This design comes from an exercise in tuning for small area, a short achievable clock period and few clock cycles per item on the open sky130 flow, not from production work. Where RTL was checked, it was by simulation tests only, not by an equivalence proof against the original. Not every run is shown, and edits may drop behaviour that the tests do not exercise. The RTL of runs 1 to 7, 15 and 16 was laid out without a check of its function.

--- flow/design.v: outline only ---
// module booth_multiplier: 69 lines
// module mul33: 3302 lines
// module fa: 4 lines
// module ha: 4 lines
module booth_multiplier(
	input			clk,
	input			rst_n,
	input [32:0]	data1,
	input [32:0]	data2,
	input			valid_i,
	output			ready_o,
	input			ready_i,
	output			valid_o,
	output [63:0] 	res
);
  // ...
==> flow/run.sh <==
#!/bin/bash
# synth_recipe.tcl (not shown) runs the flow's synth.tcl, then flattens the netlist and writes it again
# the make line also repeats each setting of config.mk as NAME=value (left out here)
make -C /OpenROAD-flow-scripts/flow DESIGN_CONFIG=/design/flow/config.mk WORK_HOME=/design/flow/orfs CLKGATE_MAP_FILE= SYNTH_SCRIPT=/design/flow/synth_recipe.tcl finish
==> flow/config.mk <==
export PLATFORM = sky130hd
export DESIGN_NAME = booth_multiplier
export DESIGN_NICKNAME = booth_multiplier
export VERILOG_FILES = /design/flow/design.v
export SDC_FILE = /design/flow/constraint.sdc
export NUM_CORES = 4
export LEC_CHECK = 0
export ABC_AREA = 1
export CAP_MARGIN = 20
export CELL_PAD_IN_SITES_DETAIL_PLACEMENT = 2
export CELL_PAD_IN_SITES_GLOBAL_PLACEMENT = 2
export CORE_MARGIN = 2
export CORE_UTILIZATION = 30
export PLACE_DENSITY = 0.5
export SLEW_MARGIN = 20
export SYNTH_HIERARCHICAL = 1
export SYNTH_MINIMUM_KEEP_SIZE = 0
==> flow/constraint.sdc <==
create_clock -name core_clock -period 32.0 [get_ports {clk}]
set_input_delay 6.4000 -clock core_clock [delete_from_list [all_inputs] [get_ports {clk}]]
set_output_delay 6.4000 -clock core_clock [all_outputs]
set_load 0.01 [all_outputs]
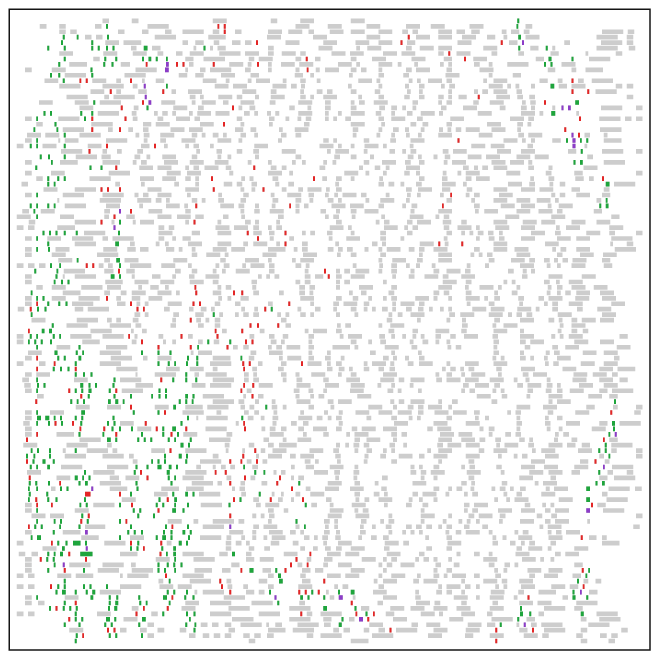
run_1/gates.png
Drawn at 2 px/µm.
| colour | family | cells |
|---|---|---|
| purple | nor cells | 26 |
| green | nand cells | 482 |
| red | inv cells | 218 |
fraction of area in multi-input gates: 0.662
fin cells: 4278

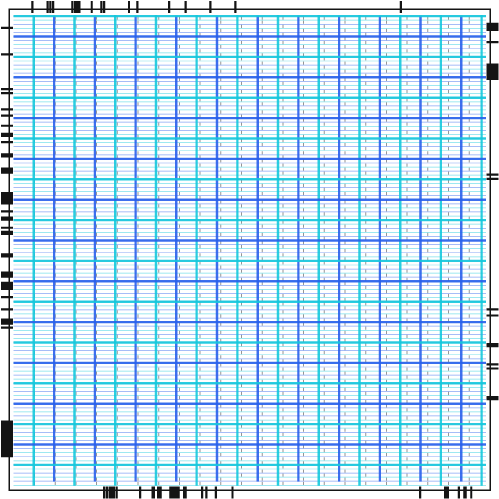
run_1/floorplan.png
Drawn at 1.5 px/µm. Pins as bars on the die edge. Tap cells in grey.
| colour | net |
|---|---|
| cyan | VSS |
| blue | VDD |
signal pins: 136
tap cells: 1287
rows: 115
met5 straps: 23
Core Box Area: 98600 µm²
Die H: 320 µm
Die X: 320 µm

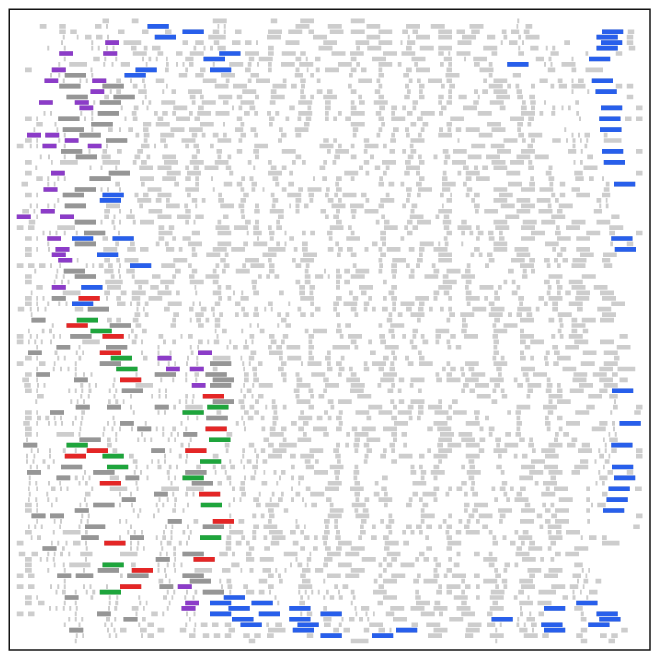
run_1/ff_map.png
Drawn at 2 px/µm. Other sequential cells in the stronger grey, the rest of the logic in the fainter grey.
| colour | netlist name | flops |
|---|---|---|
| green | a_neg | 16 |
| purple | s1 | 33 |
| red | a_two | 17 |
| blue | r | 64 |
Register Area: 5810 µm²
Core Util, Final: 0.338

==> metrics.cfg, run 1 <==
[global_routing]
grt_max_degree=74
grt_usage=0.259
first_global_vias=27966

[yosys]
yosysSeqAreaShare=0.194
synth_edf_count=147
syn-cell-area_um2=29900
synth_seq_cells=216
synth_ff_type=edfxtp_1
syn_area_per_cell_um2=9.98
ys_types=34
synth.top_cells.by_area=fa_1, xor2_1, edfxtp_1, o22ai_1, nand2_1

[final_layout]
mostFrequentLayoutCell=xor2_1
drive_above_1_share=0.0692
largest_reg_flops=64
fillers=10614
final_cell_mix=xor2_1, o22ai_1, fa_1, nand2_1, inv_1

[sta]
fmax_mhz=117
whs_ps=457
finalSetupViolCount=0
post-route-min-period_ps=8560
setup_tns_ps=0
fin_skew_ps=37.6
rsz0062_at_grt=no
worst_pin_slew_ps=1180
fin_crit_sh=0.267

[hold_path]
hp-class=flip-flop to flip-flop
hold_depth=2

[clock_network]
clk_latency_ps=640
h-tree-depth=1
cts_root_buffer=clkbuf_16
cts_tree=built
cts-resized-gates=0

[route]
wl_per_cell_um=31.1
avgViaCountPerCell=5.60
via_count=23954
drc_errors=0

[placement]
dp_hpwl_mm=88.2
placed_cells=4223

[status]
status=finished clean

[floorplan]
start_util=0.303
ios=136
fp-row-count=115

[flow_run]
drv_cap=0

[critical_path]
reg2reg_slack_ps=24150
crit_type=flip-flop to primary output
cp.required_ps=25600
r2r_cells=26
start_kind=flip-flop
cp_max_fo=33
setup.worst_path.end_class=primary output

## run 1: worst max-delay path, stage by stage, from the launching register on
cell and delay, ps:
dfrtp_4 630, inv_6 260, clkdlybuf4s50_1 600
## run 1: through the flow
stage	instance area (µm²)	setup slack, ps
6_report	33300	23440
5_1_grt	33300	23300
4_1_cts	33300	23360
3_5_place_dp	32300	23490
3_3_place_gp	32300	23520
2_1_floorplan	29900	22640
## run 1: logic make-up (layout without fill, tap and decap cells)
group,Yosys count,in the layout,synth area share
AOI/OAI and AO/OA,592,592,0.124
DFF,216,216,0.194
other,0,1,0
xor gates and xnor gates,575,575,0.169
and+or+nand+nor,508,508,0.0685
adders and majority gates,598,598,0.376
buffers and inverters,504,501,0.0685
## run 1: cells in the mapped netlist, types with 6 or more instances
master      n
xor2_1    558
o22ai_1   543
fa_1      501
nand2_1   410
clkbuf_1  215
inv_1     186
edfxtp_1  147
ha_1       97
dfxtp_1    66
buf_2      49
nand3_1    45
clkinv_1   31
nand2_2    23
o21ai_0    18
xnor2_1    17
nor2_1     16
a21oi_1    12
buf_4      12
o21bai_1    7
buf_6       6
nor3_1      6
## run 1: area by class of cell
class	count	area, µm²	area share
antenna	1	2.50	0.0000752
clock buffer	37	796	0.0239
clock inverter	17	150	0.00451
inverter	218	823	0.0247
multi-input combinational	2273	22000	0.662
sequential	216	5810	0.175
tap	1287	1610	0.0484
timing repair buffer	229	2060	0.0618
## run 1: per-layer routing
metal  up-vias  wire [µm]  global-route usage
met4         0       3500              0.0741
met3       196       8190              0.0438
met5         -          0                   0
met1     12959      60000               0.355
li1       9952          -                   -
met2       847      61100               0.418
==> run 2: changes to the inputs <==
--- a/flow/config.mk
+++ b/flow/config.mk
@@ -8,9 +8,9 @@
 export ABC_AREA = 1
 export CAP_MARGIN = 20
-export CELL_PAD_IN_SITES_DETAIL_PLACEMENT = 2
-export CELL_PAD_IN_SITES_GLOBAL_PLACEMENT = 2
+export CELL_PAD_IN_SITES_DETAIL_PLACEMENT = 0
+export CELL_PAD_IN_SITES_GLOBAL_PLACEMENT = 0
 export CORE_MARGIN = 2
-export CORE_UTILIZATION = 30
-export PLACE_DENSITY = 0.5
+export CORE_UTILIZATION = 55
+export PLACE_DENSITY = 0.7
 export SLEW_MARGIN = 20
 export SYNTH_HIERARCHICAL = 1
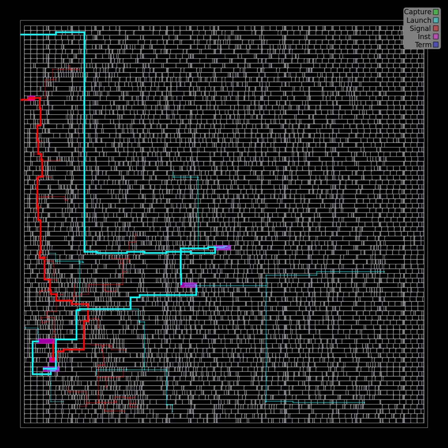
run_2/critical_path.png
clock period minus worst slack: 8620 ps
Core Util, Final: 0.603
fin cells: 3670
sum of negative setup slack: 0 ps
final worst slack: 23380 ps

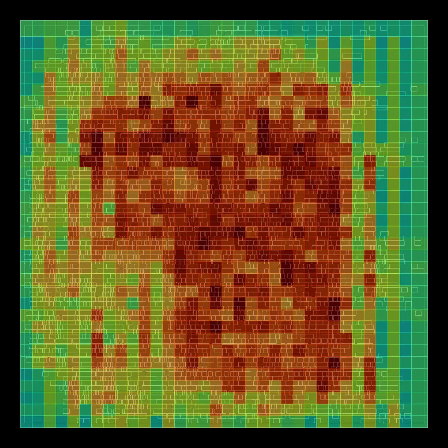
run_2/congestion_map.png
Top Usage Layer GRT: met2
WL/cell: 27.0 µm
GRT Resource Usage Total: 0.350

==> run 2 against run 1 <==
  * Clock skew down 16 ps
  * Fmax down 0.72%
  * Synthesized cell count unchanged
  * Global-route usage up 9.2 points
  * Cell area down 2.5%
  * Critical endpoint unchanged
  * Largest cell class unchanged
==> metrics.cfg, run 2 <==
[status]
status=finished clean

[critical_path]
r2r_cells=22
slowest_stage=clkdlybuf4s50_1
cp_max_fo=98

[yosys]
syn_area_per_cell_um2=9.98
synth_seq_cells=216
synthMostInstantiatedCell=xor2_1
synth_compound_area_frac=0.124
yosys.area_share.simple=0.0685
yosysSeqAreaShare=0.194
synthAdderAreaFrac=0.376
ys_types=34

[final_layout]
multiInputGateArea_um2=22000
diodes=0

[clock_network]
clk_latency_ps=600
h-tree-depth=1
cts_root_buffer=clkbuf_16

[sta]
fin_crit_sh=0.269
worst_pin_slew_ps=1040
whs_ps=449

[global_routing]
grt_max_degree=100
first_global_vias=26104

[floorplan]
fp-row-count=85
ios=136
die_w_um=237

[placement]
dp_hpwl_mm=61.6

-- run 2: cells by family (layout without fill, tap and decap cells) --
kind of cell             Yosys count  in the layout
adder cells (fa/ha/maj)          598            598
AO/OA/AOI/OAI                    592            592
XOR/XNOR                         575            575
AND/OR/NAND/NOR                  508            508
buffers and inverters            504            485
flip-flops                       216            216
-- run 2: worst max-delay path: cells and delay by family (launching register included) --
kind / cells / cell delay (ps)
flip-flops: 1 / 430
buffers and inverters: 2 / 1150
-- run 2: area by class of cell --
cell class,instances,area share
clock buffer,30,0.0214
clock inverter,16,0.00659
inverter,218,0.0254
multi-input combinational,2273,0.679
sequential,216,0.179
tap,696,0.0268
timing repair buffer,221,0.0615
-- run 2: per-stage QoR --
stage	instances	util	instance area (µm²)
global route	3670	0.603	32500
CTS	3670	0.603	32500
global placement	3624	0.586	31500
detailed placement	3624	0.586	31500
floorplan	2993	-	29900
finish	3670	0.603	32500
-- run 2: layer usage --
metal | global-route usage | wire length [µm] | vias to the layer above | share of wire
li1 | - | - | 9945 | -
met1 | 0.439 | 34800 | 12006 | 0.35
met2 | 0.514 | 41900 | 2416 | 0.42
met3 | 0.138 | 15500 | 645 | 0.16
met4 | 0.211 | 7120 | 0 | 0.072
met5 | 0 | 0 | - | 0
==> run 3: changes to the inputs <==
--- a/flow/design.v
+++ b/flow/design.v
@@ -11,4 +11,5 @@
 );
 	reg			va, vs, vr;
+	reg			rdy, vo;	 
 	reg [32:0]	a1, s1, s2;
 	reg [16:0]	a_one, a_two;
@@ -18,6 +19,6 @@
 	wire		r_free = ~vr | ready_i;
 	wire		a_load = r_free | ~va;
-	assign ready_o = ~vs;
-	assign valid_o = vr;
+	assign ready_o = rdy;
+	assign valid_o = vo;
 	assign res = r;
 	wire [32:0]	b_in = vs ? s2 : data2;
@@ -41,13 +42,20 @@
 			vs <= 1'b0;
 			vr <= 1'b0;
+			rdy <= 1'b1;
+			vo <= 1'b0;
 		end else begin
-			if (r_free)
+			if (r_free) begin
 				vr <= va;
+				vo <= va;
+			end
 			if (a_load)
 				va <= vs | valid_i;
-			if (vs)
+			if (vs) begin
 				vs <= ~r_free;
-			else
+				rdy <= r_free;
+			end else begin
 				vs <= valid_i & ~a_load;
+				rdy <= ~(valid_i & ~a_load);
+			end
 		end
 	end
==> flow/flow/run.sh (new file) <==
#!/bin/bash
# The standard layout (standard.sh) with extra ORFS make variables:
#  - port buffers use a plain buffer cell (buf_2) instead of the default choice
#  - flow/extra.txt, if present, holds one more VAR=VALUE per line
set -euo pipefail
ARGS=("BUFFER_PORTS_ARGS=-buffer_cell sky130_fd_sc_hd__buf_2")
if [[ -f flow/extra.txt ]]; then
  while read -r line; do [[ -n "$line" ]] && ARGS+=("$line"); done < flow/extra.txt
fi
bash standard.sh "${ARGS[@]}" finish > make.log 2>&1
==> flow/standard.sh (new file) <==
#!/bin/bash
# synth_recipe.tcl (not shown) runs the flow's synth.tcl, then flattens the netlist and writes it again
# the make line also repeats each setting of config.mk as NAME=value (left out here)
make -C /OpenROAD-flow-scripts/flow DESIGN_CONFIG=/design/flow/config.mk WORK_HOME=/design/flow/orfs CLKGATE_MAP_FILE= SYNTH_SCRIPT=/design/flow/synth_recipe.tcl "${@:-finish}"
--- a/flow/config.mk
+++ b/flow/config.mk
@@ -8,9 +8,9 @@
 export ABC_AREA = 1
 export CAP_MARGIN = 20
-export CELL_PAD_IN_SITES_DETAIL_PLACEMENT = 0
-export CELL_PAD_IN_SITES_GLOBAL_PLACEMENT = 0
+export CELL_PAD_IN_SITES_DETAIL_PLACEMENT = 2
+export CELL_PAD_IN_SITES_GLOBAL_PLACEMENT = 2
 export CORE_MARGIN = 2
-export CORE_UTILIZATION = 55
-export PLACE_DENSITY = 0.7
+export CORE_UTILIZATION = 30
+export PLACE_DENSITY = 0.5
 export SLEW_MARGIN = 20
 export SYNTH_HIERARCHICAL = 1
removed: flow/run.sh
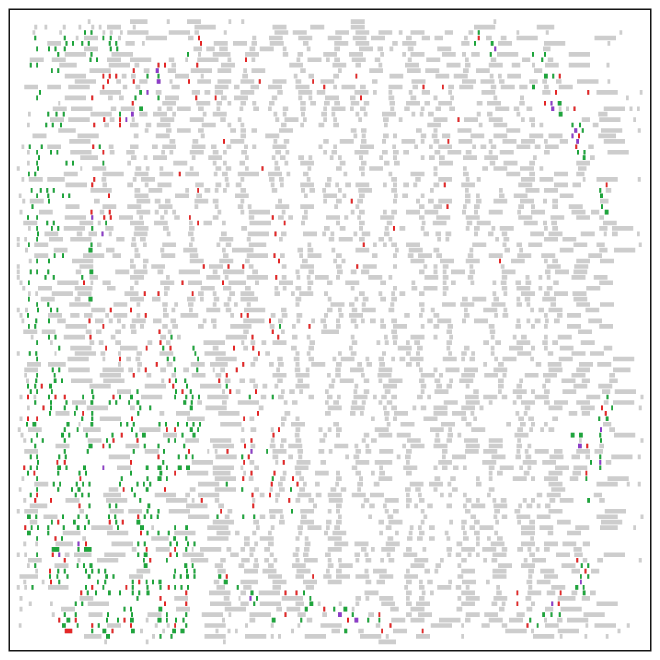
run_3/gates.png
Drawn at 2 px/µm.
| colour | family | cells |
|---|---|---|
| green | nand cells | 481 |
| red | inv cells | 219 |
| purple | nor cells | 25 |
fraction of area in multi-input gates: 0.672
fin cells: 4282

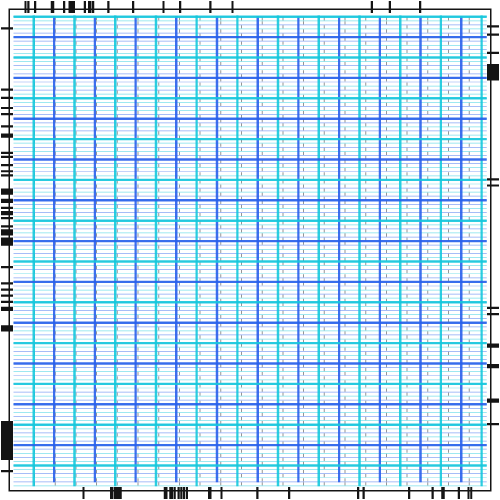
run_3/floorplan.png
Drawn at 1.5 px/µm. Pins as bars on the die edge. Tap cells in grey.
| colour | net |
|---|---|
| cyan | VSS |
| blue | VDD |
rows: 115
met5 straps: 23
tap cells: 1287
Die X: 320 µm
Core Box Area: 98700 µm²
Die H: 320 µm

==> run 3 against run 2 <==
  * Die area rose by 82%
  * Setup slack gained 830 ps
  * Global-route usage is 9.3 points lower
  * Clock-buffer cell count increased by 14
  * Sequential share of layout area down 0.11 points
==> metrics.cfg, run 3 <==
[status]
status=finished clean

[final_layout]
largest_reg_flops=64
final_util=0.332
fin_area_um2=32800

[sta]
fmax_mhz=128
worst_pin_slew_ps=1100
whs_ps=455
fin_skew_ps=40.0

[placement]
placed_area_um2=31700

[flow_run]
drv_cap=0

[yosys]
syn_area_per_cell_um2=10.0
synth_ff_type=edfxtp_1
synthAdderAreaFrac=0.375
synth_xor_area_frac=0.168
synth_common_cells=xor2_1, o22ai_1, fa_1
synth_compound_area_frac=0.123

[critical_path]
slowest_stage=fa_1
crit_top_cell=fa_1
r2r_cells=29
crit_type=flip-flop to flip-flop
cp.required_ps=32380

[route]
avgViaCountPerCell=5.58
drc_errors=0
wl_per_cell_um=30.9

[global_routing]
grt_max_degree=98
first_global_vias=27431

[hold_path]
hp-class=flip-flop to flip-flop

[floorplan]
fp-row-count=115

==> run 3: per-stage QoR <==
stage,setup WS [ps],cells
detailed placement,23500,4221
floorplan,21740,2995
finish,24210,4282
CTS,24160,4279
global placement,23540,4221
global route,23940,4279
==> run 3: per-layer routing <==
metal / global-route usage / share of wire / wire length (µm) / vias up
met5: 0 / 0 / 0 / -
met4: 0.0737 / 0.028 / 3740 / 0
met3: 0.0305 / 0.049 / 6490 / 193
met2: 0.417 / 0.46 / 60900 / 818
met1: 0.362 / 0.46 / 61200 / 12911
li1: - / - / - / 9963
==> run 3: cell type report <==
class | count | area (µm²) | area share
multi-input cells | 2273 | 22100 | 0.672
clock inverters | 14 | 229 | 0.00698
well taps | 1287 | 1610 | 0.0491
repair buffers | 225 | 1350 | 0.0412
inverters | 219 | 830 | 0.0253
flip-flops and latches | 217 | 5840 | 0.178
diodes | 3 | 7.51 | 0.000229
clock buffers | 44 | 886 | 0.0270
==> run 3: logic make-up after synthesis <==
kind of cell    after synthesis
compound gates              593
xor+xnor                    575
fa+ha+maj                   598
buf+inv                     505
flops                       217
simple gates                507
==> run 3: tightest hold or removal path, cell delays in order, from the launching register on <==
cell and delay, ps:
dfxtp_1 310, nand2_1 50, nand2_1 70
==> run 4: changes to the inputs <==
==> flow/flow/extra.txt (new file) <==
SETUP_SLACK_MARGIN=24
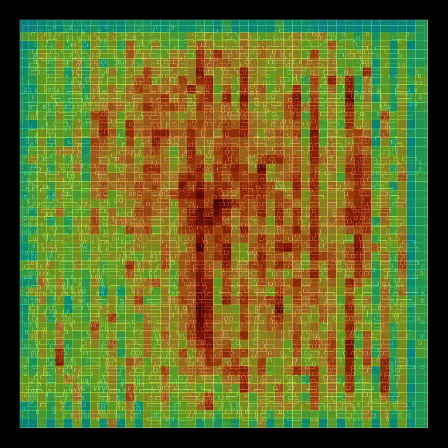
run_4/congestion_map.png
WL/cell: 31.5 µm
grt met1 use: 0.361
Core Util, Final: 0.332
GR Util met2: 0.433

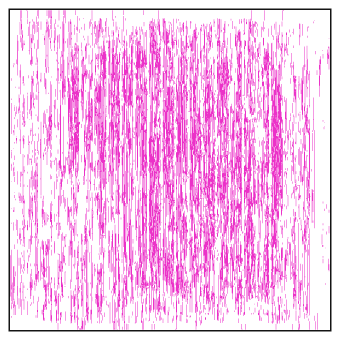
run_4/m2.png
Drawn at 1 px/µm.
nets with wire on the layer: 3299
share of all routed wire: 47%
wire length on this layer: 63.4 mm
via count: 24.1k
final WL: 135 mm

==> run 4 against run 3 <==
  * Synthesized area stayed put
  * Non-clock buffer count is 1 higher
  * Via count is 0.99% higher
  * Register-to-register slack better by 70 ps
  * Wire length is 1.7% higher
  * Synthesized cell count stayed put
  * Largest cell class unchanged
==> metrics.cfg, run 4 <==
[critical_path]
slowest_delay_ps=720
reg2reg_slack_ps=24280
cp.required_ps=32360
r2r_cells=23
worstPathCellList=inv_2 > o22ai_1 > xor2_1 > fa_1 > fa_1 > fa_1 > fa_1 > fa_1 > fa_1 > fa_1 > fa_1 > ha_1 > inv_1 > nor3_1 > nand2_1 > nor3_1 > nand2_2 > nand2_2 > nand2_1 > nand2_1 > inv_1 > o21ai_1 > fa_1
cp_max_fo=32
crit_type=flip-flop to flip-flop
crit_top_cell=fa_1
start_kind=flip-flop
slowest_stage=inv_2
setup.worst_path.end_class=flip-flop

[sta]
fin_skew_ps=32.1
setup_tns_ps=0
worst_pin_slew_ps=993
post-route-min-period_ps=7720
rsz0062_at_grt=no
finalSetupViolCount=0
fmax_mhz=130
worst_slack_ps=24280
fin_crit_sh=0.241

[flow_run]
drv_cap=0

[global_routing]
first_global_vias=27595
grt_usage=0.261
grt_max_degree=100

[floorplan]
start_util=0.303
die_y_um=320
fp-row-count=115
ios=136

[yosys]
synth_ff_type=edfxtp_1
ys_types=37
synth_common_cells=xor2_1, o22ai_1, fa_1
synth.top_cells.by_area=fa_1, xor2_1, edfxtp_1, o22ai_1, nand2_1
synth_seq_cells=217
syn-cell-area_um2=30000
yosysSeqAreaShare=0.195

[hold_path]
hold_depth=2

[status]
status=finished clean

[final_layout]
final_cell_mix=xor2_1, o22ai_1, fa_1, nand2_1, inv_1
largest_reg_flops=64
regArea_um2=5840
fillers=10744
mostFrequentLayoutCell=xor2_1
diodes=0

[clock_network]
h-tree-depth=1
cts_tree=built
clk_latency_ps=640

[route]
avgViaCountPerCell=5.64

[placement]
dp_hpwl_mm=87.0
dp_slack_ps=23890

-- run 4: cell types whose count changed in the layout (fill, tap and decap cells not counted), sizes merged --
cell and change:
clkinvlp +1, buf +1, diode -3, clkinv -1, bufinv -4
-- run 4: cell families (layout without fill, tap and decap cells) --
group,count (synthesis),in the layout,synth area share
AO/OA/AOI/OAI,593,593,0.123
XOR/XNOR,575,575,0.168
adder cells (fa/ha/maj),598,598,0.375
buffers and inverters,505,499,0.0691
flip-flops,217,217,0.195
AND/OR/NAND/NOR,507,507,0.0692
-- run 4: per-stage QoR --
| step | instance area [µm²] | instances | hold slack [ps] |
|---|---|---|---|
| after CTS | 32700 | 4273 | 457 |
| after floorplan | 30000 | 2995 | 414 |
| final | 32700 | 4276 | 452 |
| after global routing | 32700 | 4276 | 484 |
| after global placement | 31700 | 4219 | 434 |
| after detailed placement | 31700 | 4219 | 441 |
-- run 4: layer usage --
metal / global-route usage / wire (µm) / vias to the layer above
met5: 0 / 13 / -
met2: 0.433 / 63400 / 859
met4: 0.0696 / 3550 / 2
li1: - / - / 9951
met3: 0.0282 / 7000 / 202
met1: 0.361 / 60600 / 13108
-- run 4: area by class of cell --
type,count,area share
clock buffers,44,0.0280
inverters,219,0.0257
repair buffers,226,0.0416
flip-flops and latches,217,0.178
multi-input cells,2273,0.674
well taps,1287,0.0492
clock inverters,10,0.00309
-- run 4: timing repair --
action                                  in CTS  in global routing
endpoints found under the setup margin       0                  5
buffers inserted                             0                  3
gates resized for setup                      0                  6
-- run 4: worst max-delay path: cells and delay by family, from the launching register on --
family,cells,cell delay [ps]
flip-flops,1,410
buffers and inverters,3,880
AND/OR/NAND/NOR,7,1120
AO/OA/AOI/OAI,2,390
XOR/XNOR,1,220
adder cells (fa/ha/maj),10,4390
==> run 5: changes to the inputs <==
--- a/flow/design.v
+++ b/flow/design.v
@@ -19,4 +19,5 @@
 	wire		r_free = ~vr | ready_i;
 	wire		a_load = r_free | ~va;
+	wire		acc = valid_i & rdy;
 	assign ready_o = rdy;
 	assign valid_o = vo;
@@ -50,11 +51,11 @@
 			end
 			if (a_load)
-				va <= vs | valid_i;
+				va <= vs | acc;
 			if (vs) begin
 				vs <= ~r_free;
 				rdy <= r_free;
 			end else begin
-				vs <= valid_i & ~a_load;
-				rdy <= ~(valid_i & ~a_load);
+				vs <= acc & ~a_load;
+				rdy <= ~(acc & ~a_load);
 			end
 		end
@@ -2284,13 +2285,13 @@
 ha u_s3 (.a(pp0_3), .b(pp1_1), .s(s3), .co(c4));
 fa u_s5 (.a(neg[2]), .b(pp0_4), .ci(pp1_2), .s(s5), .co(c6));
-fa u_s7 (.a(pp2_0), .b(c4), .ci(s5), .s(s7), .co(c8));
+ha u_s7 (.a(pp2_0), .b(c4), .s(s7), .co(c8));
 fa u_s9 (.a(pp0_5), .b(pp1_3), .ci(pp2_1), .s(s9), .co(c10));
 ha u_s11 (.a(c6), .b(s9), .s(s11), .co(c12));
 fa u_s13 (.a(neg[3]), .b(pp0_6), .ci(pp1_4), .s(s13), .co(c14));
 fa u_s15 (.a(pp2_2), .b(pp3_0), .ci(c10), .s(s15), .co(c16));
-fa u_s17 (.a(s13), .b(c12), .ci(s15), .s(s17), .co(c18));
+ha u_s17 (.a(s13), .b(c12), .s(s17), .co(c18));
 fa u_s19 (.a(pp0_7), .b(pp1_5), .ci(pp2_3), .s(s19), .co(c20));
 fa u_s21 (.a(pp3_1), .b(c14), .ci(s19), .s(s21), .co(c22));
-fa u_s23 (.a(c16), .b(s21), .ci(c18), .s(s23), .co(c24));
+ha u_s23 (.a(c16), .b(s21), .s(s23), .co(c24));
 fa u_s25 (.a(neg[4]), .b(pp0_8), .ci(pp1_6), .s(s25), .co(c26));
 fa u_s27 (.a(pp2_4), .b(pp3_2), .ci(pp4_0), .s(s27), .co(c28));
@@ -2300,10 +2301,10 @@
 fa u_s35 (.a(pp3_3), .b(pp4_1), .ci(c26), .s(s35), .co(c36));
 fa u_s37 (.a(c28), .b(s33), .ci(c30), .s(s37), .co(c38));
-fa u_s39 (.a(s35), .b(c32), .ci(s37), .s(s39), .co(c40));
+ha u_s39 (.a(s35), .b(c32), .s(s39), .co(c40));
 fa u_s41 (.a(neg[5]), .b(pp0_10), .ci(pp1_8), .s(s41), .co(c42));
 fa u_s43 (.a(pp2_6), .b(pp3_4), .ci(pp4_2), .s(s43), .co(c44));
 fa u_s45 (.a(pp5_0), .b(c34), .ci(s41), .s(s45), .co(c46));
 fa u_s47 (.a(s43), .b(c36), .ci(s45), .s(s47), .co(c48));
-fa u_s49 (.a(c38), .b(s47), .ci(c40), .s(s49), .co(c50));
+ha u_s49 (.a(c38), .b(s47), .s(s49), .co(c50));
 fa u_s51 (.a(pp0_11), .b(pp1_9), .ci(pp2_7), .s(s51), .co(c52));
 fa u_s53 (.a(pp3_5), .b(pp4_3), .ci(pp5_1), .s(s53), .co(c54));
@@ -2316,5 +2317,5 @@
 fa u_s67 (.a(c54), .b(s61), .ci(s63), .s(s67), .co(c68));
 fa u_s69 (.a(c56), .b(s65), .ci(s67), .s(s69), .co(c70));
-fa u_s71 (.a(c58), .b(s69), .ci(c60), .s(s71), .co(c72));
+ha u_s71 (.a(c58), .b(s69), .s(s71), .co(c72));
 fa u_s73 (.a(pp0_13), .b(pp1_11), .ci(pp2_9), .s(s73), .co(c74));
 fa u_s75 (.a(pp3_7), .b(pp4_5), .ci(pp5_3), .s(s75), .co(c76));
@@ -2322,5 +2323,5 @@
 fa u_s79 (.a(s73), .b(s75), .ci(c66), .s(s79), .co(c80));
 fa u_s81 (.a(c68), .b(s77), .ci(s79), .s(s81), .co(c82));
-fa u_s83 (.a(c70), .b(s81), .ci(c72), .s(s83), .co(c84));
+ha u_s83 (.a(c70), .b(c72), .s(s83), .co(c84));
 fa u_s85 (.a(neg[7]), .b(pp0_14), .ci(pp1_12), .s(s85), .co(c86));
 fa u_s87 (.a(pp2_10), .b(pp3_8), .ci(pp4_6), .s(s87), .co(c88));
@@ -2336,5 +2337,5 @@
 fa u_s107 (.a(s99), .b(c92), .ci(s103), .s(s107), .co(c108));
 fa u_s109 (.a(s105), .b(c94), .ci(s107), .s(s109), .co(c110));
-fa u_s111 (.a(c96), .b(s109), .ci(c98), .s(s111), .co(c112));
+ha u_s111 (.a(c96), .b(s109), .s(s111), .co(c112));
 fa u_s113 (.a(neg[8]), .b(pp0_16), .ci(pp1_14), .s(s113), .co(c114));
 fa u_s115 (.a(pp2_12), .b(pp3_10), .ci(pp4_8), .s(s115), .co(c116));
@@ -2352,5 +2353,5 @@
 fa u_s139 (.a(c120), .b(c122), .ci(s135), .s(s139), .co(c140));
 fa u_s141 (.a(s137), .b(c124), .ci(s139), .s(s141), .co(c142));
-fa u_s143 (.a(c126), .b(s141), .ci(c128), .s(s143), .co(c144));
+ha u_s143 (.a(c126), .b(s141), .s(s143), .co(c144));
 fa u_s145 (.a(neg[9]), .b(pp0_18), .ci(pp1_16), .s(s145), .co(c146));
 fa u_s147 (.a(pp2_14), .b(pp3_12), .ci(pp4_10), .s(s147), .co(c148));
@@ -2370,5 +2371,5 @@
 fa u_s175 (.a(s169), .b(s171), .ci(c156), .s(s175), .co(c176));
 fa u_s177 (.a(c158), .b(s173), .ci(s175), .s(s177), .co(c178));
-fa u_s179 (.a(c160), .b(c162), .ci(s177), .s(s179), .co(c180));
+ha u_s179 (.a(c160), .b(c162), .s(s179), .co(c180));
 fa u_s181 (.a(neg[10]), .b(pp0_20), .ci(pp10_0), .s(s181), .co(c182));
 fa u_s183 (.a(pp1_18), .b(pp2_16), .ci(pp3_14), .s(s183), .co(c184));
@@ -2380,5 +2381,5 @@
 fa u_s195 (.a(s189), .b(s191), .ci(c174), .s(s195), .co(c196));
 fa u_s197 (.a(s193), .b(c176), .ci(s195), .s(s197), .co(c198));
-fa u_s199 (.a(c178), .b(s197), .ci(c180), .s(s199), .co(c200));
+ha u_s199 (.a(c178), .b(s197), .s(s199), .co(c200));
 fa u_s201 (.a(pp0_21), .b(pp10_1), .ci(pp1_19), .s(s201), .co(c202));
 fa u_s203 (.a(pp2_17), .b(pp3_15), .ci(pp4_13), .s(s203), .co(c204));
@@ -2401,5 +2402,5 @@
 fa u_s237 (.a(s231), .b(c214), .ci(s233), .s(s237), .co(c238));
 fa u_s239 (.a(s235), .b(c216), .ci(s237), .s(s239), .co(c240));
-fa u_s241 (.a(c218), .b(s239), .ci(c220), .s(s241), .co(c242));
+ha u_s241 (.a(c218), .b(s239), .s(s241), .co(c242));
 fa u_s243 (.a(pp0_23), .b(pp10_3), .ci(pp11_1), .s(s243), .co(c244));
 fa u_s245 (.a(pp1_21), .b(pp2_19), .ci(pp3_17), .s(s245), .co(c246));
@@ -2424,5 +2425,5 @@
 fa u_s283 (.a(c256), .b(c258), .ci(s279), .s(s283), .co(c284));
 fa u_s285 (.a(s281), .b(c260), .ci(s283), .s(s285), .co(c286));
-fa u_s287 (.a(c262), .b(s285), .ci(c264), .s(s287), .co(c288));
+ha u_s287 (.a(c262), .b(s285), .s(s287), .co(c288));
 fa u_s289 (.a(pp0_25), .b(pp10_5), .ci(pp11_3), .s(s289), .co(c290));
 fa u_s291 (.a(pp12_1), .b(pp1_23), .ci(pp2_21), .s(s291), .co(c292));
@@ -2449,5 +2450,5 @@
 fa u_s333 (.a(c304), .b(c306), .ci(s329), .s(s333), .co(c334));
 fa u_s335 (.a(s331), .b(c308), .ci(s333), .s(s335), .co(c336));
-fa u_s337 (.a(c310), .b(s335), .ci(c312), .s(s337), .co(c338));
+ha u_s337 (.a(c310), .b(s335), .s(s337), .co(c338));
 fa u_s339 (.a(pp0_27), .b(pp10_7), .ci(pp11_5), .s(s339), .co(c340));
 fa u_s341 (.a(pp12_3), .b(pp13_1), .ci(pp1_25), .s(s341), .co(c342));
@@ -2461,5 +2462,5 @@
 fa u_s357 (.a(s349), .b(s351), .ci(c330), .s(s357), .co(c358));
 fa u_s359 (.a(s353), .b(c332), .ci(s355), .s(s359), .co(c360));
-fa u_s361 (.a(c334), .b(s357), .ci(s359), .s(s361), .co(c362));
+fa u_s361 (.a(s357), .b(c334), .ci(s359), .s(s361), .co(c362));
 ha u_s363 (.a(c336), .b(s361), .s(s363), .co(c364));
 fa u_s365 (.a(neg[14]), .b(pp0_28), .ci(pp10_8), .s(s365), .co(c366));
@@ -2475,6 +2476,6 @@
 fa u_s385 (.a(s379), .b(c354), .ci(c356), .s(s385), .co(c386));
 fa u_s387 (.a(s381), .b(s383), .ci(c358), .s(s387), .co(c388));
-fa u_s389 (.a(c360), .b(s385), .ci(s387), .s(s389), .co(c390));
-fa u_s391 (.a(c362), .b(c364), .ci(s389), .s(s391), .co(c392));
+fa u_s389 (.a(s385), .b(c360), .ci(s387), .s(s389), .co(c390));
+ha u_s391 (.a(c362), .b(c364), .s(s391), .co(c392));
 fa u_s393 (.a(pp0_29), .b(pp10_9), .ci(pp11_7), .s(s393), .co(c394));
 fa u_s395 (.a(pp12_5), .b(pp13_3), .ci(pp14_1), .s(s395), .co(c396));
@@ -2505,5 +2506,5 @@
 fa u_s445 (.a(s439), .b(s441), .ci(c414), .s(s445), .co(c446));
 fa u_s447 (.a(s443), .b(c416), .ci(s445), .s(s447), .co(c448));
-fa u_s449 (.a(c418), .b(s447), .ci(c420), .s(s449), .co(c450));
+ha u_s449 (.a(c418), .b(s447), .s(s449), .co(c450));
 fa u_s451 (.a(pp0_31), .b(pp10_11), .ci(pp11_9), .s(s451), .co(c452));
 fa u_s453 (.a(pp12_7), .b(pp13_5), .ci(pp14_3), .s(s453), .co(c454));
@@ -2534,5 +2535,5 @@
 fa u_s503 (.a(s497), .b(c468), .ci(c470), .s(s503), .co(c504));
 fa u_s505 (.a(c472), .b(s499), .ci(s501), .s(s505), .co(c506));
-fa u_s507 (.a(c474), .b(s503), .ci(s505), .s(s507), .co(c508));
+fa u_s507 (.a(s503), .b(c474), .ci(s505), .s(s507), .co(c508));
 fa u_s509 (.a(c476), .b(s507), .ci(c478), .s(s509), .co(c510));
 assign s511 = ~(pp0_33 ^ pp10_13);
@@ -2569,5 +2570,5 @@
 fa u_s569 (.a(s563), .b(s565), .ci(c536), .s(s569), .co(c570));
 fa u_s571 (.a(s567), .b(c538), .ci(s569), .s(s571), .co(c572));
-fa u_s573 (.a(c540), .b(s571), .ci(c542), .s(s573), .co(c574));
+ha u_s573 (.a(c540), .b(s571), .s(s573), .co(c574));
 fa u_s575 (.a(pp10_15), .b(pp11_13), .ci(pp12_11), .s(s575), .co(c576));
 fa u_s577 (.a(pp13_9), .b(pp14_7), .ci(pp15_5), .s(s577), .co(c578));
@@ -2583,5 +2584,5 @@
 fa u_s597 (.a(s591), .b(c562), .ci(c564), .s(s597), .co(c598));
 fa u_s599 (.a(s593), .b(s595), .ci(c566), .s(s599), .co(c600));
-fa u_s601 (.a(c568), .b(s597), .ci(s599), .s(s601), .co(c602));
+fa u_s601 (.a(s597), .b(c568), .ci(s599), .s(s601), .co(c602));
 fa u_s603 (.a(c570), .b(s601), .ci(c572), .s(s603), .co(c604));
 assign s605 = ~(pp10_16 ^ pp11_14);
@@ -2613,5 +2614,5 @@
 fa u_s655 (.a(s649), .b(c622), .ci(c624), .s(s655), .co(c656));
 fa u_s657 (.a(s651), .b(s653), .ci(c626), .s(s657), .co(c658));
-fa u_s659 (.a(c628), .b(s655), .ci(s657), .s(s659), .co(c660));
+fa u_s659 (.a(s655), .b(c628), .ci(s657), .s(s659), .co(c660));
 fa u_s661 (.a(c630), .b(s659), .ci(c632), .s(s661), .co(c662));
 assign s663 = ~(pp10_18 ^ pp11_16);
@@ -2629,5 +2630,5 @@
 fa u_s685 (.a(s679), .b(s681), .ci(c656), .s(s685), .co(c686));
 fa u_s687 (.a(s683), .b(c658), .ci(s685), .s(s687), .co(c688));
-fa u_s689 (.a(c660), .b(s687), .ci(c662), .s(s689), .co(c690));
+ha u_s689 (.a(c660), .b(s687), .s(s689), .co(c690));
 fa u_s691 (.a(pp10_19), .b(pp11_17), .ci(pp12_15), .s(s691), .co(c692));
 fa u_s693 (.a(pp13_13), .b(pp14_11), .ci(pp15_9), .s(s693), .co(c694));
@@ -2691,6 +2692,6 @@
 fa u_s805 (.a(c778), .b(c780), .ci(s799), .s(s805), .co(c806));
 fa u_s807 (.a(s801), .b(c782), .ci(s803), .s(s807), .co(c808));
-fa u_s809 (.a(c784), .b(s805), .ci(c786), .s(s809), .co(c810));
-fa u_s811 (.a(s807), .b(c788), .ci(s809), .s(s811), .co(c812));
+fa u_s809 (.a(c784), .b(s805), .ci(s807), .s(s809), .co(c810));
+fa u_s811 (.a(c786), .b(s809), .ci(c788), .s(s811), .co(c812));
 assign s813 = ~(pp10_24 ^ pp11_22);
 assign c814 = pp10_24 | pp11_22;
@@ -2725,5 +2726,5 @@
 fa u_s869 (.a(s863), .b(s865), .ci(c848), .s(s869), .co(c870));
 fa u_s871 (.a(s867), .b(c850), .ci(s869), .s(s871), .co(c872));
-fa u_s873 (.a(c852), .b(s871), .ci(c854), .s(s873), .co(c874));
+ha u_s873 (.a(c852), .b(s871), .s(s873), .co(c874));
 fa u_s875 (.a(pp10_27), .b(pp11_25), .ci(pp12_23), .s(s875), .co(c876));
 fa u_s877 (.a(pp13_21), .b(pp14_19), .ci(pp15_17), .s(s877), .co(c878));
@@ -2768,5 +2769,5 @@
 fa u_s951 (.a(s945), .b(s947), .ci(c934), .s(s951), .co(c952));
 fa u_s953 (.a(c936), .b(s949), .ci(c938), .s(s953), .co(c954));
-fa u_s955 (.a(s951), .b(c940), .ci(s953), .s(s955), .co(c956));
+fa u_s955 (.a(s951), .b(s953), .ci(c940), .s(s955), .co(c956));
 assign s957 = ~(pp10_32 ^ pp11_30);
 assign c958 = pp10_32 | pp11_30;
@@ -2776,5 +2777,5 @@
 fa u_s965 (.a(c948), .b(s961), .ci(c950), .s(s965), .co(c966));
 fa u_s967 (.a(s963), .b(c952), .ci(s965), .s(s967), .co(c968));
-fa u_s969 (.a(c954), .b(s967), .ci(c956), .s(s969), .co(c970));
+ha u_s969 (.a(c954), .b(s967), .s(s969), .co(c970));
 fa u_s971 (.a(pp10_33), .b(pp11_31), .ci(pp12_29), .s(s971), .co(c972));
 fa u_s973 (.a(pp13_27), .b(pp14_25), .ci(pp15_23), .s(s973), .co(c974));
@@ -2823,6 +2824,6 @@
 ha u_s1049 (.a(s1047), .b(c1044), .s(s1049), .co(c1050));
 fa u_s1051 (.a(pp15_33), .b(pp16_31), .ci(c1048), .s(s1051), .co(c1052));
-wire [63:0] x = {c1050, s1049, c1042, s1041, c1030, s1029, c1014, s1013, c994, s993, s981, s969, c942, s941, c910, s909, s891, s873, c834, s833, c790, s789, c742, s741, s715, s689, c634, s633, s603, s573, s541, c480, s479, s449, s419, s391, s363, s337, s311, s287, s263, s241, s219, s199, s179, s161, s143, s127, s111, s97, s83, s71, s59, s49, s39, s31, s23, s17, s11, s7, s3, s1, pp0_1, neg[0]};
-wire [63:0] y = {s1051, c1046, s1045, c1036, s1035, c1022, s1021, c1004, s1003, c982, c970, 1'b0, s955, c926, s925, c892, c874, 1'b0, s853, c812, s811, c766, s765, c716, c690, 1'b0, s661, c604, c574, 1'b0, c510, s509, c450, 1'b0, c392, 1'b0, c338, 1'b0, c288, 1'b0, c242, 1'b0, c200, 1'b0, 1'b0, c144, 1'b0, c112, 1'b0, c84, 1'b0, 1'b0, c50, 1'b0, 1'b0, c24, 1'b0, 1'b0, c8, 1'b0, c2, 1'b0, 1'b0, pp0_0};
+wire [63:0] x = {s1051, s1049, c1042, s1041, c1030, s1029, c1014, s1013, c994, s993, c970, s969, c942, s941, c910, s909, c874, s873, c834, s833, c790, s789, c742, s741, c690, s689, c634, s633, c574, c542, s541, c480, c450, c420, c392, s389, c338, c312, c288, c264, c242, c220, c200, c180, s177, c144, c128, c112, c98, c84, s81, c60, c50, c40, s37, c24, c18, s15, c8, s5, s3, s1, pp0_1, neg[0]};
+wire [63:0] y = {c1050, c1046, s1045, c1036, s1035, c1022, s1021, c1004, s1003, c982, s981, c956, s955, c926, s925, c892, s891, c854, s853, c812, s811, c766, s765, c716, s715, c662, s661, c604, s603, s573, c510, s509, s479, s449, s419, s391, s363, s337, s311, s287, s263, s241, s219, s199, s179, s161, s143, s127, s111, s97, s83, s71, s59, s49, s39, s31, s23, s17, s11, s7, c2, 1'b0, 1'b0, pp0_0};
 wire ag0, ap0;
 assign ag0 = neg[0] & pp0_0; assign ap0 = neg[0] ^ pp0_0;
@@ -2834,59 +2835,59 @@
 assign ag3 = s3 & c2; assign ap3 = s3 ^ c2;
 wire ag4, ap4;
-assign ag4 = 1'b0; assign ap4 = s7;
+assign ag4 = s5 & s7; assign ap4 = s5 ^ s7;
 wire ag5, ap5;
-assign ag5 = s11 & c8; assign ap5 = s11 ^ c8;
+assign ag5 = c8 & s11; assign ap5 = c8 ^ s11;
 wire ag6, ap6;
-assign ag6 = 1'b0; assign ap6 = s17;
+assign ag6 = s15 & s17; assign ap6 = s15 ^ s17;
 wire ag7, ap7;
-assign ag7 = 1'b0; assign ap7 = s23;
+assign ag7 = c18 & s23; assign ap7 = c18 ^ s23;
 wire ag8, ap8;
-assign ag8 = s31 & c24; assign ap8 = s31 ^ c24;
+assign ag8 = c24 & s31; assign ap8 = c24 ^ s31;
 wire ag9, ap9;
-assign ag9 = 1'b0; assign ap9 = s39;
+assign ag9 = s37 & s39; assign ap9 = s37 ^ s39;
 wire ag10, ap10;
-assign ag10 = 1'b0; assign ap10 = s49;
+assign ag10 = c40 & s49; assign ap10 = c40 ^ s49;
 wire ag11, ap11;
-assign ag11 = s59 & c50; assign ap11 = s59 ^ c50;
+assign ag11 = c50 & s59; assign ap11 = c50 ^ s59;
 wire ag12, ap12;
-assign ag12 = 1'b0; assign ap12 = s71;
+assign ag12 = c60 & s71; assign ap12 = c60 ^ s71;
 wire ag13, ap13;
-assign ag13 = 1'b0; assign ap13 = s83;
+assign ag13 = s81 & s83; assign ap13 = s81 ^ s83;
 wire ag14, ap14;
-assign ag14 = s97 & c84; assign ap14 = s97 ^ c84;
+assign ag14 = c84 & s97; assign ap14 = c84 ^ s97;
 wire ag15, ap15;
-assign ag15 = 1'b0; assign ap15 = s111;
+assign ag15 = c98 & s111; assign ap15 = c98 ^ s111;
 wire ag16, ap16;
-assign ag16 = s127 & c112; assign ap16 = s127 ^ c112;
+assign ag16 = c112 & s127; assign ap16 = c112 ^ s127;
 wire ag17, ap17;
-assign ag17 = 1'b0; assign ap17 = s143;
+assign ag17 = c128 & s143; assign ap17 = c128 ^ s143;
 wire ag18, ap18;
-assign ag18 = s161 & c144; assign ap18 = s161 ^ c144;
+assign ag18 = c144 & s161; assign ap18 = c144 ^ s161;
 wire ag19, ap19;
-assign ag19 = 1'b0; assign ap19 = s179;
+assign ag19 = s177 & s179; assign ap19 = s177 ^ s179;
 wire ag20, ap20;
-assign ag20 = 1'b0; assign ap20 = s199;
+assign ag20 = c180 & s199; assign ap20 = c180 ^ s199;
 wire ag21, ap21;
-assign ag21 = s219 & c200; assign ap21 = s219 ^ c200;
+assign ag21 = c200 & s219; assign ap21 = c200 ^ s219;
 wire ag22, ap22;
-assign ag22 = 1'b0; assign ap22 = s241;
+assign ag22 = c220 & s241; assign ap22 = c220 ^ s241;
 wire ag23, ap23;
-assign ag23 = s263 & c242; assign ap23 = s263 ^ c242;
+assign ag23 = c242 & s263; assign ap23 = c242 ^ s263;
 wire ag24, ap24;
-assign ag24 = 1'b0; assign ap24 = s287;
+assign ag24 = c264 & s287; assign ap24 = c264 ^ s287;
 wire ag25, ap25;
-assign ag25 = s311 & c288; assign ap25 = s311 ^ c288;
+assign ag25 = c288 & s311; assign ap25 = c288 ^ s311;
 wire ag26, ap26;
-assign ag26 = 1'b0; assign ap26 = s337;
+assign ag26 = c312 & s337; assign ap26 = c312 ^ s337;
 wire ag27, ap27;
-assign ag27 = s363 & c338; assign ap27 = s363 ^ c338;
+assign ag27 = c338 & s363; assign ap27 = c338 ^ s363;
 wire ag28, ap28;
-assign ag28 = 1'b0; assign ap28 = s391;
+assign ag28 = s389 & s391; assign ap28 = s389 ^ s391;
 wire ag29, ap29;
-assign ag29 = s419 & c392; assign ap29 = s419 ^ c392;
+assign ag29 = c392 & s419; assign ap29 = c392 ^ s419;
 wire ag30, ap30;
-assign ag30 = 1'b0; assign ap30 = s449;
+assign ag30 = c420 & s449; assign ap30 = c420 ^ s449;
 wire ag31, ap31;
-assign ag31 = s479 & c450; assign ap31 = s479 ^ c450;
+assign ag31 = c450 & s479; assign ap31 = c450 ^ s479;
 wire ag32, ap32;
 assign ag32 = c480 & s509; assign ap32 = c480 ^ s509;
@@ -2894,7 +2895,7 @@
 assign ag33 = s541 & c510; assign ap33 = s541 ^ c510;
 wire ag34, ap34;
-assign ag34 = 1'b0; assign ap34 = s573;
+assign ag34 = c542 & s573; assign ap34 = c542 ^ s573;
 wire ag35, ap35;
-assign ag35 = s603 & c574; assign ap35 = s603 ^ c574;
+assign ag35 = c574 & s603; assign ap35 = c574 ^ s603;
 wire ag36, ap36;
 assign ag36 = s633 & c604; assign ap36 = s633 ^ c604;
@@ -2902,7 +2903,7 @@
 assign ag37 = c634 & s661; assign ap37 = c634 ^ s661;
 wire ag38, ap38;
-assign ag38 = 1'b0; assign ap38 = s689;
+assign ag38 = s689 & c662; assign ap38 = s689 ^ c662;
 wire ag39, ap39;
-assign ag39 = s715 & c690; assign ap39 = s715 ^ c690;
+assign ag39 = c690 & s715; assign ap39 = c690 ^ s715;
 wire ag40, ap40;
 assign ag40 = s741 & c716; assign ap40 = s741 ^ c716;
@@ -2918,7 +2919,7 @@
 assign ag45 = c834 & s853; assign ap45 = c834 ^ s853;
 wire ag46, ap46;
-assign ag46 = 1'b0; assign ap46 = s873;
+assign ag46 = s873 & c854; assign ap46 = s873 ^ c854;
 wire ag47, ap47;
-assign ag47 = s891 & c874; assign ap47 = s891 ^ c874;
+assign ag47 = c874 & s891; assign ap47 = c874 ^ s891;
 wire ag48, ap48;
 assign ag48 = s909 & c892; assign ap48 = s909 ^ c892;
@@ -2930,7 +2931,7 @@
 assign ag51 = c942 & s955; assign ap51 = c942 ^ s955;
 wire ag52, ap52;
-assign ag52 = 1'b0; assign ap52 = s969;
+assign ag52 = s969 & c956; assign ap52 = s969 ^ c956;
 wire ag53, ap53;
-assign ag53 = s981 & c970; assign ap53 = s981 ^ c970;
+assign ag53 = c970 & s981; assign ap53 = c970 ^ s981;
 wire ag54, ap54;
 assign ag54 = s993 & c982; assign ap54 = s993 ^ c982;
@@ -2952,5 +2953,5 @@
 assign ag62 = s1049 & c1046; assign ap62 = s1049 ^ c1046;
 wire ag63, ap63;
-assign ag63 = c1050 & s1051; assign ap63 = c1050 ^ s1051;
+assign ag63 = s1051 & c1050; assign ap63 = s1051 ^ c1050;
 wire bg1, bp1;
 assign bg1 = ag1 | (ap1 & ag0);
removed: flow/flow/extra.txt
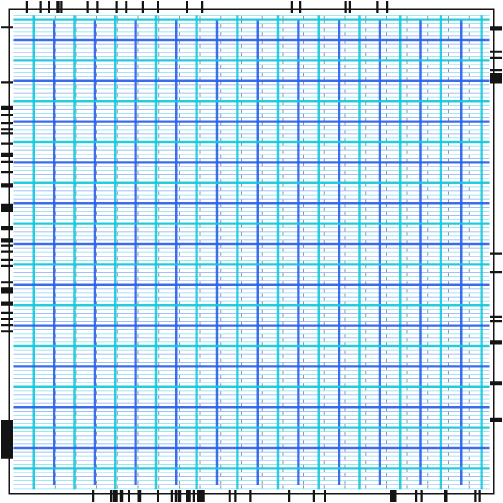
run_5/floorplan.png
Drawn at 1.5 px/µm. Pins as bars on the die edge. Tap cells in grey.
| colour | net |
|---|---|
| cyan | VSS |
| blue | VDD |
signal pins: 136
met1 rails: 117
rows: 116
Die X: 322 µm

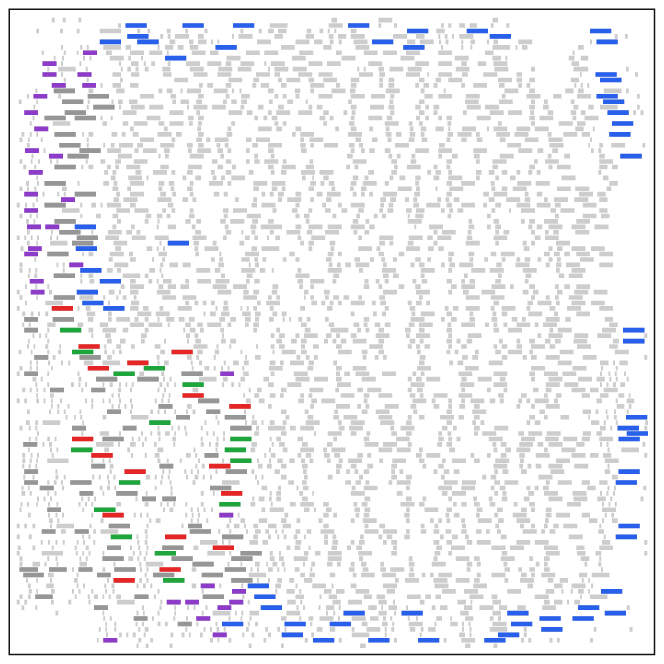
run_5/ff_map.png
Drawn at 2 px/µm. Other sequential cells in the stronger grey, the rest of the logic in the fainter grey.
| colour | netlist name | flops |
|---|---|---|
| green | a_neg | 16 |
| red | a_two | 17 |
| purple | s1 | 33 |
| blue | r | 64 |
Core Util, Final: 0.331
Register Area: 5840 µm²
sequential cell area share: 0.176

==> run 5 against run 4 <==
  * Still clean on timing, DRC and antenna
  * Clock-buffer cell count down 5
  * Cell area up 1.3%
  * Critical path depth down 22
==> metrics.cfg, run 5 <==
[status]
status=finished clean

[floorplan]
ios=136

[yosys]
synth_edf_count=147
synth.top_cells.by_area=fa_1, xor2_1, edfxtp_1, o22ai_1, nand2_1
synth_seq_cells=217
syn-cell-area_um2=30300
synth_common_cells=xor2_1, o22ai_1, fa_1
syn_area_per_cell_um2=9.98

[global_routing]
grt.busiest_layer=met2
use_met3=0.0329

[sta]
rsz0062_at_grt=no
setup_tns_ps=0
worst_pin_slew_ps=1140

[final_layout]
final_cell_mix=xor2_1, o22ai_1, fa_1, nand2_1, inv_1
mostFrequentLayoutCell=xor2_1
diodes=0

[critical_path]
cp_num_cells=1
crit_buf_inv=1
worstPathCellList=buf_2
cp.required_ps=25600
reg2reg_slack_ps=24520
slowest_stage=dfstp_2
slowest_delay_ps=530
start_kind=flip-flop

[route]
avgViaCountPerCell=5.62
drc_errors=0
wl_per_cell_um=30.5

[clock_network]
postCtsSetupRepairBufs=0
cts_root_buffer=clkbuf_16
clk_latency_ps=630

[placement]
dp_hpwl_mm=86.5

[run 5: metrics by stage]
| step | hold WS [ps] | setup WS [ps] | cell area [µm²] |
|---|---|---|---|
| 6_report | 456 | 24320 | 33200 |
| 5_1_grt | 476 | 24220 | 33200 |
| 4_1_cts | 462 | 24240 | 33200 |
| 3_5_place_dp | 447 | 23930 | 32100 |
| 3_3_place_gp | 436 | 23990 | 32100 |
| 2_1_floorplan | 414 | 23220 | 30300 |
[run 5: area by class of cell]
cell class	instances	area, µm²	share of cell area
multi-input combinational	2313	22400	0.677
clock inverter	17	206	0.00623
timing repair buffer	221	1330	0.0401
clock buffer	39	878	0.0265
tap	1298	1620	0.0490
inverter	223	843	0.0254
sequential	217	5840	0.176
[run 5: worst min-delay path, cell delays in order (launching register included)]
cell     delay (ps)
dfxtp_1         300
nand2_1          50
nand2_1          70
[run 5: logic make-up (layout without fill, tap and decap cells)]
group,Yosys count,in the layout,share of synthesized area
buffers and inverters,509,500,0.0677
XOR/XNOR,575,575,0.166
AND/OR/NAND/NOR,513,513,0.0700
flip-flops,217,217,0.192
adder cells (fa/ha/maj),618,618,0.378
AO/OA/AOI/OAI,607,607,0.126
[run 5: per-layer routing]
layer / up-vias / part of all wire
met2: 870 / 0.47
met1: 13078 / 0.45
met4: 0 / 0.029
met3: 234 / 0.055
li1: 10125 / -
met5: - / 0
==> run 6: changes to the inputs <==
--- a/flow/design.v
+++ b/flow/design.v
@@ -11,5 +11,5 @@
 );
 	reg			va, vs, vr;
-	reg			rdy, vo;	 
+	reg			nrdy, vo;	 
 	reg [32:0]	a1, s1, s2;
 	reg [16:0]	a_one, a_two;
@@ -19,6 +19,6 @@
 	wire		r_free = ~vr | ready_i;
 	wire		a_load = r_free | ~va;
-	wire		acc = valid_i & rdy;
-	assign ready_o = rdy;
+	wire		acc = valid_i & ~vs;
+	assign ready_o = ~nrdy;
 	assign valid_o = vo;
 	assign res = r;
@@ -43,5 +43,5 @@
 			vs <= 1'b0;
 			vr <= 1'b0;
-			rdy <= 1'b1;
+			nrdy <= 1'b0;
 			vo <= 1'b0;
 		end else begin
@@ -54,8 +54,8 @@
 			if (vs) begin
 				vs <= ~r_free;
-				rdy <= r_free;
+				nrdy <= ~r_free;
 			end else begin
 				vs <= acc & ~a_load;
-				rdy <= ~(acc & ~a_load);
+				nrdy <= acc & ~a_load;
 			end
 		end
==> flow/flow/extra.txt (new file) <==
REMOVE_ABC_BUFFERS=1
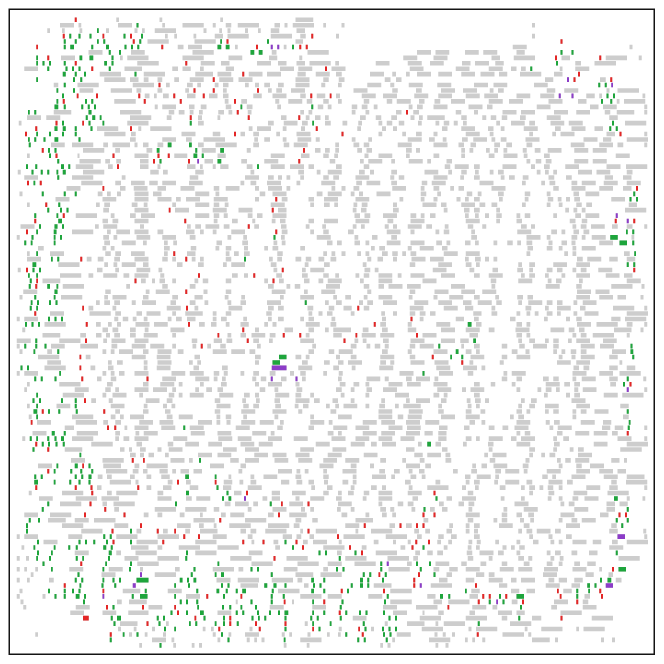
run_6/gates.png
Drawn at 2 px/µm.
| colour | family | cells | where |
|---|---|---|---|
| red | inv cells | 222 | all over the die |
| purple | nor cells | 22 | all over the die |
| green | nand cells | 493 | all over the die |
most common cell after layout, fill and taps aside: xor2_1
fin cells: 4331
fraction of area in multi-input gates: 0.679

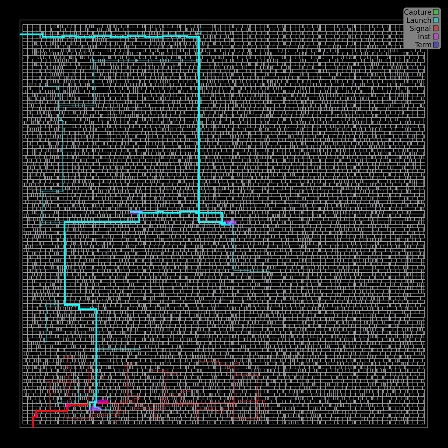
run_6/critical_path.png
clock period minus worst slack: 8250 ps
final worst slack: 23750 ps
Core Util, Final: 0.330

==> run 6 against run 5 <==
  * Still clean on timing, DRC and antenna
  * Clock skew rose by 2.3 ps
  * Highest routed layer unchanged
==> metrics.cfg, run 6 <==
[status]
status=finished clean

[yosys]
synth_ff_type=edfxtp_1
yosysSeqAreaShare=0.192
yosys_warnings=7
syn-cell-area_um2=30300
synth_common_cells=xor2_1, o22ai_1, fa_1
ys_types=38
synth_seq_cells=216
synth.top_cells.by_area=fa_1, xor2_1, edfxtp_1, o22ai_1, nand2_1
synth_edf_count=147

[route]
wl_per_cell_um=30.1
via_count=24119
avgViaCountPerCell=5.57
routed_wl_mm=131
drc_errors=0

[clock_network]
cts-resized-gates=0
cts_tree=built
postCtsSetupRepairBufs=0
clk_latency_ps=640
cts_root_buffer=clkbuf_16

[placement]
dp_slack_ps=23910
dp_hpwl_mm=85.3

[critical_path]
cp.required_ps=25600
setup.worst_path.end_class=primary output
slowest_stage=dfrtp_4
crit_type=flip-flop to primary output
start_kind=flip-flop
crit_family=flip-flops
slowest_delay_ps=710
reg2reg_slack_ps=24410
worstPathCellList=inv_6 > buf_2
crit_buf_inv=2
r2r_cells=21

[final_layout]
final_cell_mix=xor2_1, o22ai_1, fa_1, nand2_1, inv_1
drive_above_1_share=0.127
largest_reg_flops=64

[global_routing]
grt_usage=0.253
grt_max_degree=58

[sta]
rsz0062_at_grt=no
fmax_mhz=121
fin_crit_sh=0.258
setup_tns_ps=0
worst_pin_slew_ps=1110
finalSetupViolCount=0

[floorplan]
ios=136
die_w_um=322
start_util=0.302
die_y_um=322
fp-row-count=116

[flow_run]
drv_cap=0

[hold_path]
hp-class=flip-flop to flip-flop
hold_depth=2

run 6: cell count changes in the layout (fill, tap and decap cells not counted), moves of 3 or more:
| cell | change |
|---|---|
| buf_4 | +9 |
| bufinv_16 | -3 |
| clkbuf_16 | -3 |
| clkinv_1 | -4 |
| inv_1 | -7 |
| inv_2 | +12 |
run 6: worst reg2reg max path, stage by stage, from the launching register on:
cell and delay (ps):
edfxtp_1 1070, buf_4 610, xor2_1 190, fa_1 470, fa_1 420, fa_1 470, fa_1 400, fa_1 470
fa_1 430, fa_1 490, ha_1 370, nand4_1 390, inv_1 160, nand2_1 80, nand2_1 200, a21oi_2 110
nand2_4 150, nand2_2 70, nand2_2 110, inv_2 70, o21ai_1 160, fa_1 450
run 6: layer usage:
metal	wire [µm]	GRT usage	vias up
met5	0	0	-
met4	3620	0.0712	0
met3	6010	0.0292	198
met2	65500	0.449	722
met1	55400	0.323	13071
li1	-	-	10128
run 6: through the flow:
step                hold slack [ps]  instances  utilization  area, µm²
CTS                             459       4331        0.330      33000
global placement                432       4277        0.321      32100
detailed placement              443       4277        0.321      32100
finish                          452       4331        0.330      33000
global route                    478       4331        0.330      33000
floorplan                       414       2751            -      29100
run 6: layout make-up:
type / instances / area [µm²]
clock inverters: 17 / 129
inverters: 222 / 838
clock buffers: 37 / 817
fillers: 10933 / 67100
multi-input cells: 2313 / 22500
repair buffers: 228 / 1370
well taps: 1298 / 1620
flip-flops and latches: 216 / 5810
run 6: cells by family after synthesis:
kind of cell,Yosys count,synth area share
adders and majority gates,618,0.378
AOI/OAI and AO/OA,605,0.126
xor gates and xnor gates,575,0.166
and+or+nand+nor,515,0.0702
buffers and inverters,508,0.0677
DFF,216,0.192
==> run 7: changes to the inputs <==
--- a/flow/flow/run.sh
+++ b/flow/flow/run.sh
@@ -4,5 +4,5 @@
 #  - flow/extra.txt, if present, holds one more VAR=VALUE per line
 set -euo pipefail
-ARGS=("BUFFER_PORTS_ARGS=-buffer_cell sky130_fd_sc_hd__buf_2")
+ARGS=("BUFFER_PORTS_ARGS=-buffer_cell sky130_fd_sc_hd__buf_1")
 if [[ -f flow/extra.txt ]]; then
   while read -r line; do [[ -n "$line" ]] && ARGS+=("$line"); done < flow/extra.txt
--- a/flow/config.mk
+++ b/flow/config.mk
@@ -12,4 +12,5 @@
 export CORE_MARGIN = 2
 export CORE_UTILIZATION = 30
+export CTS_BUF_LIST = sky130_fd_sc_hd__clkbuf_8
 export PLACE_DENSITY = 0.5
 export SLEW_MARGIN = 20
removed: flow/flow/extra.txt
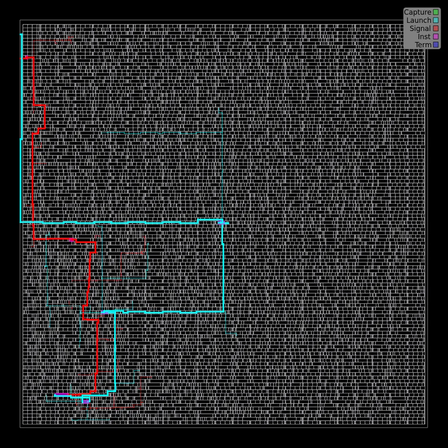
run_7/critical_path.png
Core Util, Final: 0.328
clock period minus worst slack: 8320 ps
final worst slack: 23680 ps
fin cells: 4363

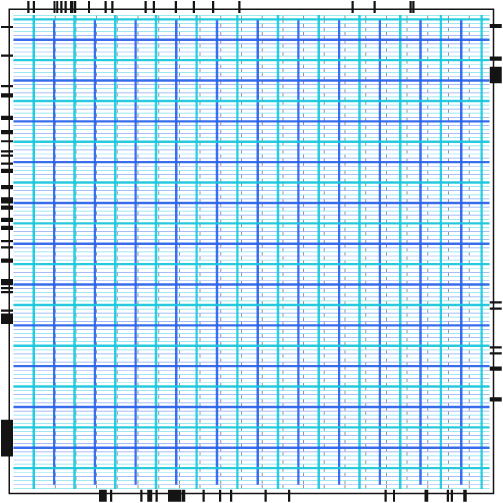
run_7/floorplan.png
Drawn at 1.5 px/µm. Pins as bars on the die edge. Tap cells in grey.
| colour | net |
|---|---|
| cyan | VSS |
| blue | VDD |
rows: 116
met1 rails: 117
tap cells: 1298
Die H: 322 µm
Die X: 322 µm

==> run 7 against run 6 <==
  * Wire length rose by 2.0%
  * Via count is 0.35% higher
  * Critical path depth unchanged
  * Setup slack worse by 66 ps
  * First-iteration DRC count rose by 20%
  * Flip-flop and latch count stayed put
  * Synthesized area unchanged
  * Die area unchanged
  * Core utilization down 0.17 points
==> metrics.cfg, run 7 <==
[status]
status=finished clean

[route]
drc_errors=0
wl_per_cell_um=30.5

[critical_path]
setup.worst_path.end_class=primary output
crit_type=flip-flop to primary output
cp.required_ps=25600
reg2reg_slack_ps=24450
r2r_cells=21
worstPathCellList=inv_6 > buf_1
slowest_delay_ps=690
cp_max_fo=44

[floorplan]
start_util=0.302
fp-row-count=116

[yosys]
synthMostInstantiatedCell=xor2_1
synth_common_cells=xor2_1, o22ai_1, fa_1
synth_ff_type=edfxtp_1
yosys.area_share.simple=0.0702
yosysSeqAreaShare=0.192
synthAdderAreaFrac=0.378
syn_area_per_cell_um2=9.97
synth_seq_cells=216
synth.top_cells.by_area=fa_1, xor2_1, edfxtp_1, o22ai_1, nand2_1

[clock_network]
cts_root_buffer=clkbuf_8
cts_tree=built
postCtsSetupRepairBufs=0
cts-resized-gates=0
h-tree-depth=2

[final_layout]
final_cell_mix=xor2_1, o22ai_1, fa_1, nand2_1, inv_1
largest_reg_flops=64
mostFrequentLayoutCell=xor2_1

[sta]
finalSetupViolCount=0
fin_crit_sh=0.260
worst_pin_slew_ps=1160
rsz0062_at_grt=no
setup_tns_ps=0

[hold_path]
hold_depth=2
hp-class=flip-flop to flip-flop

==> run 7: changes by cell type in the layout (fill, tap and decap cells not counted), moves of 10 or more <==
cell / previous run / this run
buf_1: 0 / 135
buf_2: 135 / 0
inv_1: 156 / 175
clkbuf_16: 30 / 0
clkinv_1: 11 / 24
clkbuf_8: 4 / 54
inv_2: 55 / 45
==> run 7: stage by stage <==
step                      hold slack (ps)  instance area [µm²]  cells
after detailed placement              440                31900   4274
after global placement                437                31900   4274
after CTS                             460                32900   4362
final                                 450                32900   4363
after global routing                  479                32900   4363
after floorplan                       414                30300   3037
==> run 7: cell type report <==
class | instances | area, µm²
well taps | 1298 | 1620
multi-input cells | 2313 | 22500
flip-flops and latches | 216 | 5810
diodes | 1 | 2.50
clock inverters | 34 | 216
clock buffers | 54 | 743
fillers | 10951 | 67300
inverters | 222 | 838
repair buffers | 225 | 1190
==> run 7: worst max-delay path: cells and delay by family (launching register included) <==
| kind | cells | cell delay, ps |
|---|---|---|
| buffers and inverters | 2 | 470 |
| DFF | 1 | 690 |
==> run 7: kinds of logic after synthesis <==
group	Yosys count
AOI/OAI and AO/OA	605
xor gates and xnor gates	575
adders and majority gates	618
buffers and inverters	508
DFF	216
and+or+nand+nor	515
==> run 7: layer usage <==
layer	GRT usage	wire length (µm)	vias to the layer above
li1	-	-	10176
met1	0.352	59900	13019
met2	0.424	62200	801
met3	0.0369	6830	208
met4	0.0801	4150	0
met5	0	0	-
==> run 8: changes to the inputs <==
--- a/flow/design.v
+++ b/flow/design.v
@@ -11,5 +11,5 @@
 );
 	reg			va, vs, vr;
-	reg			nrdy, vo;	 
+	reg			nrdy, vo;
 	reg [32:0]	a1, s1, s2;
 	reg [16:0]	a_one, a_two;
@@ -52,11 +52,12 @@
 			if (a_load)
 				va <= vs | acc;
-			if (vs) begin
+			if (vs)
 				vs <= ~r_free;
-				nrdy <= ~r_free;
-			end else begin
+			else
 				vs <= acc & ~a_load;
+			if (nrdy)
+				nrdy <= ~r_free;
+			else
 				nrdy <= acc & ~a_load;
-			end
 		end
 	end
--- a/flow/flow/run.sh
+++ b/flow/flow/run.sh
@@ -4,5 +4,5 @@
 #  - flow/extra.txt, if present, holds one more VAR=VALUE per line
 set -euo pipefail
-ARGS=("BUFFER_PORTS_ARGS=-buffer_cell sky130_fd_sc_hd__buf_1")
+ARGS=("BUFFER_PORTS_ARGS=-buffer_cell sky130_fd_sc_hd__buf_2")
 if [[ -f flow/extra.txt ]]; then
   while read -r line; do [[ -n "$line" ]] && ARGS+=("$line"); done < flow/extra.txt
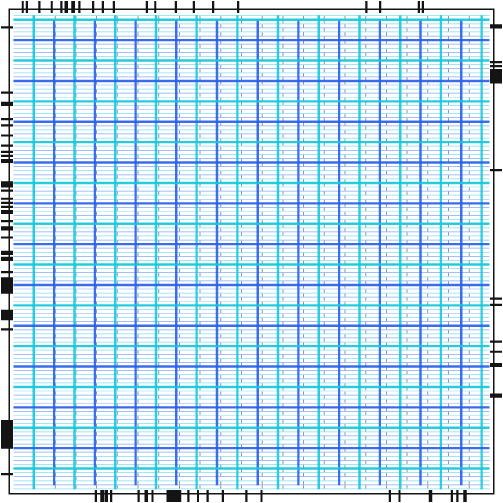
run_8/floorplan.png
Drawn at 1.5 px/µm. Pins as bars on the die edge. Tap cells in grey.
| colour | net |
|---|---|
| blue | VDD |
| cyan | VSS |
met1 rails: 117
signal pins: 136
Die H: 322 µm
Core Box Area: 100000 µm²
Die X: 322 µm

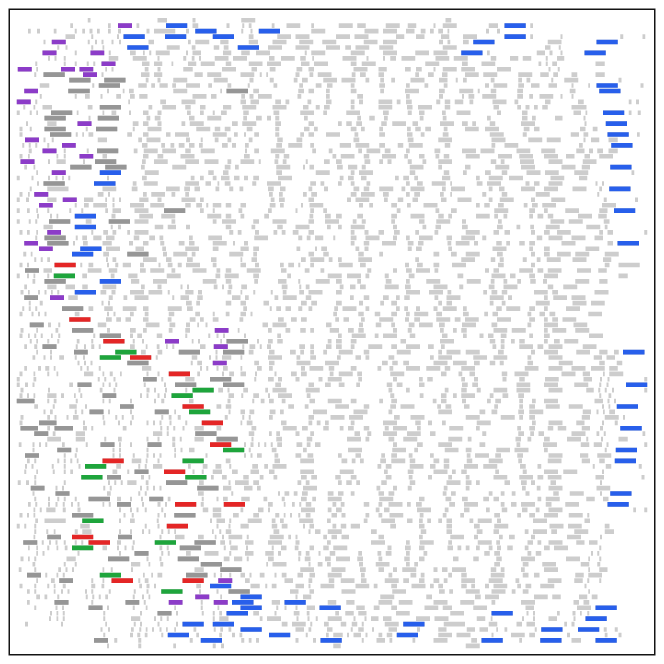
run_8/ff_map.png
Drawn at 2 px/µm. Other sequential cells in the stronger grey, the rest of the logic in the fainter grey.
| colour | netlist name | flops |
|---|---|---|
| green | a_neg | 16 |
| purple | s1 | 33 |
| red | a_two | 17 |
| blue | r | 64 |
Register Area: 5840 µm²
Core Util, Final: 0.331
sequential cell area share: 0.176

==> run 8 against run 7 <==
  * Synthesized area rose by 0.15%
  * Critical path depth fell by 1
  * Cell area rose by 0.87%
  * Clock-buffer cell count rose by 3
  * Die area rose by 0.15%
  * Setup slack improved by 610 ps
  * Via count rose by 0.50%
  * Largest cell class unchanged
  * Wire length barely moved
  * Fmax rose by 7.9%
  * Still clean on timing, DRC and antenna
==> metrics.cfg, run 8 <==
[yosys]
syn-cell-area_um2=30300
synth.top_cells.by_area=fa_1, xor2_1, edfxtp_1, o22ai_1, nand2_1
synth_seq_cells=217
synth_common_cells=xor2_1, o22ai_1, fa_1
syn_area_per_cell_um2=9.97

[route]
avgViaCountPerCell=5.57
drc_errors=0
via_count=24324
routed_wl_mm=133

[critical_path]
start_kind=flip-flop
cp.required_ps=25600
reg2reg_slack_ps=24580

[clock_network]
h-tree-depth=2
postCtsSetupRepairBufs=0
cts_tree=built
clk_latency_ps=730

[floorplan]
start_util=0.303

[final_layout]
largest_reg_flops=64
mostFrequentLayoutCell=xor2_1
final_cell_mix=xor2_1, o22ai_1, fa_1, nand2_1, inv_1

[hold_path]
hold_depth=2

[status]
status=finished clean

[global_routing]
first_global_vias=27865

Testbench counts for the RTL of run 8, summed over its fixed seeds: cycles 2,064, items 2,048.
-- run 8: changes by cell type in the layout (fill, tap and decap cells not counted), sizes merged, moves of 2 or more --
cell	change
buf	-6
bufinv	+4
clkbuf	+3
clkinv	-6
clkinvlp	+2
o21ai	+2
-- run 8: final cells by class --
type | instances | area, µm²
clock inverter | 33 | 302
antenna | 2 | 5.00
clock buffer | 57 | 785
multi-input combinational | 2315 | 22500
sequential | 217 | 5840
timing repair buffer | 219 | 1310
fill | 10951 | 67000
inverter | 224 | 847
tap | 1298 | 1620
-- run 8: cell families (layout without fill, tap and decap cells) --
family / after synthesis / count (layout) / share of synthesized area
AND/OR/NAND/NOR: 515 / 515 / 0.0701
buffers and inverters: 510 / 533 / 0.0680
AO/OA/AOI/OAI: 607 / 607 / 0.126
XOR/XNOR: 575 / 575 / 0.166
flip-flops: 217 / 217 / 0.192
adder cells (fa/ha/maj): 618 / 618 / 0.377
other: 0 / 2 / 0
-- run 8: metal layers --
| layer | track usage | up-vias | wire length (µm) |
|---|---|---|---|
| met4 | 0.0892 | 0 | 4570 |
| met2 | 0.420 | 844 | 61600 |
| met3 | 0.0380 | 242 | 6930 |
| met1 | 0.352 | 13064 | 60000 |
| li1 | - | 10174 | - |
| met5 | 0 | - | 0 |
-- run 8: metrics by stage --
stage,util,worst slack (ps),cell area [µm²],std cells
6_report,0.331,24290,33200,4365
5_1_grt,0.331,24210,33200,4364
4_1_cts,0.331,24210,33200,4363
3_5_place_dp,0.320,23780,32100,4273
3_3_place_gp,0.320,23750,32100,4273
2_1_floorplan,-,23140,30300,3042
==> run 9: changes to the inputs <==
==> flow/flow/extra.txt (new file) <==
SETUP_SLACK_MARGIN=25
--- a/flow/config.mk
+++ b/flow/config.mk
@@ -12,5 +12,4 @@
 export CORE_MARGIN = 2
 export CORE_UTILIZATION = 30
-export CTS_BUF_LIST = sky130_fd_sc_hd__clkbuf_8
 export PLACE_DENSITY = 0.5
 export SLEW_MARGIN = 20
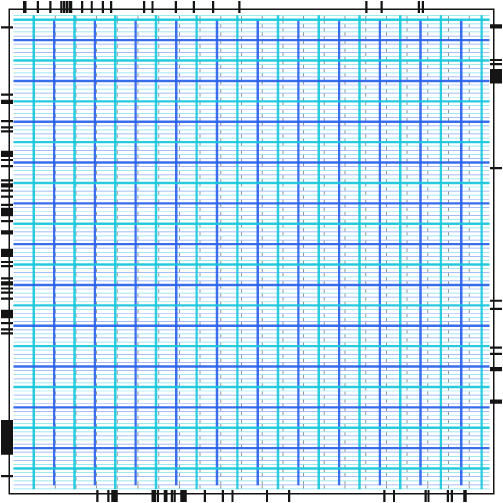
run_9/floorplan.png
Drawn at 1.5 px/µm. Pins as bars on the die edge. Tap cells in grey.
| colour | net |
|---|---|
| blue | VDD |
| cyan | VSS |
signal pins: 136
met1 rails: 117

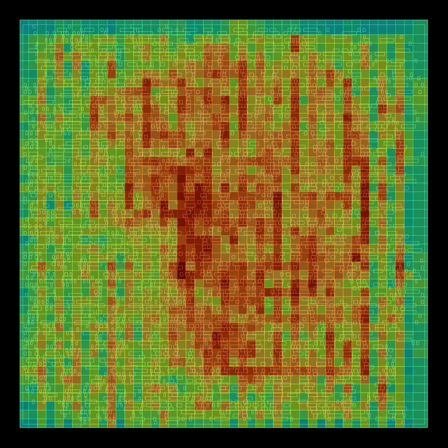
run_9/congestion_map.png
WL/cell: 30.8 µm
grt met1 use: 0.355

==> run 9 against run 8 <==
  * Register-to-register slack better by 650 ps
  * Wire length grew 1.2%
  * Die area unchanged
  * Cell count grew 0.30%
  * Critical path type unchanged
  * Flip-flop and latch count unchanged
  * Clock skew is 40 ps lower
  * First-iteration DRC count is 24% higher
  * Setup slack better by 88 ps
  * Still clean
  * Hold slack lost 1.5 ps
==> metrics.cfg, run 9 <==
[clock_network]
clk_latency_ps=640
cts_root_buffer=clkbuf_16
h-tree-depth=1

[placement]
dp_slack_ps=23960

[yosys]
synth_ff_type=edfxtp_1
synthMostInstantiatedCell=xor2_1
yosys_warnings=7
synth_edf_count=147
synth.top_cells.by_area=fa_1, xor2_1, edfxtp_1, o22ai_1, nand2_1
ys_types=38

[critical_path]
slowest_delay_ps=390
r2r_cells=24
start_kind=flip-flop
setup.worst_path.end_class=primary output
cp.required_ps=25600
cp_num_cells=2
crit_type=flip-flop to primary output
crit_buf_inv=2

[floorplan]
die_w_um=322
die_y_um=322
start_util=0.303
floorplan.core_area_um2=100000
fp-row-count=116

[hold_path]
hp-class=flip-flop to flip-flop
hold_depth=2

[final_layout]
final_util=0.347
final_cell_mix=xor2_1, o22ai_1, fa_1, nand2_1, inv_1
fillers=10796
mostFrequentLayoutCell=xor2_1
final_cells=4378
multiInputGateArea_um2=22700
regArea_um2=5840

[sta]
post-route-min-period_ps=7620
fmax_mhz=131
fin_crit_sh=0.238
finalSetupViolCount=0
rsz0062_at_grt=yes
worst_slack_ps=24380

[route]
routed_wl_mm=135
drc_errors=0

[flow_run]
drv_cap=0

[status]
status=finished clean

run 9: timing repair:
action	CTS	global route
gates cloned	0	13
gates resized for setup	115	188
endpoints found under the setup margin	200	151
setup buffers	2	27
pin swaps	0	20
run 9: cell families after synthesis:
| family | synth area share |
|---|---|
| fa+ha+maj | 0.377 |
| compound gates | 0.126 |
| xor+xnor | 0.166 |
| simple gates | 0.0701 |
| buf+inv | 0.0680 |
| flops | 0.192 |
run 9: layer usage:
metal,vias to the layer above,part of all wire,track usage
li1,10248,-,-
met1,13192,0.45,0.355
met2,807,0.47,0.421
met3,141,0.055,0.0339
met4,0,0.024,0.0646
met5,-,0,0
run 9: layout make-up:
| cell class | instances | area share |
|---|---|---|
| Antenna cell | 1 | 0.0000720 |
| Clock buffer | 31 | 0.0211 |
| Clock inverter | 23 | 0.00839 |
| Inverter | 224 | 0.0268 |
| Multi-Input combinational cell | 2316 | 0.654 |
| Sequential cell | 217 | 0.168 |
| Tap cell | 1298 | 0.0468 |
| Timing Repair Buffer | 268 | 0.0753 |
run 9: worst min-delay path, stage by stage, from the launching register on:
cell	delay (ps)
dfxtp_1	310
nand2_1	50
nand2_1	60
run 9: through the flow:
step / instance area (µm²)
after global routing: 34700
after CTS: 33600
after detailed placement: 32200
final: 34700
after floorplan: 30400
after global placement: 32200
==> run 10: changes to the inputs <==
--- a/flow/config.mk
+++ b/flow/config.mk
@@ -11,6 +11,6 @@
 export CELL_PAD_IN_SITES_GLOBAL_PLACEMENT = 2
 export CORE_MARGIN = 2
-export CORE_UTILIZATION = 30
-export PLACE_DENSITY = 0.5
+export CORE_UTILIZATION = 45
+export PLACE_DENSITY = 0.6
 export SLEW_MARGIN = 20
 export SYNTH_HIERARCHICAL = 1
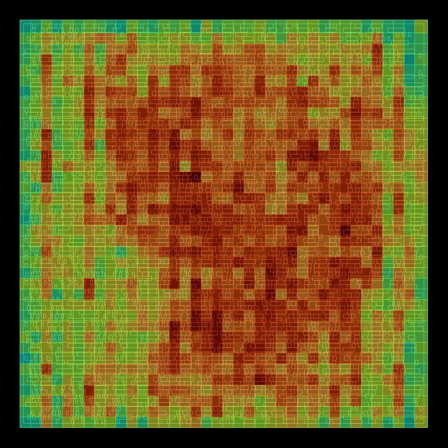
run_10/congestion_map.png
met3 usage in global routing: 0.0626
WL/cell: 33.0 µm
GRT Resource Usage Total: 0.357

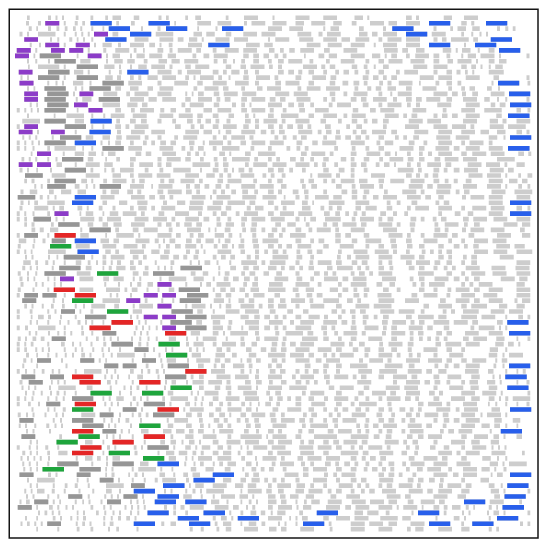
run_10/ff_map.png
Drawn at 2 px/µm. Other sequential cells in the stronger grey, the rest of the logic in the fainter grey.
| colour | netlist name | flops |
|---|---|---|
| blue | r | 64 |
| purple | s1 | 33 |
| red | a_two | 17 |
| green | a_neg | 16 |
Core Util, Final: 0.513
sequential cell area share: 0.170

==> run 10 against run 9 <==
  * Still clean on timing, DRC and antenna
  * Hold slack improved by 2.2 ps
  * Synthesized cell count unchanged
  * Wire length down 3.2%
  * Die area shrank 33%
  * Critical path depth shrank 1
  * Flip-flop and latch count unchanged
  * Clock-buffer cell count is 1 lower
==> metrics.cfg, run 10 <==
[status]
status=finished clean

[final_layout]
drive_above_1_share=0.153
final_cell_mix=xor2_1, o22ai_1, fa_1, nand2_1, inv_1
fillers=6780
largest_reg_flops=64
final_cells=3954

[sta]
fmax_mhz=132
fin_skew_ps=18.3
setup_tns_ps=0
fin_crit_sh=0.237
rsz0062_at_grt=yes
finalSetupViolCount=0
post-route-min-period_ps=7600

[yosys]
synth_ff_type=edfxtp_1
synth_edf_count=147
yosysSeqAreaShare=0.192
yosys_warnings=7
syn_area_per_cell_um2=9.97
ys_types=38
synth_seq_cells=217
synth.top_cells.by_area=fa_1, xor2_1, edfxtp_1, o22ai_1, nand2_1
synth_common_cells=xor2_1, o22ai_1, fa_1

[clock_network]
cts_root_buffer=clkbuf_16
cts_tree=built
clk_latency_ps=620

[flow_run]
drv_cap=0

[floorplan]
die_y_um=264
floorplan.core_area_um2=66900
fp-row-count=95
ios=136
start_util=0.453

[critical_path]
crit_type=flip-flop to primary output
r2r_cells=30
setup.worst_path.end_class=primary output
cp_max_fo=1
cp.required_ps=25600
crit_buf_inv=1
crit_family=flip-flops
reg2reg_slack_ps=25090
start_kind=flip-flop
worstPathCellList=buf_2
slowest_stage=edfxtp_1
cp_num_cells=1

[global_routing]
gr-usage-met2=0.582
grt_max_degree=100
grt.busiest_layer=met2
first_global_vias=29038
grt.met1_usage=0.473

[route]
drc_errors=0
routed_wl_mm=130
avgViaCountPerCell=6.56
via_count=25922

[hold_path]
hp-class=flip-flop to flip-flop
hold_depth=2

[placement]
placed_cells=3852

[run 10: cells by family after synthesis]
family / synth area share
fa+ha+maj: 0.377
flops: 0.192
simple gates: 0.0701
compound gates: 0.126
xor+xnor: 0.166
buf+inv: 0.0680
[run 10: per-layer routing]
layer | vias up | part of all wire
met5 | - | 0.000077
met4 | 2 | 0.048
met3 | 396 | 0.10
met2 | 1693 | 0.46
met1 | 13608 | 0.39
li1 | 10223 | -
[run 10: what timing repair did]
item	in CTS	in global routing
setup endpoints to repair	241	136
cloned	2	18
buffers inserted	13	19
resized for setup	94	219
pin swaps	2	14
[run 10: final cells by class]
cell class	instances	area [µm²]	share of cell area
repair buffers	273	2790	0.0813
inverters	224	915	0.0266
repair inverters	1	8.76	0.000255
well taps	873	1090	0.0318
flip-flops and latches	217	5840	0.170
clock buffers	30	717	0.0209
clock inverters	20	226	0.00660
multi-input cells	2316	22700	0.662
[run 10: stage by stage]
stage	util	area, µm²	worst slack (ps)	hold slack [ps]
2_1_floorplan	-	30400	24110	414
3_3_place_gp	0.472	31600	24150	434
3_5_place_dp	0.472	31600	24020	437
4_1_cts	0.494	33100	24370	457
5_1_grt	0.513	34300	24360	477
6_report	0.513	34300	24400	455
==> run 11: changes to the inputs <==
--- a/flow/config.mk
+++ b/flow/config.mk
@@ -11,6 +11,8 @@
 export CELL_PAD_IN_SITES_GLOBAL_PLACEMENT = 2
 export CORE_MARGIN = 2
-export CORE_UTILIZATION = 45
-export PLACE_DENSITY = 0.6
+export CORE_UTILIZATION = 30
+export CTS_CLUSTER_DIAMETER = 100
+export CTS_CLUSTER_SIZE = 24
+export PLACE_DENSITY = 0.5
 export SLEW_MARGIN = 20
 export SYNTH_HIERARCHICAL = 1
removed: flow/flow/extra.txt
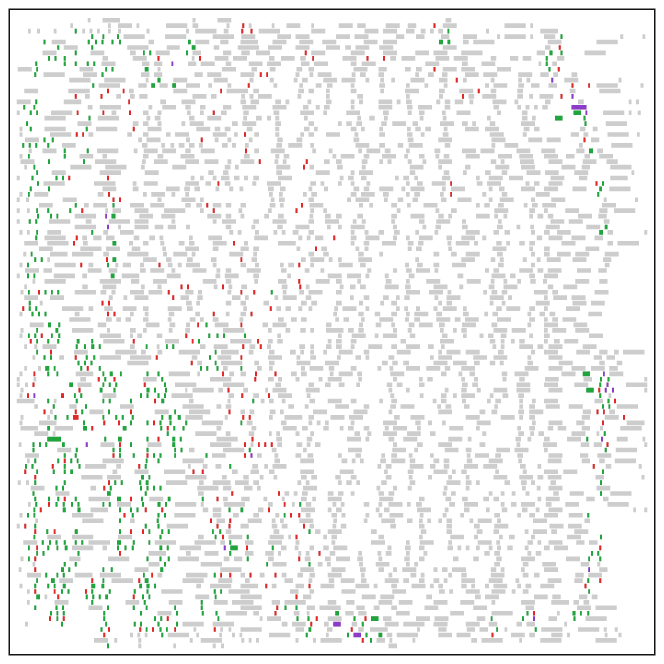
run_11/gates.png
Drawn at 2 px/µm.
| colour | family | cells | where |
|---|---|---|---|
| purple | nor cells | 20 | all over the die |
| green | nand cells | 494 | all over the die |
| red | inv cells | 224 | all over the die |
fraction of area in multi-input gates: 0.684
fin cells: 4310

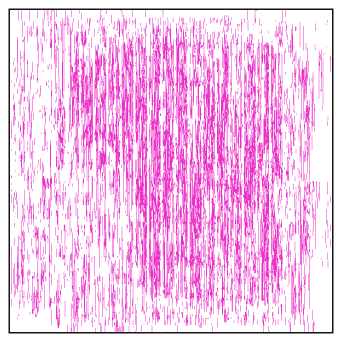
run_11/m2.png
Drawn at 1 px/µm.
main direction: vertical
longest straight run: 118 µm
share of all routed wire: 47%
final WL: 132 mm
GR Util met2: 0.420
via count: 24.1k

==> run 11 against run 10 <==
  * Setup slack got worse by 21 ps
  * Register-to-register slack got worse by 520 ps
  * Still clean on timing, DRC and antenna
  * Non-clock buffer count decreased by 54
  * Cell area is 4.3% lower
  * Highest routed layer is now met4
  * Global-route usage shrank 10 points
  * Die area grew 49%
  * First-iteration DRC count down 46%
  * Wire length grew 1.5%
  * Clock skew grew 6.1 ps
==> metrics.cfg, run 11 <==
[status]
status=finished clean

[yosys]
synth_compound_area_frac=0.126
syn-cell-area_um2=30300
yosys_warnings=7
ys_types=38
synthAdderAreaFrac=0.377
synth_edf_count=147
synth_top_family_by_area=adder cells
synth.top_cells.by_area=fa_1, xor2_1, edfxtp_1, o22ai_1, nand2_1
syn_area_per_cell_um2=9.97
yosysSeqAreaShare=0.192
synthMuxAreaShare=0
synth_seq_cells=217

[sta]
finalSetupViolCount=0
post-route-min-period_ps=7620
fin_crit_sh=0.238
whs_ps=459
rsz0062_at_grt=no
worst_pin_slew_ps=1190

[final_layout]
largest_reg_flops=64
mostFrequentLayoutCell=xor2_1
multiInputGateArea_um2=22500
drive_above_1_share=0.116
regArea_um2=5840
fillers=10947
final_cell_mix=xor2_1, o22ai_1, fa_1, nand2_1, inv_1

[critical_path]
slowest_delay_ps=440
cp_max_fo=1
cp.required_ps=25600
slowest_stage=edfxtp_1
crit_family=flip-flops
worstPathCellList=buf_2
setup.worst_path.end_class=primary output
reg2reg_slack_ps=24570

[clock_network]
h-tree-depth=1
cts_tree=built
clk_latency_ps=610

[floorplan]
floorplan.core_area_um2=100000
ios=136

[route]
drc_errors=0
avgViaCountPerCell=5.58

[hold_path]
hold_depth=2

[global_routing]
grt_max_degree=100

[placement]
dp_hpwl_mm=88.7

[flow_run]
drv_cap=0

## run 11: metal layers
layer,global-route usage,vias up,share of wire
li1,-,10097,-
met1,0.351,13021,0.45
met2,0.420,740,0.47
met3,0.0338,201,0.049
met4,0.0798,0,0.033
met5,0,-,0
## run 11: logic make-up after synthesis
kind of cell / count (synthesis)
adders and majority gates: 618
AOI/OAI and AO/OA: 607
xor gates and xnor gates: 575
and+or+nand+nor: 515
buffers and inverters: 510
DFF: 217
## run 11: metrics by stage
stage          worst slack, ps  utilization  cells  cell area, µm²
5_1_grt                  24200        0.328   4310           32800
4_1_cts                  24310        0.328   4310           32800
3_5_place_dp             23780        0.320   4273           32100
2_1_floorplan            23140            -   3042           30300
6_report                 24380        0.328   4310           32800
3_3_place_gp             23750        0.320   4273           32100
## run 11: final cells by class
type | count | share of cell area
Multi-Input combinational cell | 2315 | 0.684
Clock buffer | 22 | 0.0161
Timing Repair Buffer | 219 | 0.0399
Sequential cell | 217 | 0.178
Tap cell | 1298 | 0.0494
Inverter | 224 | 0.0258
Clock inverter | 15 | 0.00739
## run 11: worst reg2reg max path: cells and delay by family, from the launching register on
family          cells  cell delay (ps)
fa+ha+maj           9             4050
xor+xnor            2              360
simple gates        8              710
buf+inv             1              760
compound gates      4              790
flops               1              500
==> run 12: changes to the inputs <==
--- a/flow/config.mk
+++ b/flow/config.mk
@@ -13,5 +13,5 @@
 export CORE_UTILIZATION = 30
 export CTS_CLUSTER_DIAMETER = 100
-export CTS_CLUSTER_SIZE = 24
+export CTS_CLUSTER_SIZE = 20
 export PLACE_DENSITY = 0.5
 export SLEW_MARGIN = 20
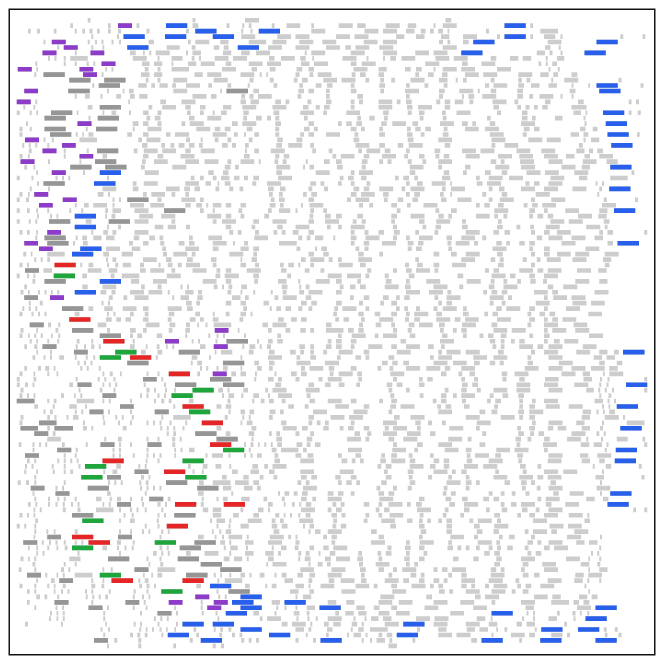
run_12/ff_map.png
Drawn at 2 px/µm. Other sequential cells in the stronger grey, the rest of the logic in the fainter grey.
| colour | netlist name | flops |
|---|---|---|
| blue | r | 64 |
| green | a_neg | 16 |
| purple | s1 | 33 |
| red | a_two | 17 |
not coloured: 87
sequential cell area share: 0.178
Core Util, Final: 0.328

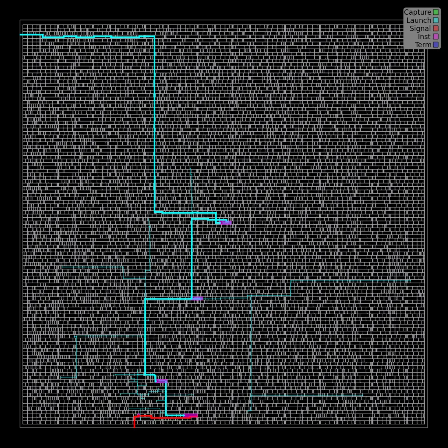
run_12/critical_path.png
final worst slack: 24380 ps
clock period minus worst slack: 7620 ps
fin cells: 4312

==> run 12 against run 11 <==
  * Cell count is essentially flat
  * Synthesized cell count is the same
  * Highest routed layer unchanged
  * Fmax is essentially flat
  * First-iteration DRC count shrank 2.6%
  * Hold slack gained 2.0 ps
  * Still clean
  * Core utilization is essentially flat
  * Register-to-register slack gained 20 ps
  * Largest cell class unchanged
  * Flip-flop and latch count is the same
==> metrics.cfg, run 12 <==
[status]
status=finished clean

[critical_path]
cp_num_cells=1
slowest_stage=edfxtp_1
worstPathCellList=buf_2
reg2reg_slack_ps=24590
crit_type=flip-flop to primary output
crit_buf_inv=1
crit_family=flip-flops
cp_max_fo=1

[clock_network]
clk_latency_ps=620
cts-resized-gates=0
postCtsSetupRepairBufs=0
cts_root_buffer=clkbuf_16

[yosys]
synthMostInstantiatedCell=xor2_1
synth_seq_cells=217
syn-cell-area_um2=30300
synth.top_cells.by_area=fa_1, xor2_1, edfxtp_1, o22ai_1, nand2_1
yosysSeqAreaShare=0.192

[sta]
rsz0062_at_grt=no
fin_skew_ps=44.6
worst_pin_slew_ps=1180
finalSetupViolCount=0

[final_layout]
final_cell_mix=xor2_1, o22ai_1, fa_1, nand2_1, inv_1
largest_reg_flops=64

[floorplan]
start_util=0.303
floorplan.core_area_um2=100000

[global_routing]
gr-usage-met2=0.419
first_global_vias=27637
grt.busiest_layer=met2

[route]
via_count=24166
wl_per_cell_um=30.7

-- run 12: final cells by class --
cell class,count,area (µm²),area share
Tap cell,1298,1620,0.0494
Clock buffer,25,562,0.0171
Timing Repair Buffer,219,1310,0.0399
Multi-Input combinational cell,2315,22500,0.684
Sequential cell,217,5840,0.178
Clock inverter,14,214,0.00651
Inverter,224,847,0.0258
-- run 12: routing by layer --
metal  part of all wire  up-vias
li1                   -    10095
met1               0.45    13097
met2               0.46      750
met3              0.052      224
met4              0.036        0
met5                  0        -
-- run 12: cell families after synthesis --
logic type	after synthesis	share of synthesized area
AO/OA/AOI/OAI	607	0.126
XOR/XNOR	575	0.166
adder cells (fa/ha/maj)	618	0.377
buffers and inverters	510	0.0680
flip-flops	217	0.192
AND/OR/NAND/NOR	515	0.0701
-- run 12: stage by stage --
stage	worst slack, ps	cell area, µm²	hold slack, ps
floorplan	23140	30300	414
global placement	23750	32100	436
detailed placement	23780	32100	442
CTS	24320	32800	463
global route	24180	32800	494
finish	24380	32800	461
==> run 13: changes to the inputs <==
--- a/flow/config.mk
+++ b/flow/config.mk
@@ -12,6 +12,4 @@
 export CORE_MARGIN = 2
 export CORE_UTILIZATION = 30
-export CTS_CLUSTER_DIAMETER = 100
-export CTS_CLUSTER_SIZE = 20
 export PLACE_DENSITY = 0.5
 export SLEW_MARGIN = 20
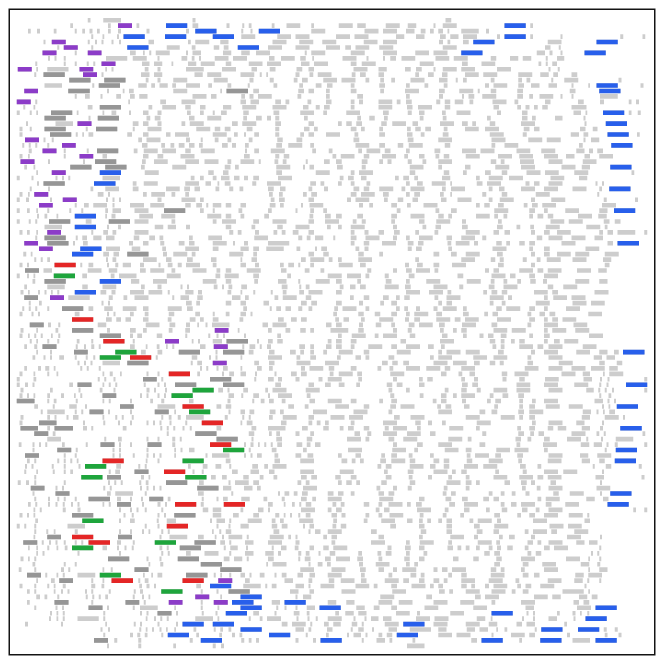
run_13/ff_map.png
Drawn at 2 px/µm. Other sequential cells in the stronger grey, the rest of the logic in the fainter grey.
| colour | netlist name | flops |
|---|---|---|
| blue | r | 64 |
| purple | s1 | 33 |
| green | a_neg | 16 |
| red | a_two | 17 |
not coloured: 87
sequential cell area share: 0.176
Core Util, Final: 0.331

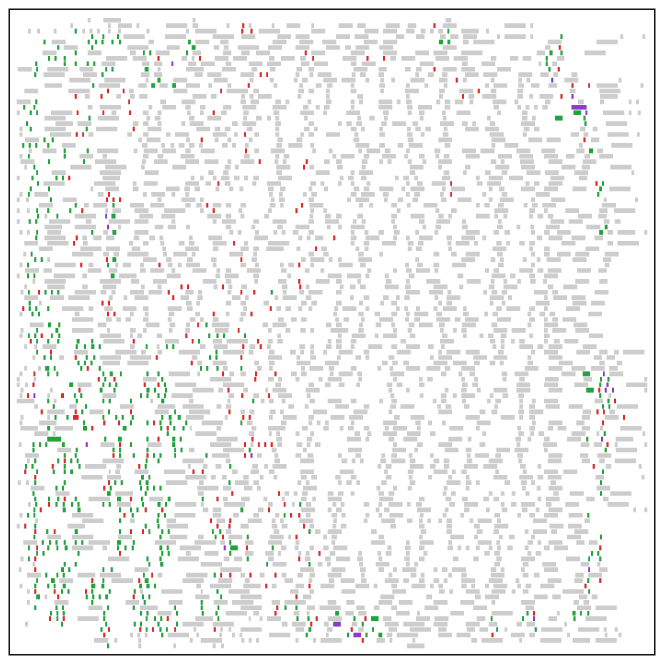
run_13/gates.png
Drawn at 2 px/µm.
| colour | family | cells | where |
|---|---|---|---|
| red | inv cells | 224 | all over the die |
| purple | nor cells | 20 | all over the die |
| green | nand cells | 494 | all over the die |
fin cells: 4328
fraction of area in multi-input gates: 0.677

==> run 13 against run 12 <==
  * Clock-buffer cell count is 11 higher
  * Synthesized area stayed put
  * Via count hardly changed
  * Critical path depth stayed put
  * Largest cell class unchanged
  * Highest routed layer unchanged
==> metrics.cfg, run 13 <==
[critical_path]
slowest_stage=edfxtp_1
r2r_cells=22
start_kind=flip-flop
setup.worst_path.end_class=primary output
cp_max_fo=1
reg2reg_slack_ps=24580
worstPathCellList=buf_2

[yosys]
synth_xor_area_frac=0.166
yosys_warnings=7
synthMostInstantiatedCell=xor2_1
yosys.area_share.simple=0.0701

[route]
drc_errors=0
routed_wl_mm=133
wl_per_cell_um=30.6
via_count=24173
avgViaCountPerCell=5.59

[floorplan]
die_w_um=322
fp-row-count=116

[hold_path]
hold_depth=2

[sta]
fmax_mhz=131
fin_crit_sh=0.239

[status]
status=finished clean

[global_routing]
first_global_vias=27657
grt_max_degree=100

[clock_network]
clk_latency_ps=650
postCtsSetupRepairBufs=0

[final_layout]
fillers=10912
mostFrequentLayoutCell=xor2_1

[placement]
dp_hpwl_mm=88.7

[flow_run]
drv_cap=0

-- run 13: cell counts after synthesis --
No cell type changed its count.
-- run 13: cell type report --
cell class,instances,area share
multi-input combinational,2315,0.677
timing repair buffer,219,0.0395
clock buffer,36,0.0239
tap,1298,0.0490
sequential,217,0.176
clock inverter,19,0.00872
inverter,224,0.0255
-- run 13: tightest hold or removal path: stages, from the launching register on --
cell,delay (ps)
dfxtp_1,310
nand2_1,50
nand2_1,70
-- run 13: cells by family after synthesis --
logic type,after synthesis
AOI/OAI and AO/OA,607
xor gates and xnor gates,575
buffers and inverters,510
DFF,217
and+or+nand+nor,515
adders and majority gates,618
-- run 13: stage by stage --
stage / worst slack (ps) / hold slack (ps) / area [µm²] / instances
2_1_floorplan: 23140 / 414 / 30300 / 3042
3_3_place_gp: 23750 / 436 / 32100 / 4273
3_5_place_dp: 23780 / 442 / 32100 / 4273
4_1_cts: 24280 / 459 / 33200 / 4328
5_1_grt: 24220 / 488 / 33200 / 4328
6_report: 24360 / 452 / 33200 / 4328
-- run 13: layer usage --
metal	track usage	part of all wire
met3	0.0345	0.054
met1	0.353	0.45
met2	0.417	0.46
met5	0	0
met4	0.0823	0.033
==> run 14: changes to the inputs <==
--- a/flow/config.mk
+++ b/flow/config.mk
@@ -12,4 +12,6 @@
 export CORE_MARGIN = 2
 export CORE_UTILIZATION = 30
+export CTS_CLUSTER_DIAMETER = 120
+export CTS_CLUSTER_SIZE = 30
 export PLACE_DENSITY = 0.5
 export SLEW_MARGIN = 20
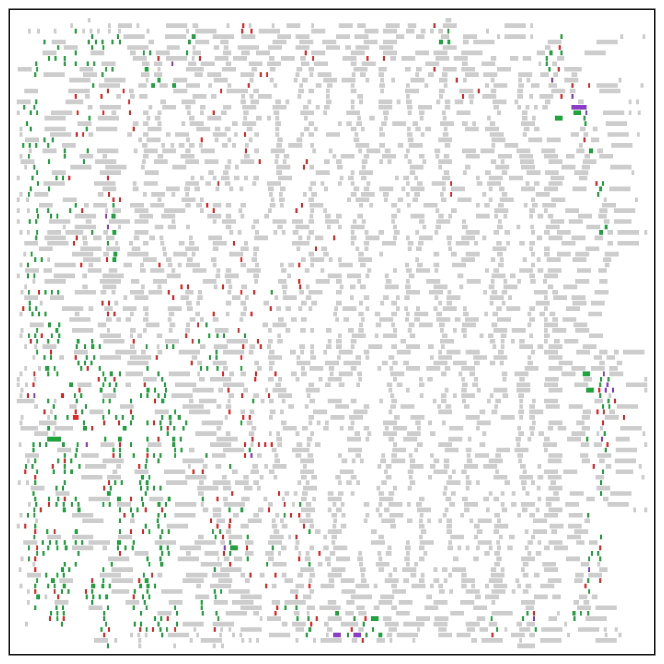
run_14/gates.png
Drawn at 2 px/µm.
| colour | family | cells | where |
|---|---|---|---|
| purple | nor cells | 20 | all over the die |
| red | inv cells | 224 | all over the die |
| green | nand cells | 494 | all over the die |
fin cells: 4305
fraction of area in multi-input gates: 0.685

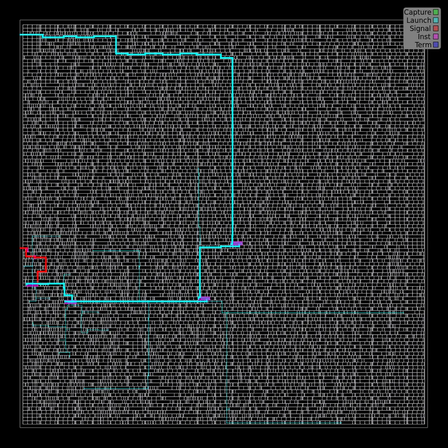
run_14/critical_path.png
Core Util, Final: 0.327
final worst slack: 24400 ps
clock period minus worst slack: 7600 ps

==> run 14 against run 13 <==
  * Fmax grew 0.50%
  * Still clean
  * First-iteration DRC count grew 1.7%
  * Clock-buffer cell count shrank 17
  * Hold slack gained 12 ps
  * Synthesized cell count is the same
  * Critical path type unchanged
  * Flip-flop and latch count is the same
  * Register-to-register slack is essentially flat
==> metrics.cfg, run 14 <==
[hold_path]
hp-class=flip-flop to flip-flop

[final_layout]
final_cell_mix=xor2_1, o22ai_1, fa_1, nand2_1, inv_1
largest_reg_flops=64
drive_above_1_share=0.114

[sta]
fin_skew_ps=40.7
setup_tns_ps=0
fmax_mhz=132
finalSetupViolCount=0

[critical_path]
reg2reg_slack_ps=24580
cp_max_fo=2
setup.worst_path.end_class=primary output
slowest_stage=dfrtp_1

[floorplan]
die_w_um=322
die_y_um=322
ios=136
start_util=0.303

[clock_network]
clk_latency_ps=600

[yosys]
yosys_warnings=7
synth.top_cells.by_area=fa_1, xor2_1, edfxtp_1, o22ai_1, nand2_1
yosysSeqAreaShare=0.192
synth_edf_count=147
ys_types=38
synth_seq_cells=217

[placement]
dp_hpwl_mm=88.7

[global_routing]
grt_usage=0.257

[route]
via_count=24108
drc_errors=0

[status]
status=finished clean

[run 14: cell counts after synthesis]
No cell type changed its count.
[run 14: cell type report]
cell class | count | area (µm²)
fillers | 10950 | 67400
clock buffers | 19 | 454
inverters | 224 | 847
well taps | 1298 | 1620
flip-flops and latches | 217 | 5840
clock inverters | 13 | 265
multi-input cells | 2315 | 22500
repair buffers | 219 | 1310
[run 14: stage by stage]
step,area (µm²),util,cells,worst slack (ps)
after floorplan,30300,-,3042,23140
after global placement,32100,0.320,4273,23750
after detailed placement,32100,0.320,4273,23780
after CTS,32800,0.327,4305,24320
after global routing,32800,0.327,4305,24210
final,32800,0.327,4305,24400
[run 14: worst max-delay path: cells and delay by family, from the launching register on]
kind / cells / cell delay [ps]
buffers and inverters: 2 / 180
DFF: 1 / 410
[run 14: metal layers]
metal | up-vias | GRT usage | part of all wire
met4 | 0 | 0.0762 | 0.030
met2 | 759 | 0.422 | 0.47
met5 | - | 0 | 0
met1 | 13087 | 0.353 | 0.45
li1 | 10080 | - | -
met3 | 182 | 0.0312 | 0.050
[run 14: logic make-up after synthesis]
kind of cell,after synthesis,share of synthesized area
fa+ha+maj,618,0.377
compound gates,607,0.126
xor+xnor,575,0.166
simple gates,515,0.0701
buf+inv,510,0.0680
flops,217,0.192
## Run 15: large edit since run 14, in outline
flow/design.v: 3389 -> 3604 lines; modules unchanged: 2
  booth_multiplier: edited, 79 -> 78 lines
  mul33: edited, 3302 -> 3518 lines
==> module booth_multiplier as of run 15 <==
module booth_multiplier(
	input			clk,
	input			rst_n,
	input [32:0]	data1,
	input [32:0]	data2,
	input			valid_i,
	output			ready_o,
	input			ready_i,
	output			valid_o,
	output [63:0] 	res
);
	reg			va, vs, vr;
	reg			rdy, vo;	 
	reg [32:0]	a1, s1, s2;
	reg [16:0]	a_one, a_two;
	reg [15:0]	a_neg;
	reg [63:0]	r;
	wire [63:0]	prod;
	wire		r_free = ~vr | ready_i;
	wire		a_load = r_free | ~va;
	wire		acc = valid_i & rdy;
	assign ready_o = rdy;
	assign valid_o = vo;
	assign res = r;
	wire [32:0]	b_in = vs ? s2 : data2;
	wire [34:0]	b_ext = {1'b0, b_in, 1'b0};
	wire [16:0]	e_one, e_two;
	wire [15:0]	e_neg;
	genvar j;
	generate
		for (j = 0; j < 17; j = j + 1) begin : enc
			assign e_one[j] = b_ext[2*j+1] ^ b_ext[2*j];
			assign e_two[j] = (b_ext[2*j+2] & ~b_ext[2*j+1] & ~b_ext[2*j]) |
			                  (~b_ext[2*j+2] & b_ext[2*j+1] & b_ext[2*j]);
			if (j < 16) begin : n
				assign e_neg[j] = b_ext[2*j+2];
			end
		end
	endgenerate
	always @(posedge clk or negedge rst_n) begin
		if (!rst_n) begin
			va <= 1'b0;
			vs <= 1'b0;
			vr <= 1'b0;
			rdy <= 1'b1;
			vo <= 1'b0;
		end else begin
			if (r_free) begin
				vr <= va;
				vo <= va;
			end
			if (a_load)
				va <= vs | acc;
			if (vs) begin
				vs <= ~r_free;
				rdy <= r_free;
			end else begin
				vs <= acc & ~a_load;
				rdy <= ~(acc & ~a_load);
			end
		end
	end
	always @(posedge clk) begin
		if (a_load) begin
			a1 <= vs ? s1 : data1;
			a_one <= e_one;
			a_two <= e_two;
			a_neg <= e_neg;
		end
		if (~vs) begin
			s1 <= data1;
			s2 <= data2;
		end
		if (r_free)
			r <= prod;
	end
	mul33 u_mul (.a(a1), .one(a_one), .two(a_two), .neg(a_neg), .p(prod));
endmodule
--- a/flow/config.mk
+++ b/flow/config.mk
@@ -12,6 +12,4 @@
 export CORE_MARGIN = 2
 export CORE_UTILIZATION = 30
-export CTS_CLUSTER_DIAMETER = 120
-export CTS_CLUSTER_SIZE = 30
 export PLACE_DENSITY = 0.5
 export SLEW_MARGIN = 20
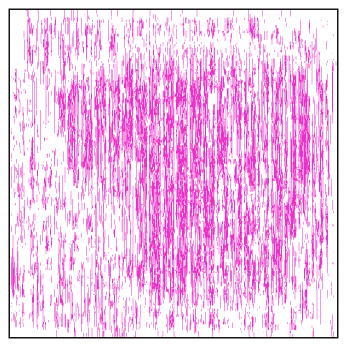
run_15/m2.png
Drawn at 1 px/µm.
main direction: vertical
nets with wire on the layer: 3630
wire length on this layer: 65.7 mm
share of all routed wire: 47%
via count: 26.5k
final WL: 140 mm
GR Util met2: 0.432

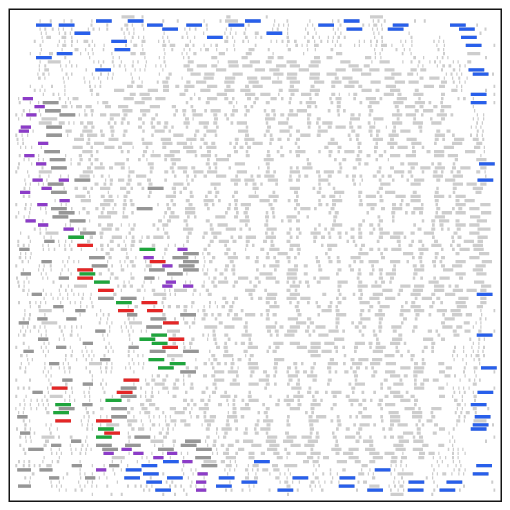
run_15/ff_map.png
Drawn at 1.5 px/µm. Other sequential cells in the stronger grey, the rest of the logic in the fainter grey.
| colour | netlist name | flops |
|---|---|---|
| green | a_neg | 16 |
| red | a_two | 17 |
| blue | r | 64 |
| purple | s1 | 33 |
not coloured: 87
sequential cell area share: 0.171

==> run 15 against run 14 <==
  * Flip-flop and latch count is the same
  * Fmax shrank 1.7%
  * Synthesized cell count grew 12%
  * Still clean
  * Wire length grew 5.9%
==> metrics.cfg, run 15 <==
[sta]
fmax_mhz=129
fin_skew_ps=33.2
setup_tns_ps=0
post-route-min-period_ps=7730

[critical_path]
crit_type=input port to flip-flop
slowest_stage=clkinv_2
cp_num_cells=5
crit_family=buffers and inverters
r2r_cells=20
setup.worst_path.end_class=flip-flop
start_kind=input port
reg2reg_slack_ps=24280
crit_buf_inv=4
cp_max_fo=30

[final_layout]
drive_above_1_share=0.106
final_cells=4764
final_cell_mix=nand2_1, xor2_1, o22ai_1, fa_1, inv_1
mostFrequentLayoutCell=nand2_1

[yosys]
synth_seq_cells=217
ys_types=39
yosysSeqAreaShare=0.187
yosys_warnings=7
synthMostInstantiatedCell=nand2_1
synth.top_cells.by_area=fa_1, xor2_1, edfxtp_1, o22ai_1, nand2_1

[floorplan]
die_y_um=327
floorplan.core_area_um2=103000

[hold_path]
hold_depth=2

[placement]
dp_hpwl_mm=91.8
placed_cells=4711

[status]
status=finished clean

[clock_network]
h-tree-depth=1
cts_tree=built
cts_root_buffer=clkbuf_16

[flow_run]
drv_cap=0

==> run 15: final cells by class <==
class	instances	area (µm²)
clock buffer	32	737
inverter	290	1090
timing repair buffer	225	1350
tap	1380	1730
multi-input combinational	2599	23100
clock inverter	21	248
fill	11462	69400
sequential	217	5840
==> run 15: logic make-up (layout without fill, tap and decap cells) <==
logic type      count (synthesis)  count (layout)  share of synthesized area
simple gates                  805             805                      0.104
compound gates                636             636                      0.126
fa+ha+maj                     593             593                      0.350
buf+inv                       583             568                     0.0757
xor+xnor                      565             565                      0.158
flops                         217             217                      0.187
==> run 15: through the flow <==
stage / hold WS [ps] / cell area (µm²) / utilization
4_1_cts: 461 / 34100 / 0.329
5_1_grt: 475 / 34100 / 0.329
6_report: 455 / 34100 / 0.329
3_3_place_gp: 433 / 33100 / 0.320
3_5_place_dp: 442 / 33100 / 0.320
2_1_floorplan: 414 / 31300 / -
==> run 15: worst min-delay path, delay by kind of cell, from the launching register on <==
family	cells	cell delay, ps
flip-flops	1	310
AND/OR/NAND/NOR	2	120
==> run 15: routing by layer <==
layer  wire [µm]  vias up  global-route usage
met2       65700      898               0.432
met4        4190        0              0.0758
met1       62700    14175               0.355
met5           0        -                   0
met3        7460      232              0.0329
li1            -    11189                   -
--- run 16: outline of the changes from run 15 ---
flow/design.v: 3604 -> 3389 lines; modules unchanged: 2
  booth_multiplier: edited, 78 -> 79 lines
  mul33: edited, 3518 -> 3302 lines
==> module booth_multiplier as of run 16 <==
module booth_multiplier(
	input			clk,
	input			rst_n,
	input [32:0]	data1,
	input [32:0]	data2,
	input			valid_i,
	output			ready_o,
	input			ready_i,
	output			valid_o,
	output [63:0] 	res
);
	reg			va, vs, vr;
	reg			nrdy, vo;
	reg [32:0]	na1, s1, s2;
	reg [16:0]	na_one, na_two;
	reg [15:0]	a_neg;
	reg [63:0]	r;
	wire [63:0]	prod;
	wire		r_free = ~vr | ready_i;
	wire		a_load = r_free | ~va;
	wire		acc = valid_i & ~vs;
	assign ready_o = ~nrdy;
	assign valid_o = vo;
	assign res = r;
	wire [32:0]	b_in = vs ? s2 : data2;
	wire [34:0]	b_ext = {1'b0, b_in, 1'b0};
	wire [16:0]	e_one, e_two;
	wire [15:0]	e_neg;
	genvar j;
	generate
		for (j = 0; j < 17; j = j + 1) begin : enc
			assign e_one[j] = b_ext[2*j+1] ^ b_ext[2*j];
			assign e_two[j] = (b_ext[2*j+2] & ~b_ext[2*j+1] & ~b_ext[2*j]) |
			                  (~b_ext[2*j+2] & b_ext[2*j+1] & b_ext[2*j]);
			if (j < 16) begin : n
				assign e_neg[j] = b_ext[2*j+2];
			end
		end
	endgenerate
	always @(posedge clk or negedge rst_n) begin
		if (!rst_n) begin
			va <= 1'b0;
			vs <= 1'b0;
			vr <= 1'b0;
			nrdy <= 1'b0;
			vo <= 1'b0;
		end else begin
			if (r_free) begin
				vr <= va;
				vo <= va;
			end
			if (a_load)
				va <= vs | acc;
			if (vs)
				vs <= ~r_free;
			else
				vs <= acc & ~a_load;
			if (nrdy)
				nrdy <= ~r_free;
			else
				nrdy <= acc & ~a_load;
		end
	end
	always @(posedge clk) begin
		if (a_load) begin
			na1 <= ~(vs ? s1 : data1);
			na_one <= ~e_one;
			na_two <= ~e_two;
			a_neg <= e_neg;
		end
		if (~vs) begin
			s1 <= data1;
			s2 <= data2;
		end
		if (r_free)
			r <= prod;
	end
	mul33 u_mul (.na(na1), .none(na_one), .ntwo(na_two), .neg(a_neg), .p(prod));
endmodule
--- a/flow/config.mk
+++ b/flow/config.mk
@@ -12,4 +12,6 @@
 export CORE_MARGIN = 2
 export CORE_UTILIZATION = 30
+export CTS_CLUSTER_DIAMETER = 100
+export CTS_CLUSTER_SIZE = 24
 export PLACE_DENSITY = 0.5
 export SLEW_MARGIN = 20
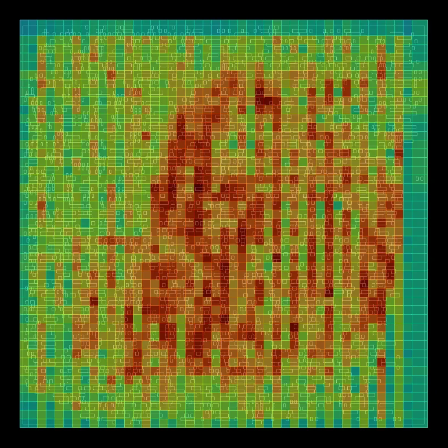
run_16/congestion_map.png
met3 usage in global routing: 0.0282
WL/cell: 29.9 µm
GR Util met2: 0.421

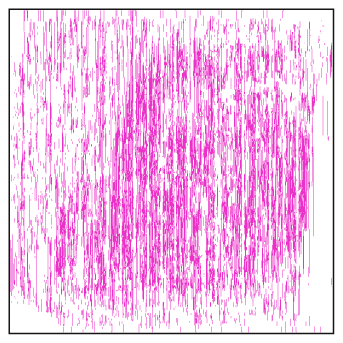
run_16/m2.png
Drawn at 1 px/µm.
longest straight run: 92.5 µm
wire length on this layer: 62.3 mm
nets with wire on the layer: 3318
main direction: vertical
share of all routed wire: 48%
via count: 24.0k
final WL: 129 mm

==> run 16 against run 15 <==
  * Wire length shrank 8.1%
  * Cell count fell by 9.7%
  * Core utilization shrank 0.27 points
  * Cell area shrank 3.7%
  * Synthesized area fell by 2.5%
  * Die area decreased by 2.5%
  * Via count down 9.5%
  * Synthesized cell count fell by 11%
  * Global-route usage is 1.3 points lower
  * Critical path depth down 4
  * Fmax grew 2.1%
==> metrics.cfg, run 16 <==
[final_layout]
mostFrequentLayoutCell=xor2_1
drive_above_1_share=0.114
final_cell_mix=xor2_1, o22ai_1, fa_1, nand2_1, inv_1

[hold_path]
hp-class=flip-flop to flip-flop

[critical_path]
crit_buf_inv=1
worstPathCellList=buf_2
crit_type=flip-flop to primary output
start_kind=flip-flop
slowest_stage=dfrtp_1

[clock_network]
clk_latency_ps=590
cts-resized-gates=0

[yosys]
syn_area_per_cell_um2=10.1
yosys_warnings=7
synthMostInstantiatedCell=xor2_1
ys_types=45
yosysSeqAreaShare=0.191

[placement]
dp_hpwl_mm=82.3

[sta]
whs_ps=491
rsz0062_at_grt=no
fin_crit_sh=0.237

[floorplan]
fp-row-count=116
floorplan.core_area_um2=100000

[status]
status=finished clean

-- run 16: area by class of cell --
class | instances | area (µm²)
sequential | 217 | 5840
clock inverter | 12 | 190
multi-input combinational | 2279 | 22500
tap | 1357 | 1700
inverter | 188 | 708
fill | 10953 | 67600
timing repair buffer | 230 | 1390
clock buffer | 20 | 458
-- run 16: per-layer routing --
layer	wire, µm	GRT usage
met4	4200	0.0776
met5	0	0
met2	62300	0.421
met3	5770	0.0282
met1	56500	0.329
-- run 16: logic make-up after synthesis --
| logic type | share of synthesized area |
|---|---|
| compound gates | 0.136 |
| xor+xnor | 0.165 |
| fa+ha+maj | 0.376 |
| buf+inv | 0.0707 |
| flops | 0.191 |
| simple gates | 0.0613 |
-- run 16: stage by stage --
step | instances | util | setup slack, ps | instance area, µm²
2_1_floorplan | 3035 | - | 23270 | 30500
3_3_place_gp | 4271 | 0.320 | 24040 | 32200
3_5_place_dp | 4271 | 0.320 | 23990 | 32200
4_1_cts | 4303 | 0.327 | 24370 | 32800
5_1_grt | 4303 | 0.327 | 24360 | 32800
6_report | 4303 | 0.327 | 24430 | 32800
==> run 17: changes to the inputs <==
--- a/flow/design.v
+++ b/flow/design.v
@@ -46,8 +46,7 @@
 			vo <= 1'b0;
 		end else begin
-			if (r_free) begin
+			if (r_free)
 				vr <= va;
-				vo <= va;
-			end
+			vo <= va | (vr & ~ready_i);
 			if (a_load)
 				va <= vs | acc;
@@ -56,8 +55,5 @@
 			else
 				vs <= acc & ~a_load;
-			if (nrdy)
-				nrdy <= ~r_free;
-			else
-				nrdy <= acc & ~a_load;
+			nrdy <= vr & ~ready_i & (vs | (valid_i & va));
 		end
 	end
--- a/flow/config.mk
+++ b/flow/config.mk
@@ -7,5 +7,5 @@
 export LEC_CHECK = 0
 export ABC_AREA = 1
-export CAP_MARGIN = 20
+export CAP_MARGIN = 0
 export CELL_PAD_IN_SITES_DETAIL_PLACEMENT = 2
 export CELL_PAD_IN_SITES_GLOBAL_PLACEMENT = 2
@@ -15,5 +15,5 @@
 export CTS_CLUSTER_SIZE = 24
 export PLACE_DENSITY = 0.5
-export SLEW_MARGIN = 20
+export SLEW_MARGIN = 0
 export SYNTH_HIERARCHICAL = 1
 export SYNTH_MINIMUM_KEEP_SIZE = 0
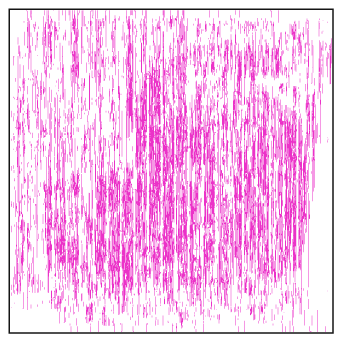
run_17/m2.png
Drawn at 1 px/µm.
share of all routed wire: 48%
longest straight run: 146 µm
wire length on this layer: 62.2 mm
nets with wire on the layer: 3290
via count: 23.9k
final WL: 128 mm

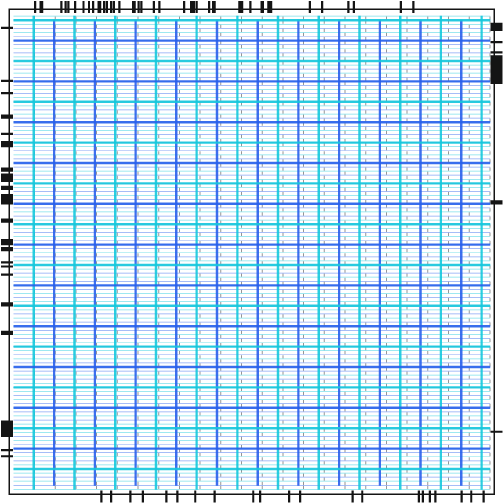
run_17/floorplan.png
Drawn at 1.5 px/µm. Pins as bars on the die edge. Tap cells in grey.
| colour | net |
|---|---|
| blue | VDD |
| cyan | VSS |
signal pins: 136
tap cells: 1357
Die H: 322 µm
Die X: 322 µm
Core Box Area: 100000 µm²

==> run 17 against run 16 <==
  * Still clean on timing, DRC and antenna
  * Synthesized cell count is essentially flat
  * First-iteration DRC count grew 2.2%
  * Critical path depth is the same
  * Global-route usage is essentially flat
  * Clock skew shrank 1.3 ps
==> metrics.cfg, run 17 <==
[sta]
setup_tns_ps=0
finalSetupViolCount=0
worst_pin_slew_ps=1150
rsz0062_at_grt=no
post-route-min-period_ps=7570
fmax_mhz=132
fin_crit_sh=0.236

[final_layout]
final_cells=4307
mostFrequentLayoutCell=xor2_1
drive_above_1_share=0.110
diodes=0
final_cell_mix=xor2_1, o22ai_1, fa_1, nand2_1, inv_1

[critical_path]
worstPathCellList=buf_2
crit_type=flip-flop to primary output
crit_buf_inv=1
cp_max_fo=1
cp_num_cells=1
r2r_cells=23
setup.worst_path.end_class=primary output

[yosys]
synth_ff_type=edfxtp_1
yosys_warnings=7
syn_area_per_cell_um2=10.0
synth_seq_cells=218
synthMostInstantiatedCell=xor2_1
yosysSeqAreaShare=0.193
ys_types=44
synth_edf_count=147
synth_common_cells=xor2_1, o22ai_1, fa_1

[route]
avgViaCountPerCell=5.55
wl_per_cell_um=29.8
drc_errors=0

[global_routing]
first_global_vias=27791
grt_max_degree=98
grt_usage=0.248

[status]
status=finished clean

[hold_path]
hold_depth=2

[placement]
placed_cells=4275
dp_hpwl_mm=82.3

[clock_network]
h-tree-depth=1
cts_root_buffer=clkbuf_16
cts-resized-gates=0
clk_latency_ps=600
postCtsSetupRepairBufs=0

[floorplan]
ios=136
start_util=0.303

Testbench counts for the RTL of run 17, summed over its fixed seeds: cycles 2,064, items 2,048.
[run 17: kinds of logic (layout without fill, tap and decap cells)]
kind of cell,count (synthesis),after routing,synth area share
compound gates,642,642,0.132
xor+xnor,576,576,0.166
fa+ha+maj,619,619,0.377
buf+inv,538,452,0.0701
flops,218,218,0.193
simple gates,443,443,0.0618
[run 17: final cells by class]
type                       instances  area, µm²
fill                           10921      67600
sequential                       218       5860
clock inverter                    13        185
tap                             1357       1700
timing repair buffer             233       1410
multi-input combinational       2280      22400
inverter                         187        706
clock buffer                      19        454
[run 17: worst reg2reg max path: stages (launching register included)]
cell and delay, ps:
edfxtp_1 960, buf_4 680, xor2_1 250, fa_1 490, fa_1 430, fa_1 450, fa_1 490, fa_1 410
fa_1 550, ha_1 370, nand4_1 320, inv_1 90, nand2_1 90, nand2_1 100, a21oi_1 240, nand2_4 140
nand2_2 100, nand2_2 100, nand2_2 80, nand2_2 70, nand2_2 70, nand2_2 50, fa_1 370, xnor2_1 140
[run 17: layer usage]
metal	up-vias	part of all wire	GRT usage
li1	9950	-	-
met1	12914	0.43	0.323
met2	781	0.48	0.422
met3	253	0.045	0.0258
met4	0	0.039	0.0945
met5	-	0	0
[run 17: stage by stage]
| step | worst slack, ps | hold slack [ps] | instance area, µm² | utilization |
|---|---|---|---|---|
| after global routing | 24370 | 517 | 32700 | 0.326 |
| after global placement | 24030 | 456 | 32100 | 0.320 |
| final | 24430 | 480 | 32700 | 0.326 |
| after floorplan | 23230 | 426 | 30400 | - |
| after CTS | 24370 | 489 | 32700 | 0.326 |
| after detailed placement | 24010 | 461 | 32100 | 0.320 |

port drivers added, routing unchanged:
The flow's constraints put no driver on any port. The routed layouts listed below were extracted and timed again, unchanged, in two steps.
Step 1 sets driving cells, clkbuf_16 on the clock port and buf_2 on the other inputs (assumed; they add their load-dependent delay and slew).
Step 2, shift: input delay + t, output delay - t, t = (earliest + latest rising clock arrival at the registers) / 2. This alone moves slack from input paths to output paths.
a / b / c = no drivers / after step 1 / after step 2; a / b = the first two.
run | t (ns) | setup WS [ns] | pins driven straight from the clock port
run 1 | 0.685 | 23.443 / 23.376 / 23.523 | 1
run 2 | 0.652 | 23.381 / 23.313 / 23.736 | 1
run 3 | 0.710 | 24.211 / 24.211 / 23.559 | 1
run 4 | 0.700 | 24.281 / 24.255 / 23.915 | 1
run 5 | 0.678 | 24.323 / 24.256 / 23.963 | 1
run 6 | 0.697 | 23.749 / 23.675 / 23.966 | 1
run 7 | 0.759 | 23.684 / 23.618 / 24.213 | 1
run 8 | 0.760 | 24.292 / 24.231 / 23.876 | 1
run 9 | 0.694 | 24.381 / 24.313 / 24.364 | 1
run 10 | 0.681 | 24.404 / 24.330 / 24.381 | 1
run 11 | 0.669 | 24.382 / 24.309 / 23.914 | 1
run 12 | 0.673 | 24.381 / 24.310 / 23.915 | 1
run 13 | 0.710 | 24.365 / 24.291 / 23.908 | 1
run 14 | 0.661 | 24.402 / 24.323 / 23.913 | 1
run 15 | 0.697 | 24.270 / 24.259 / 23.629 | 1
run 16 | 0.641 | 24.430 / 24.361 / 24.058 | 1
run 17 | 0.657 | 24.433 / 24.361 / 24.057 | 1
After both steps every run listed still meets setup and hold. The setup slack of run 3, which loses most, moves by 0.000 ns with the drivers and by -0.652 ns with both steps.
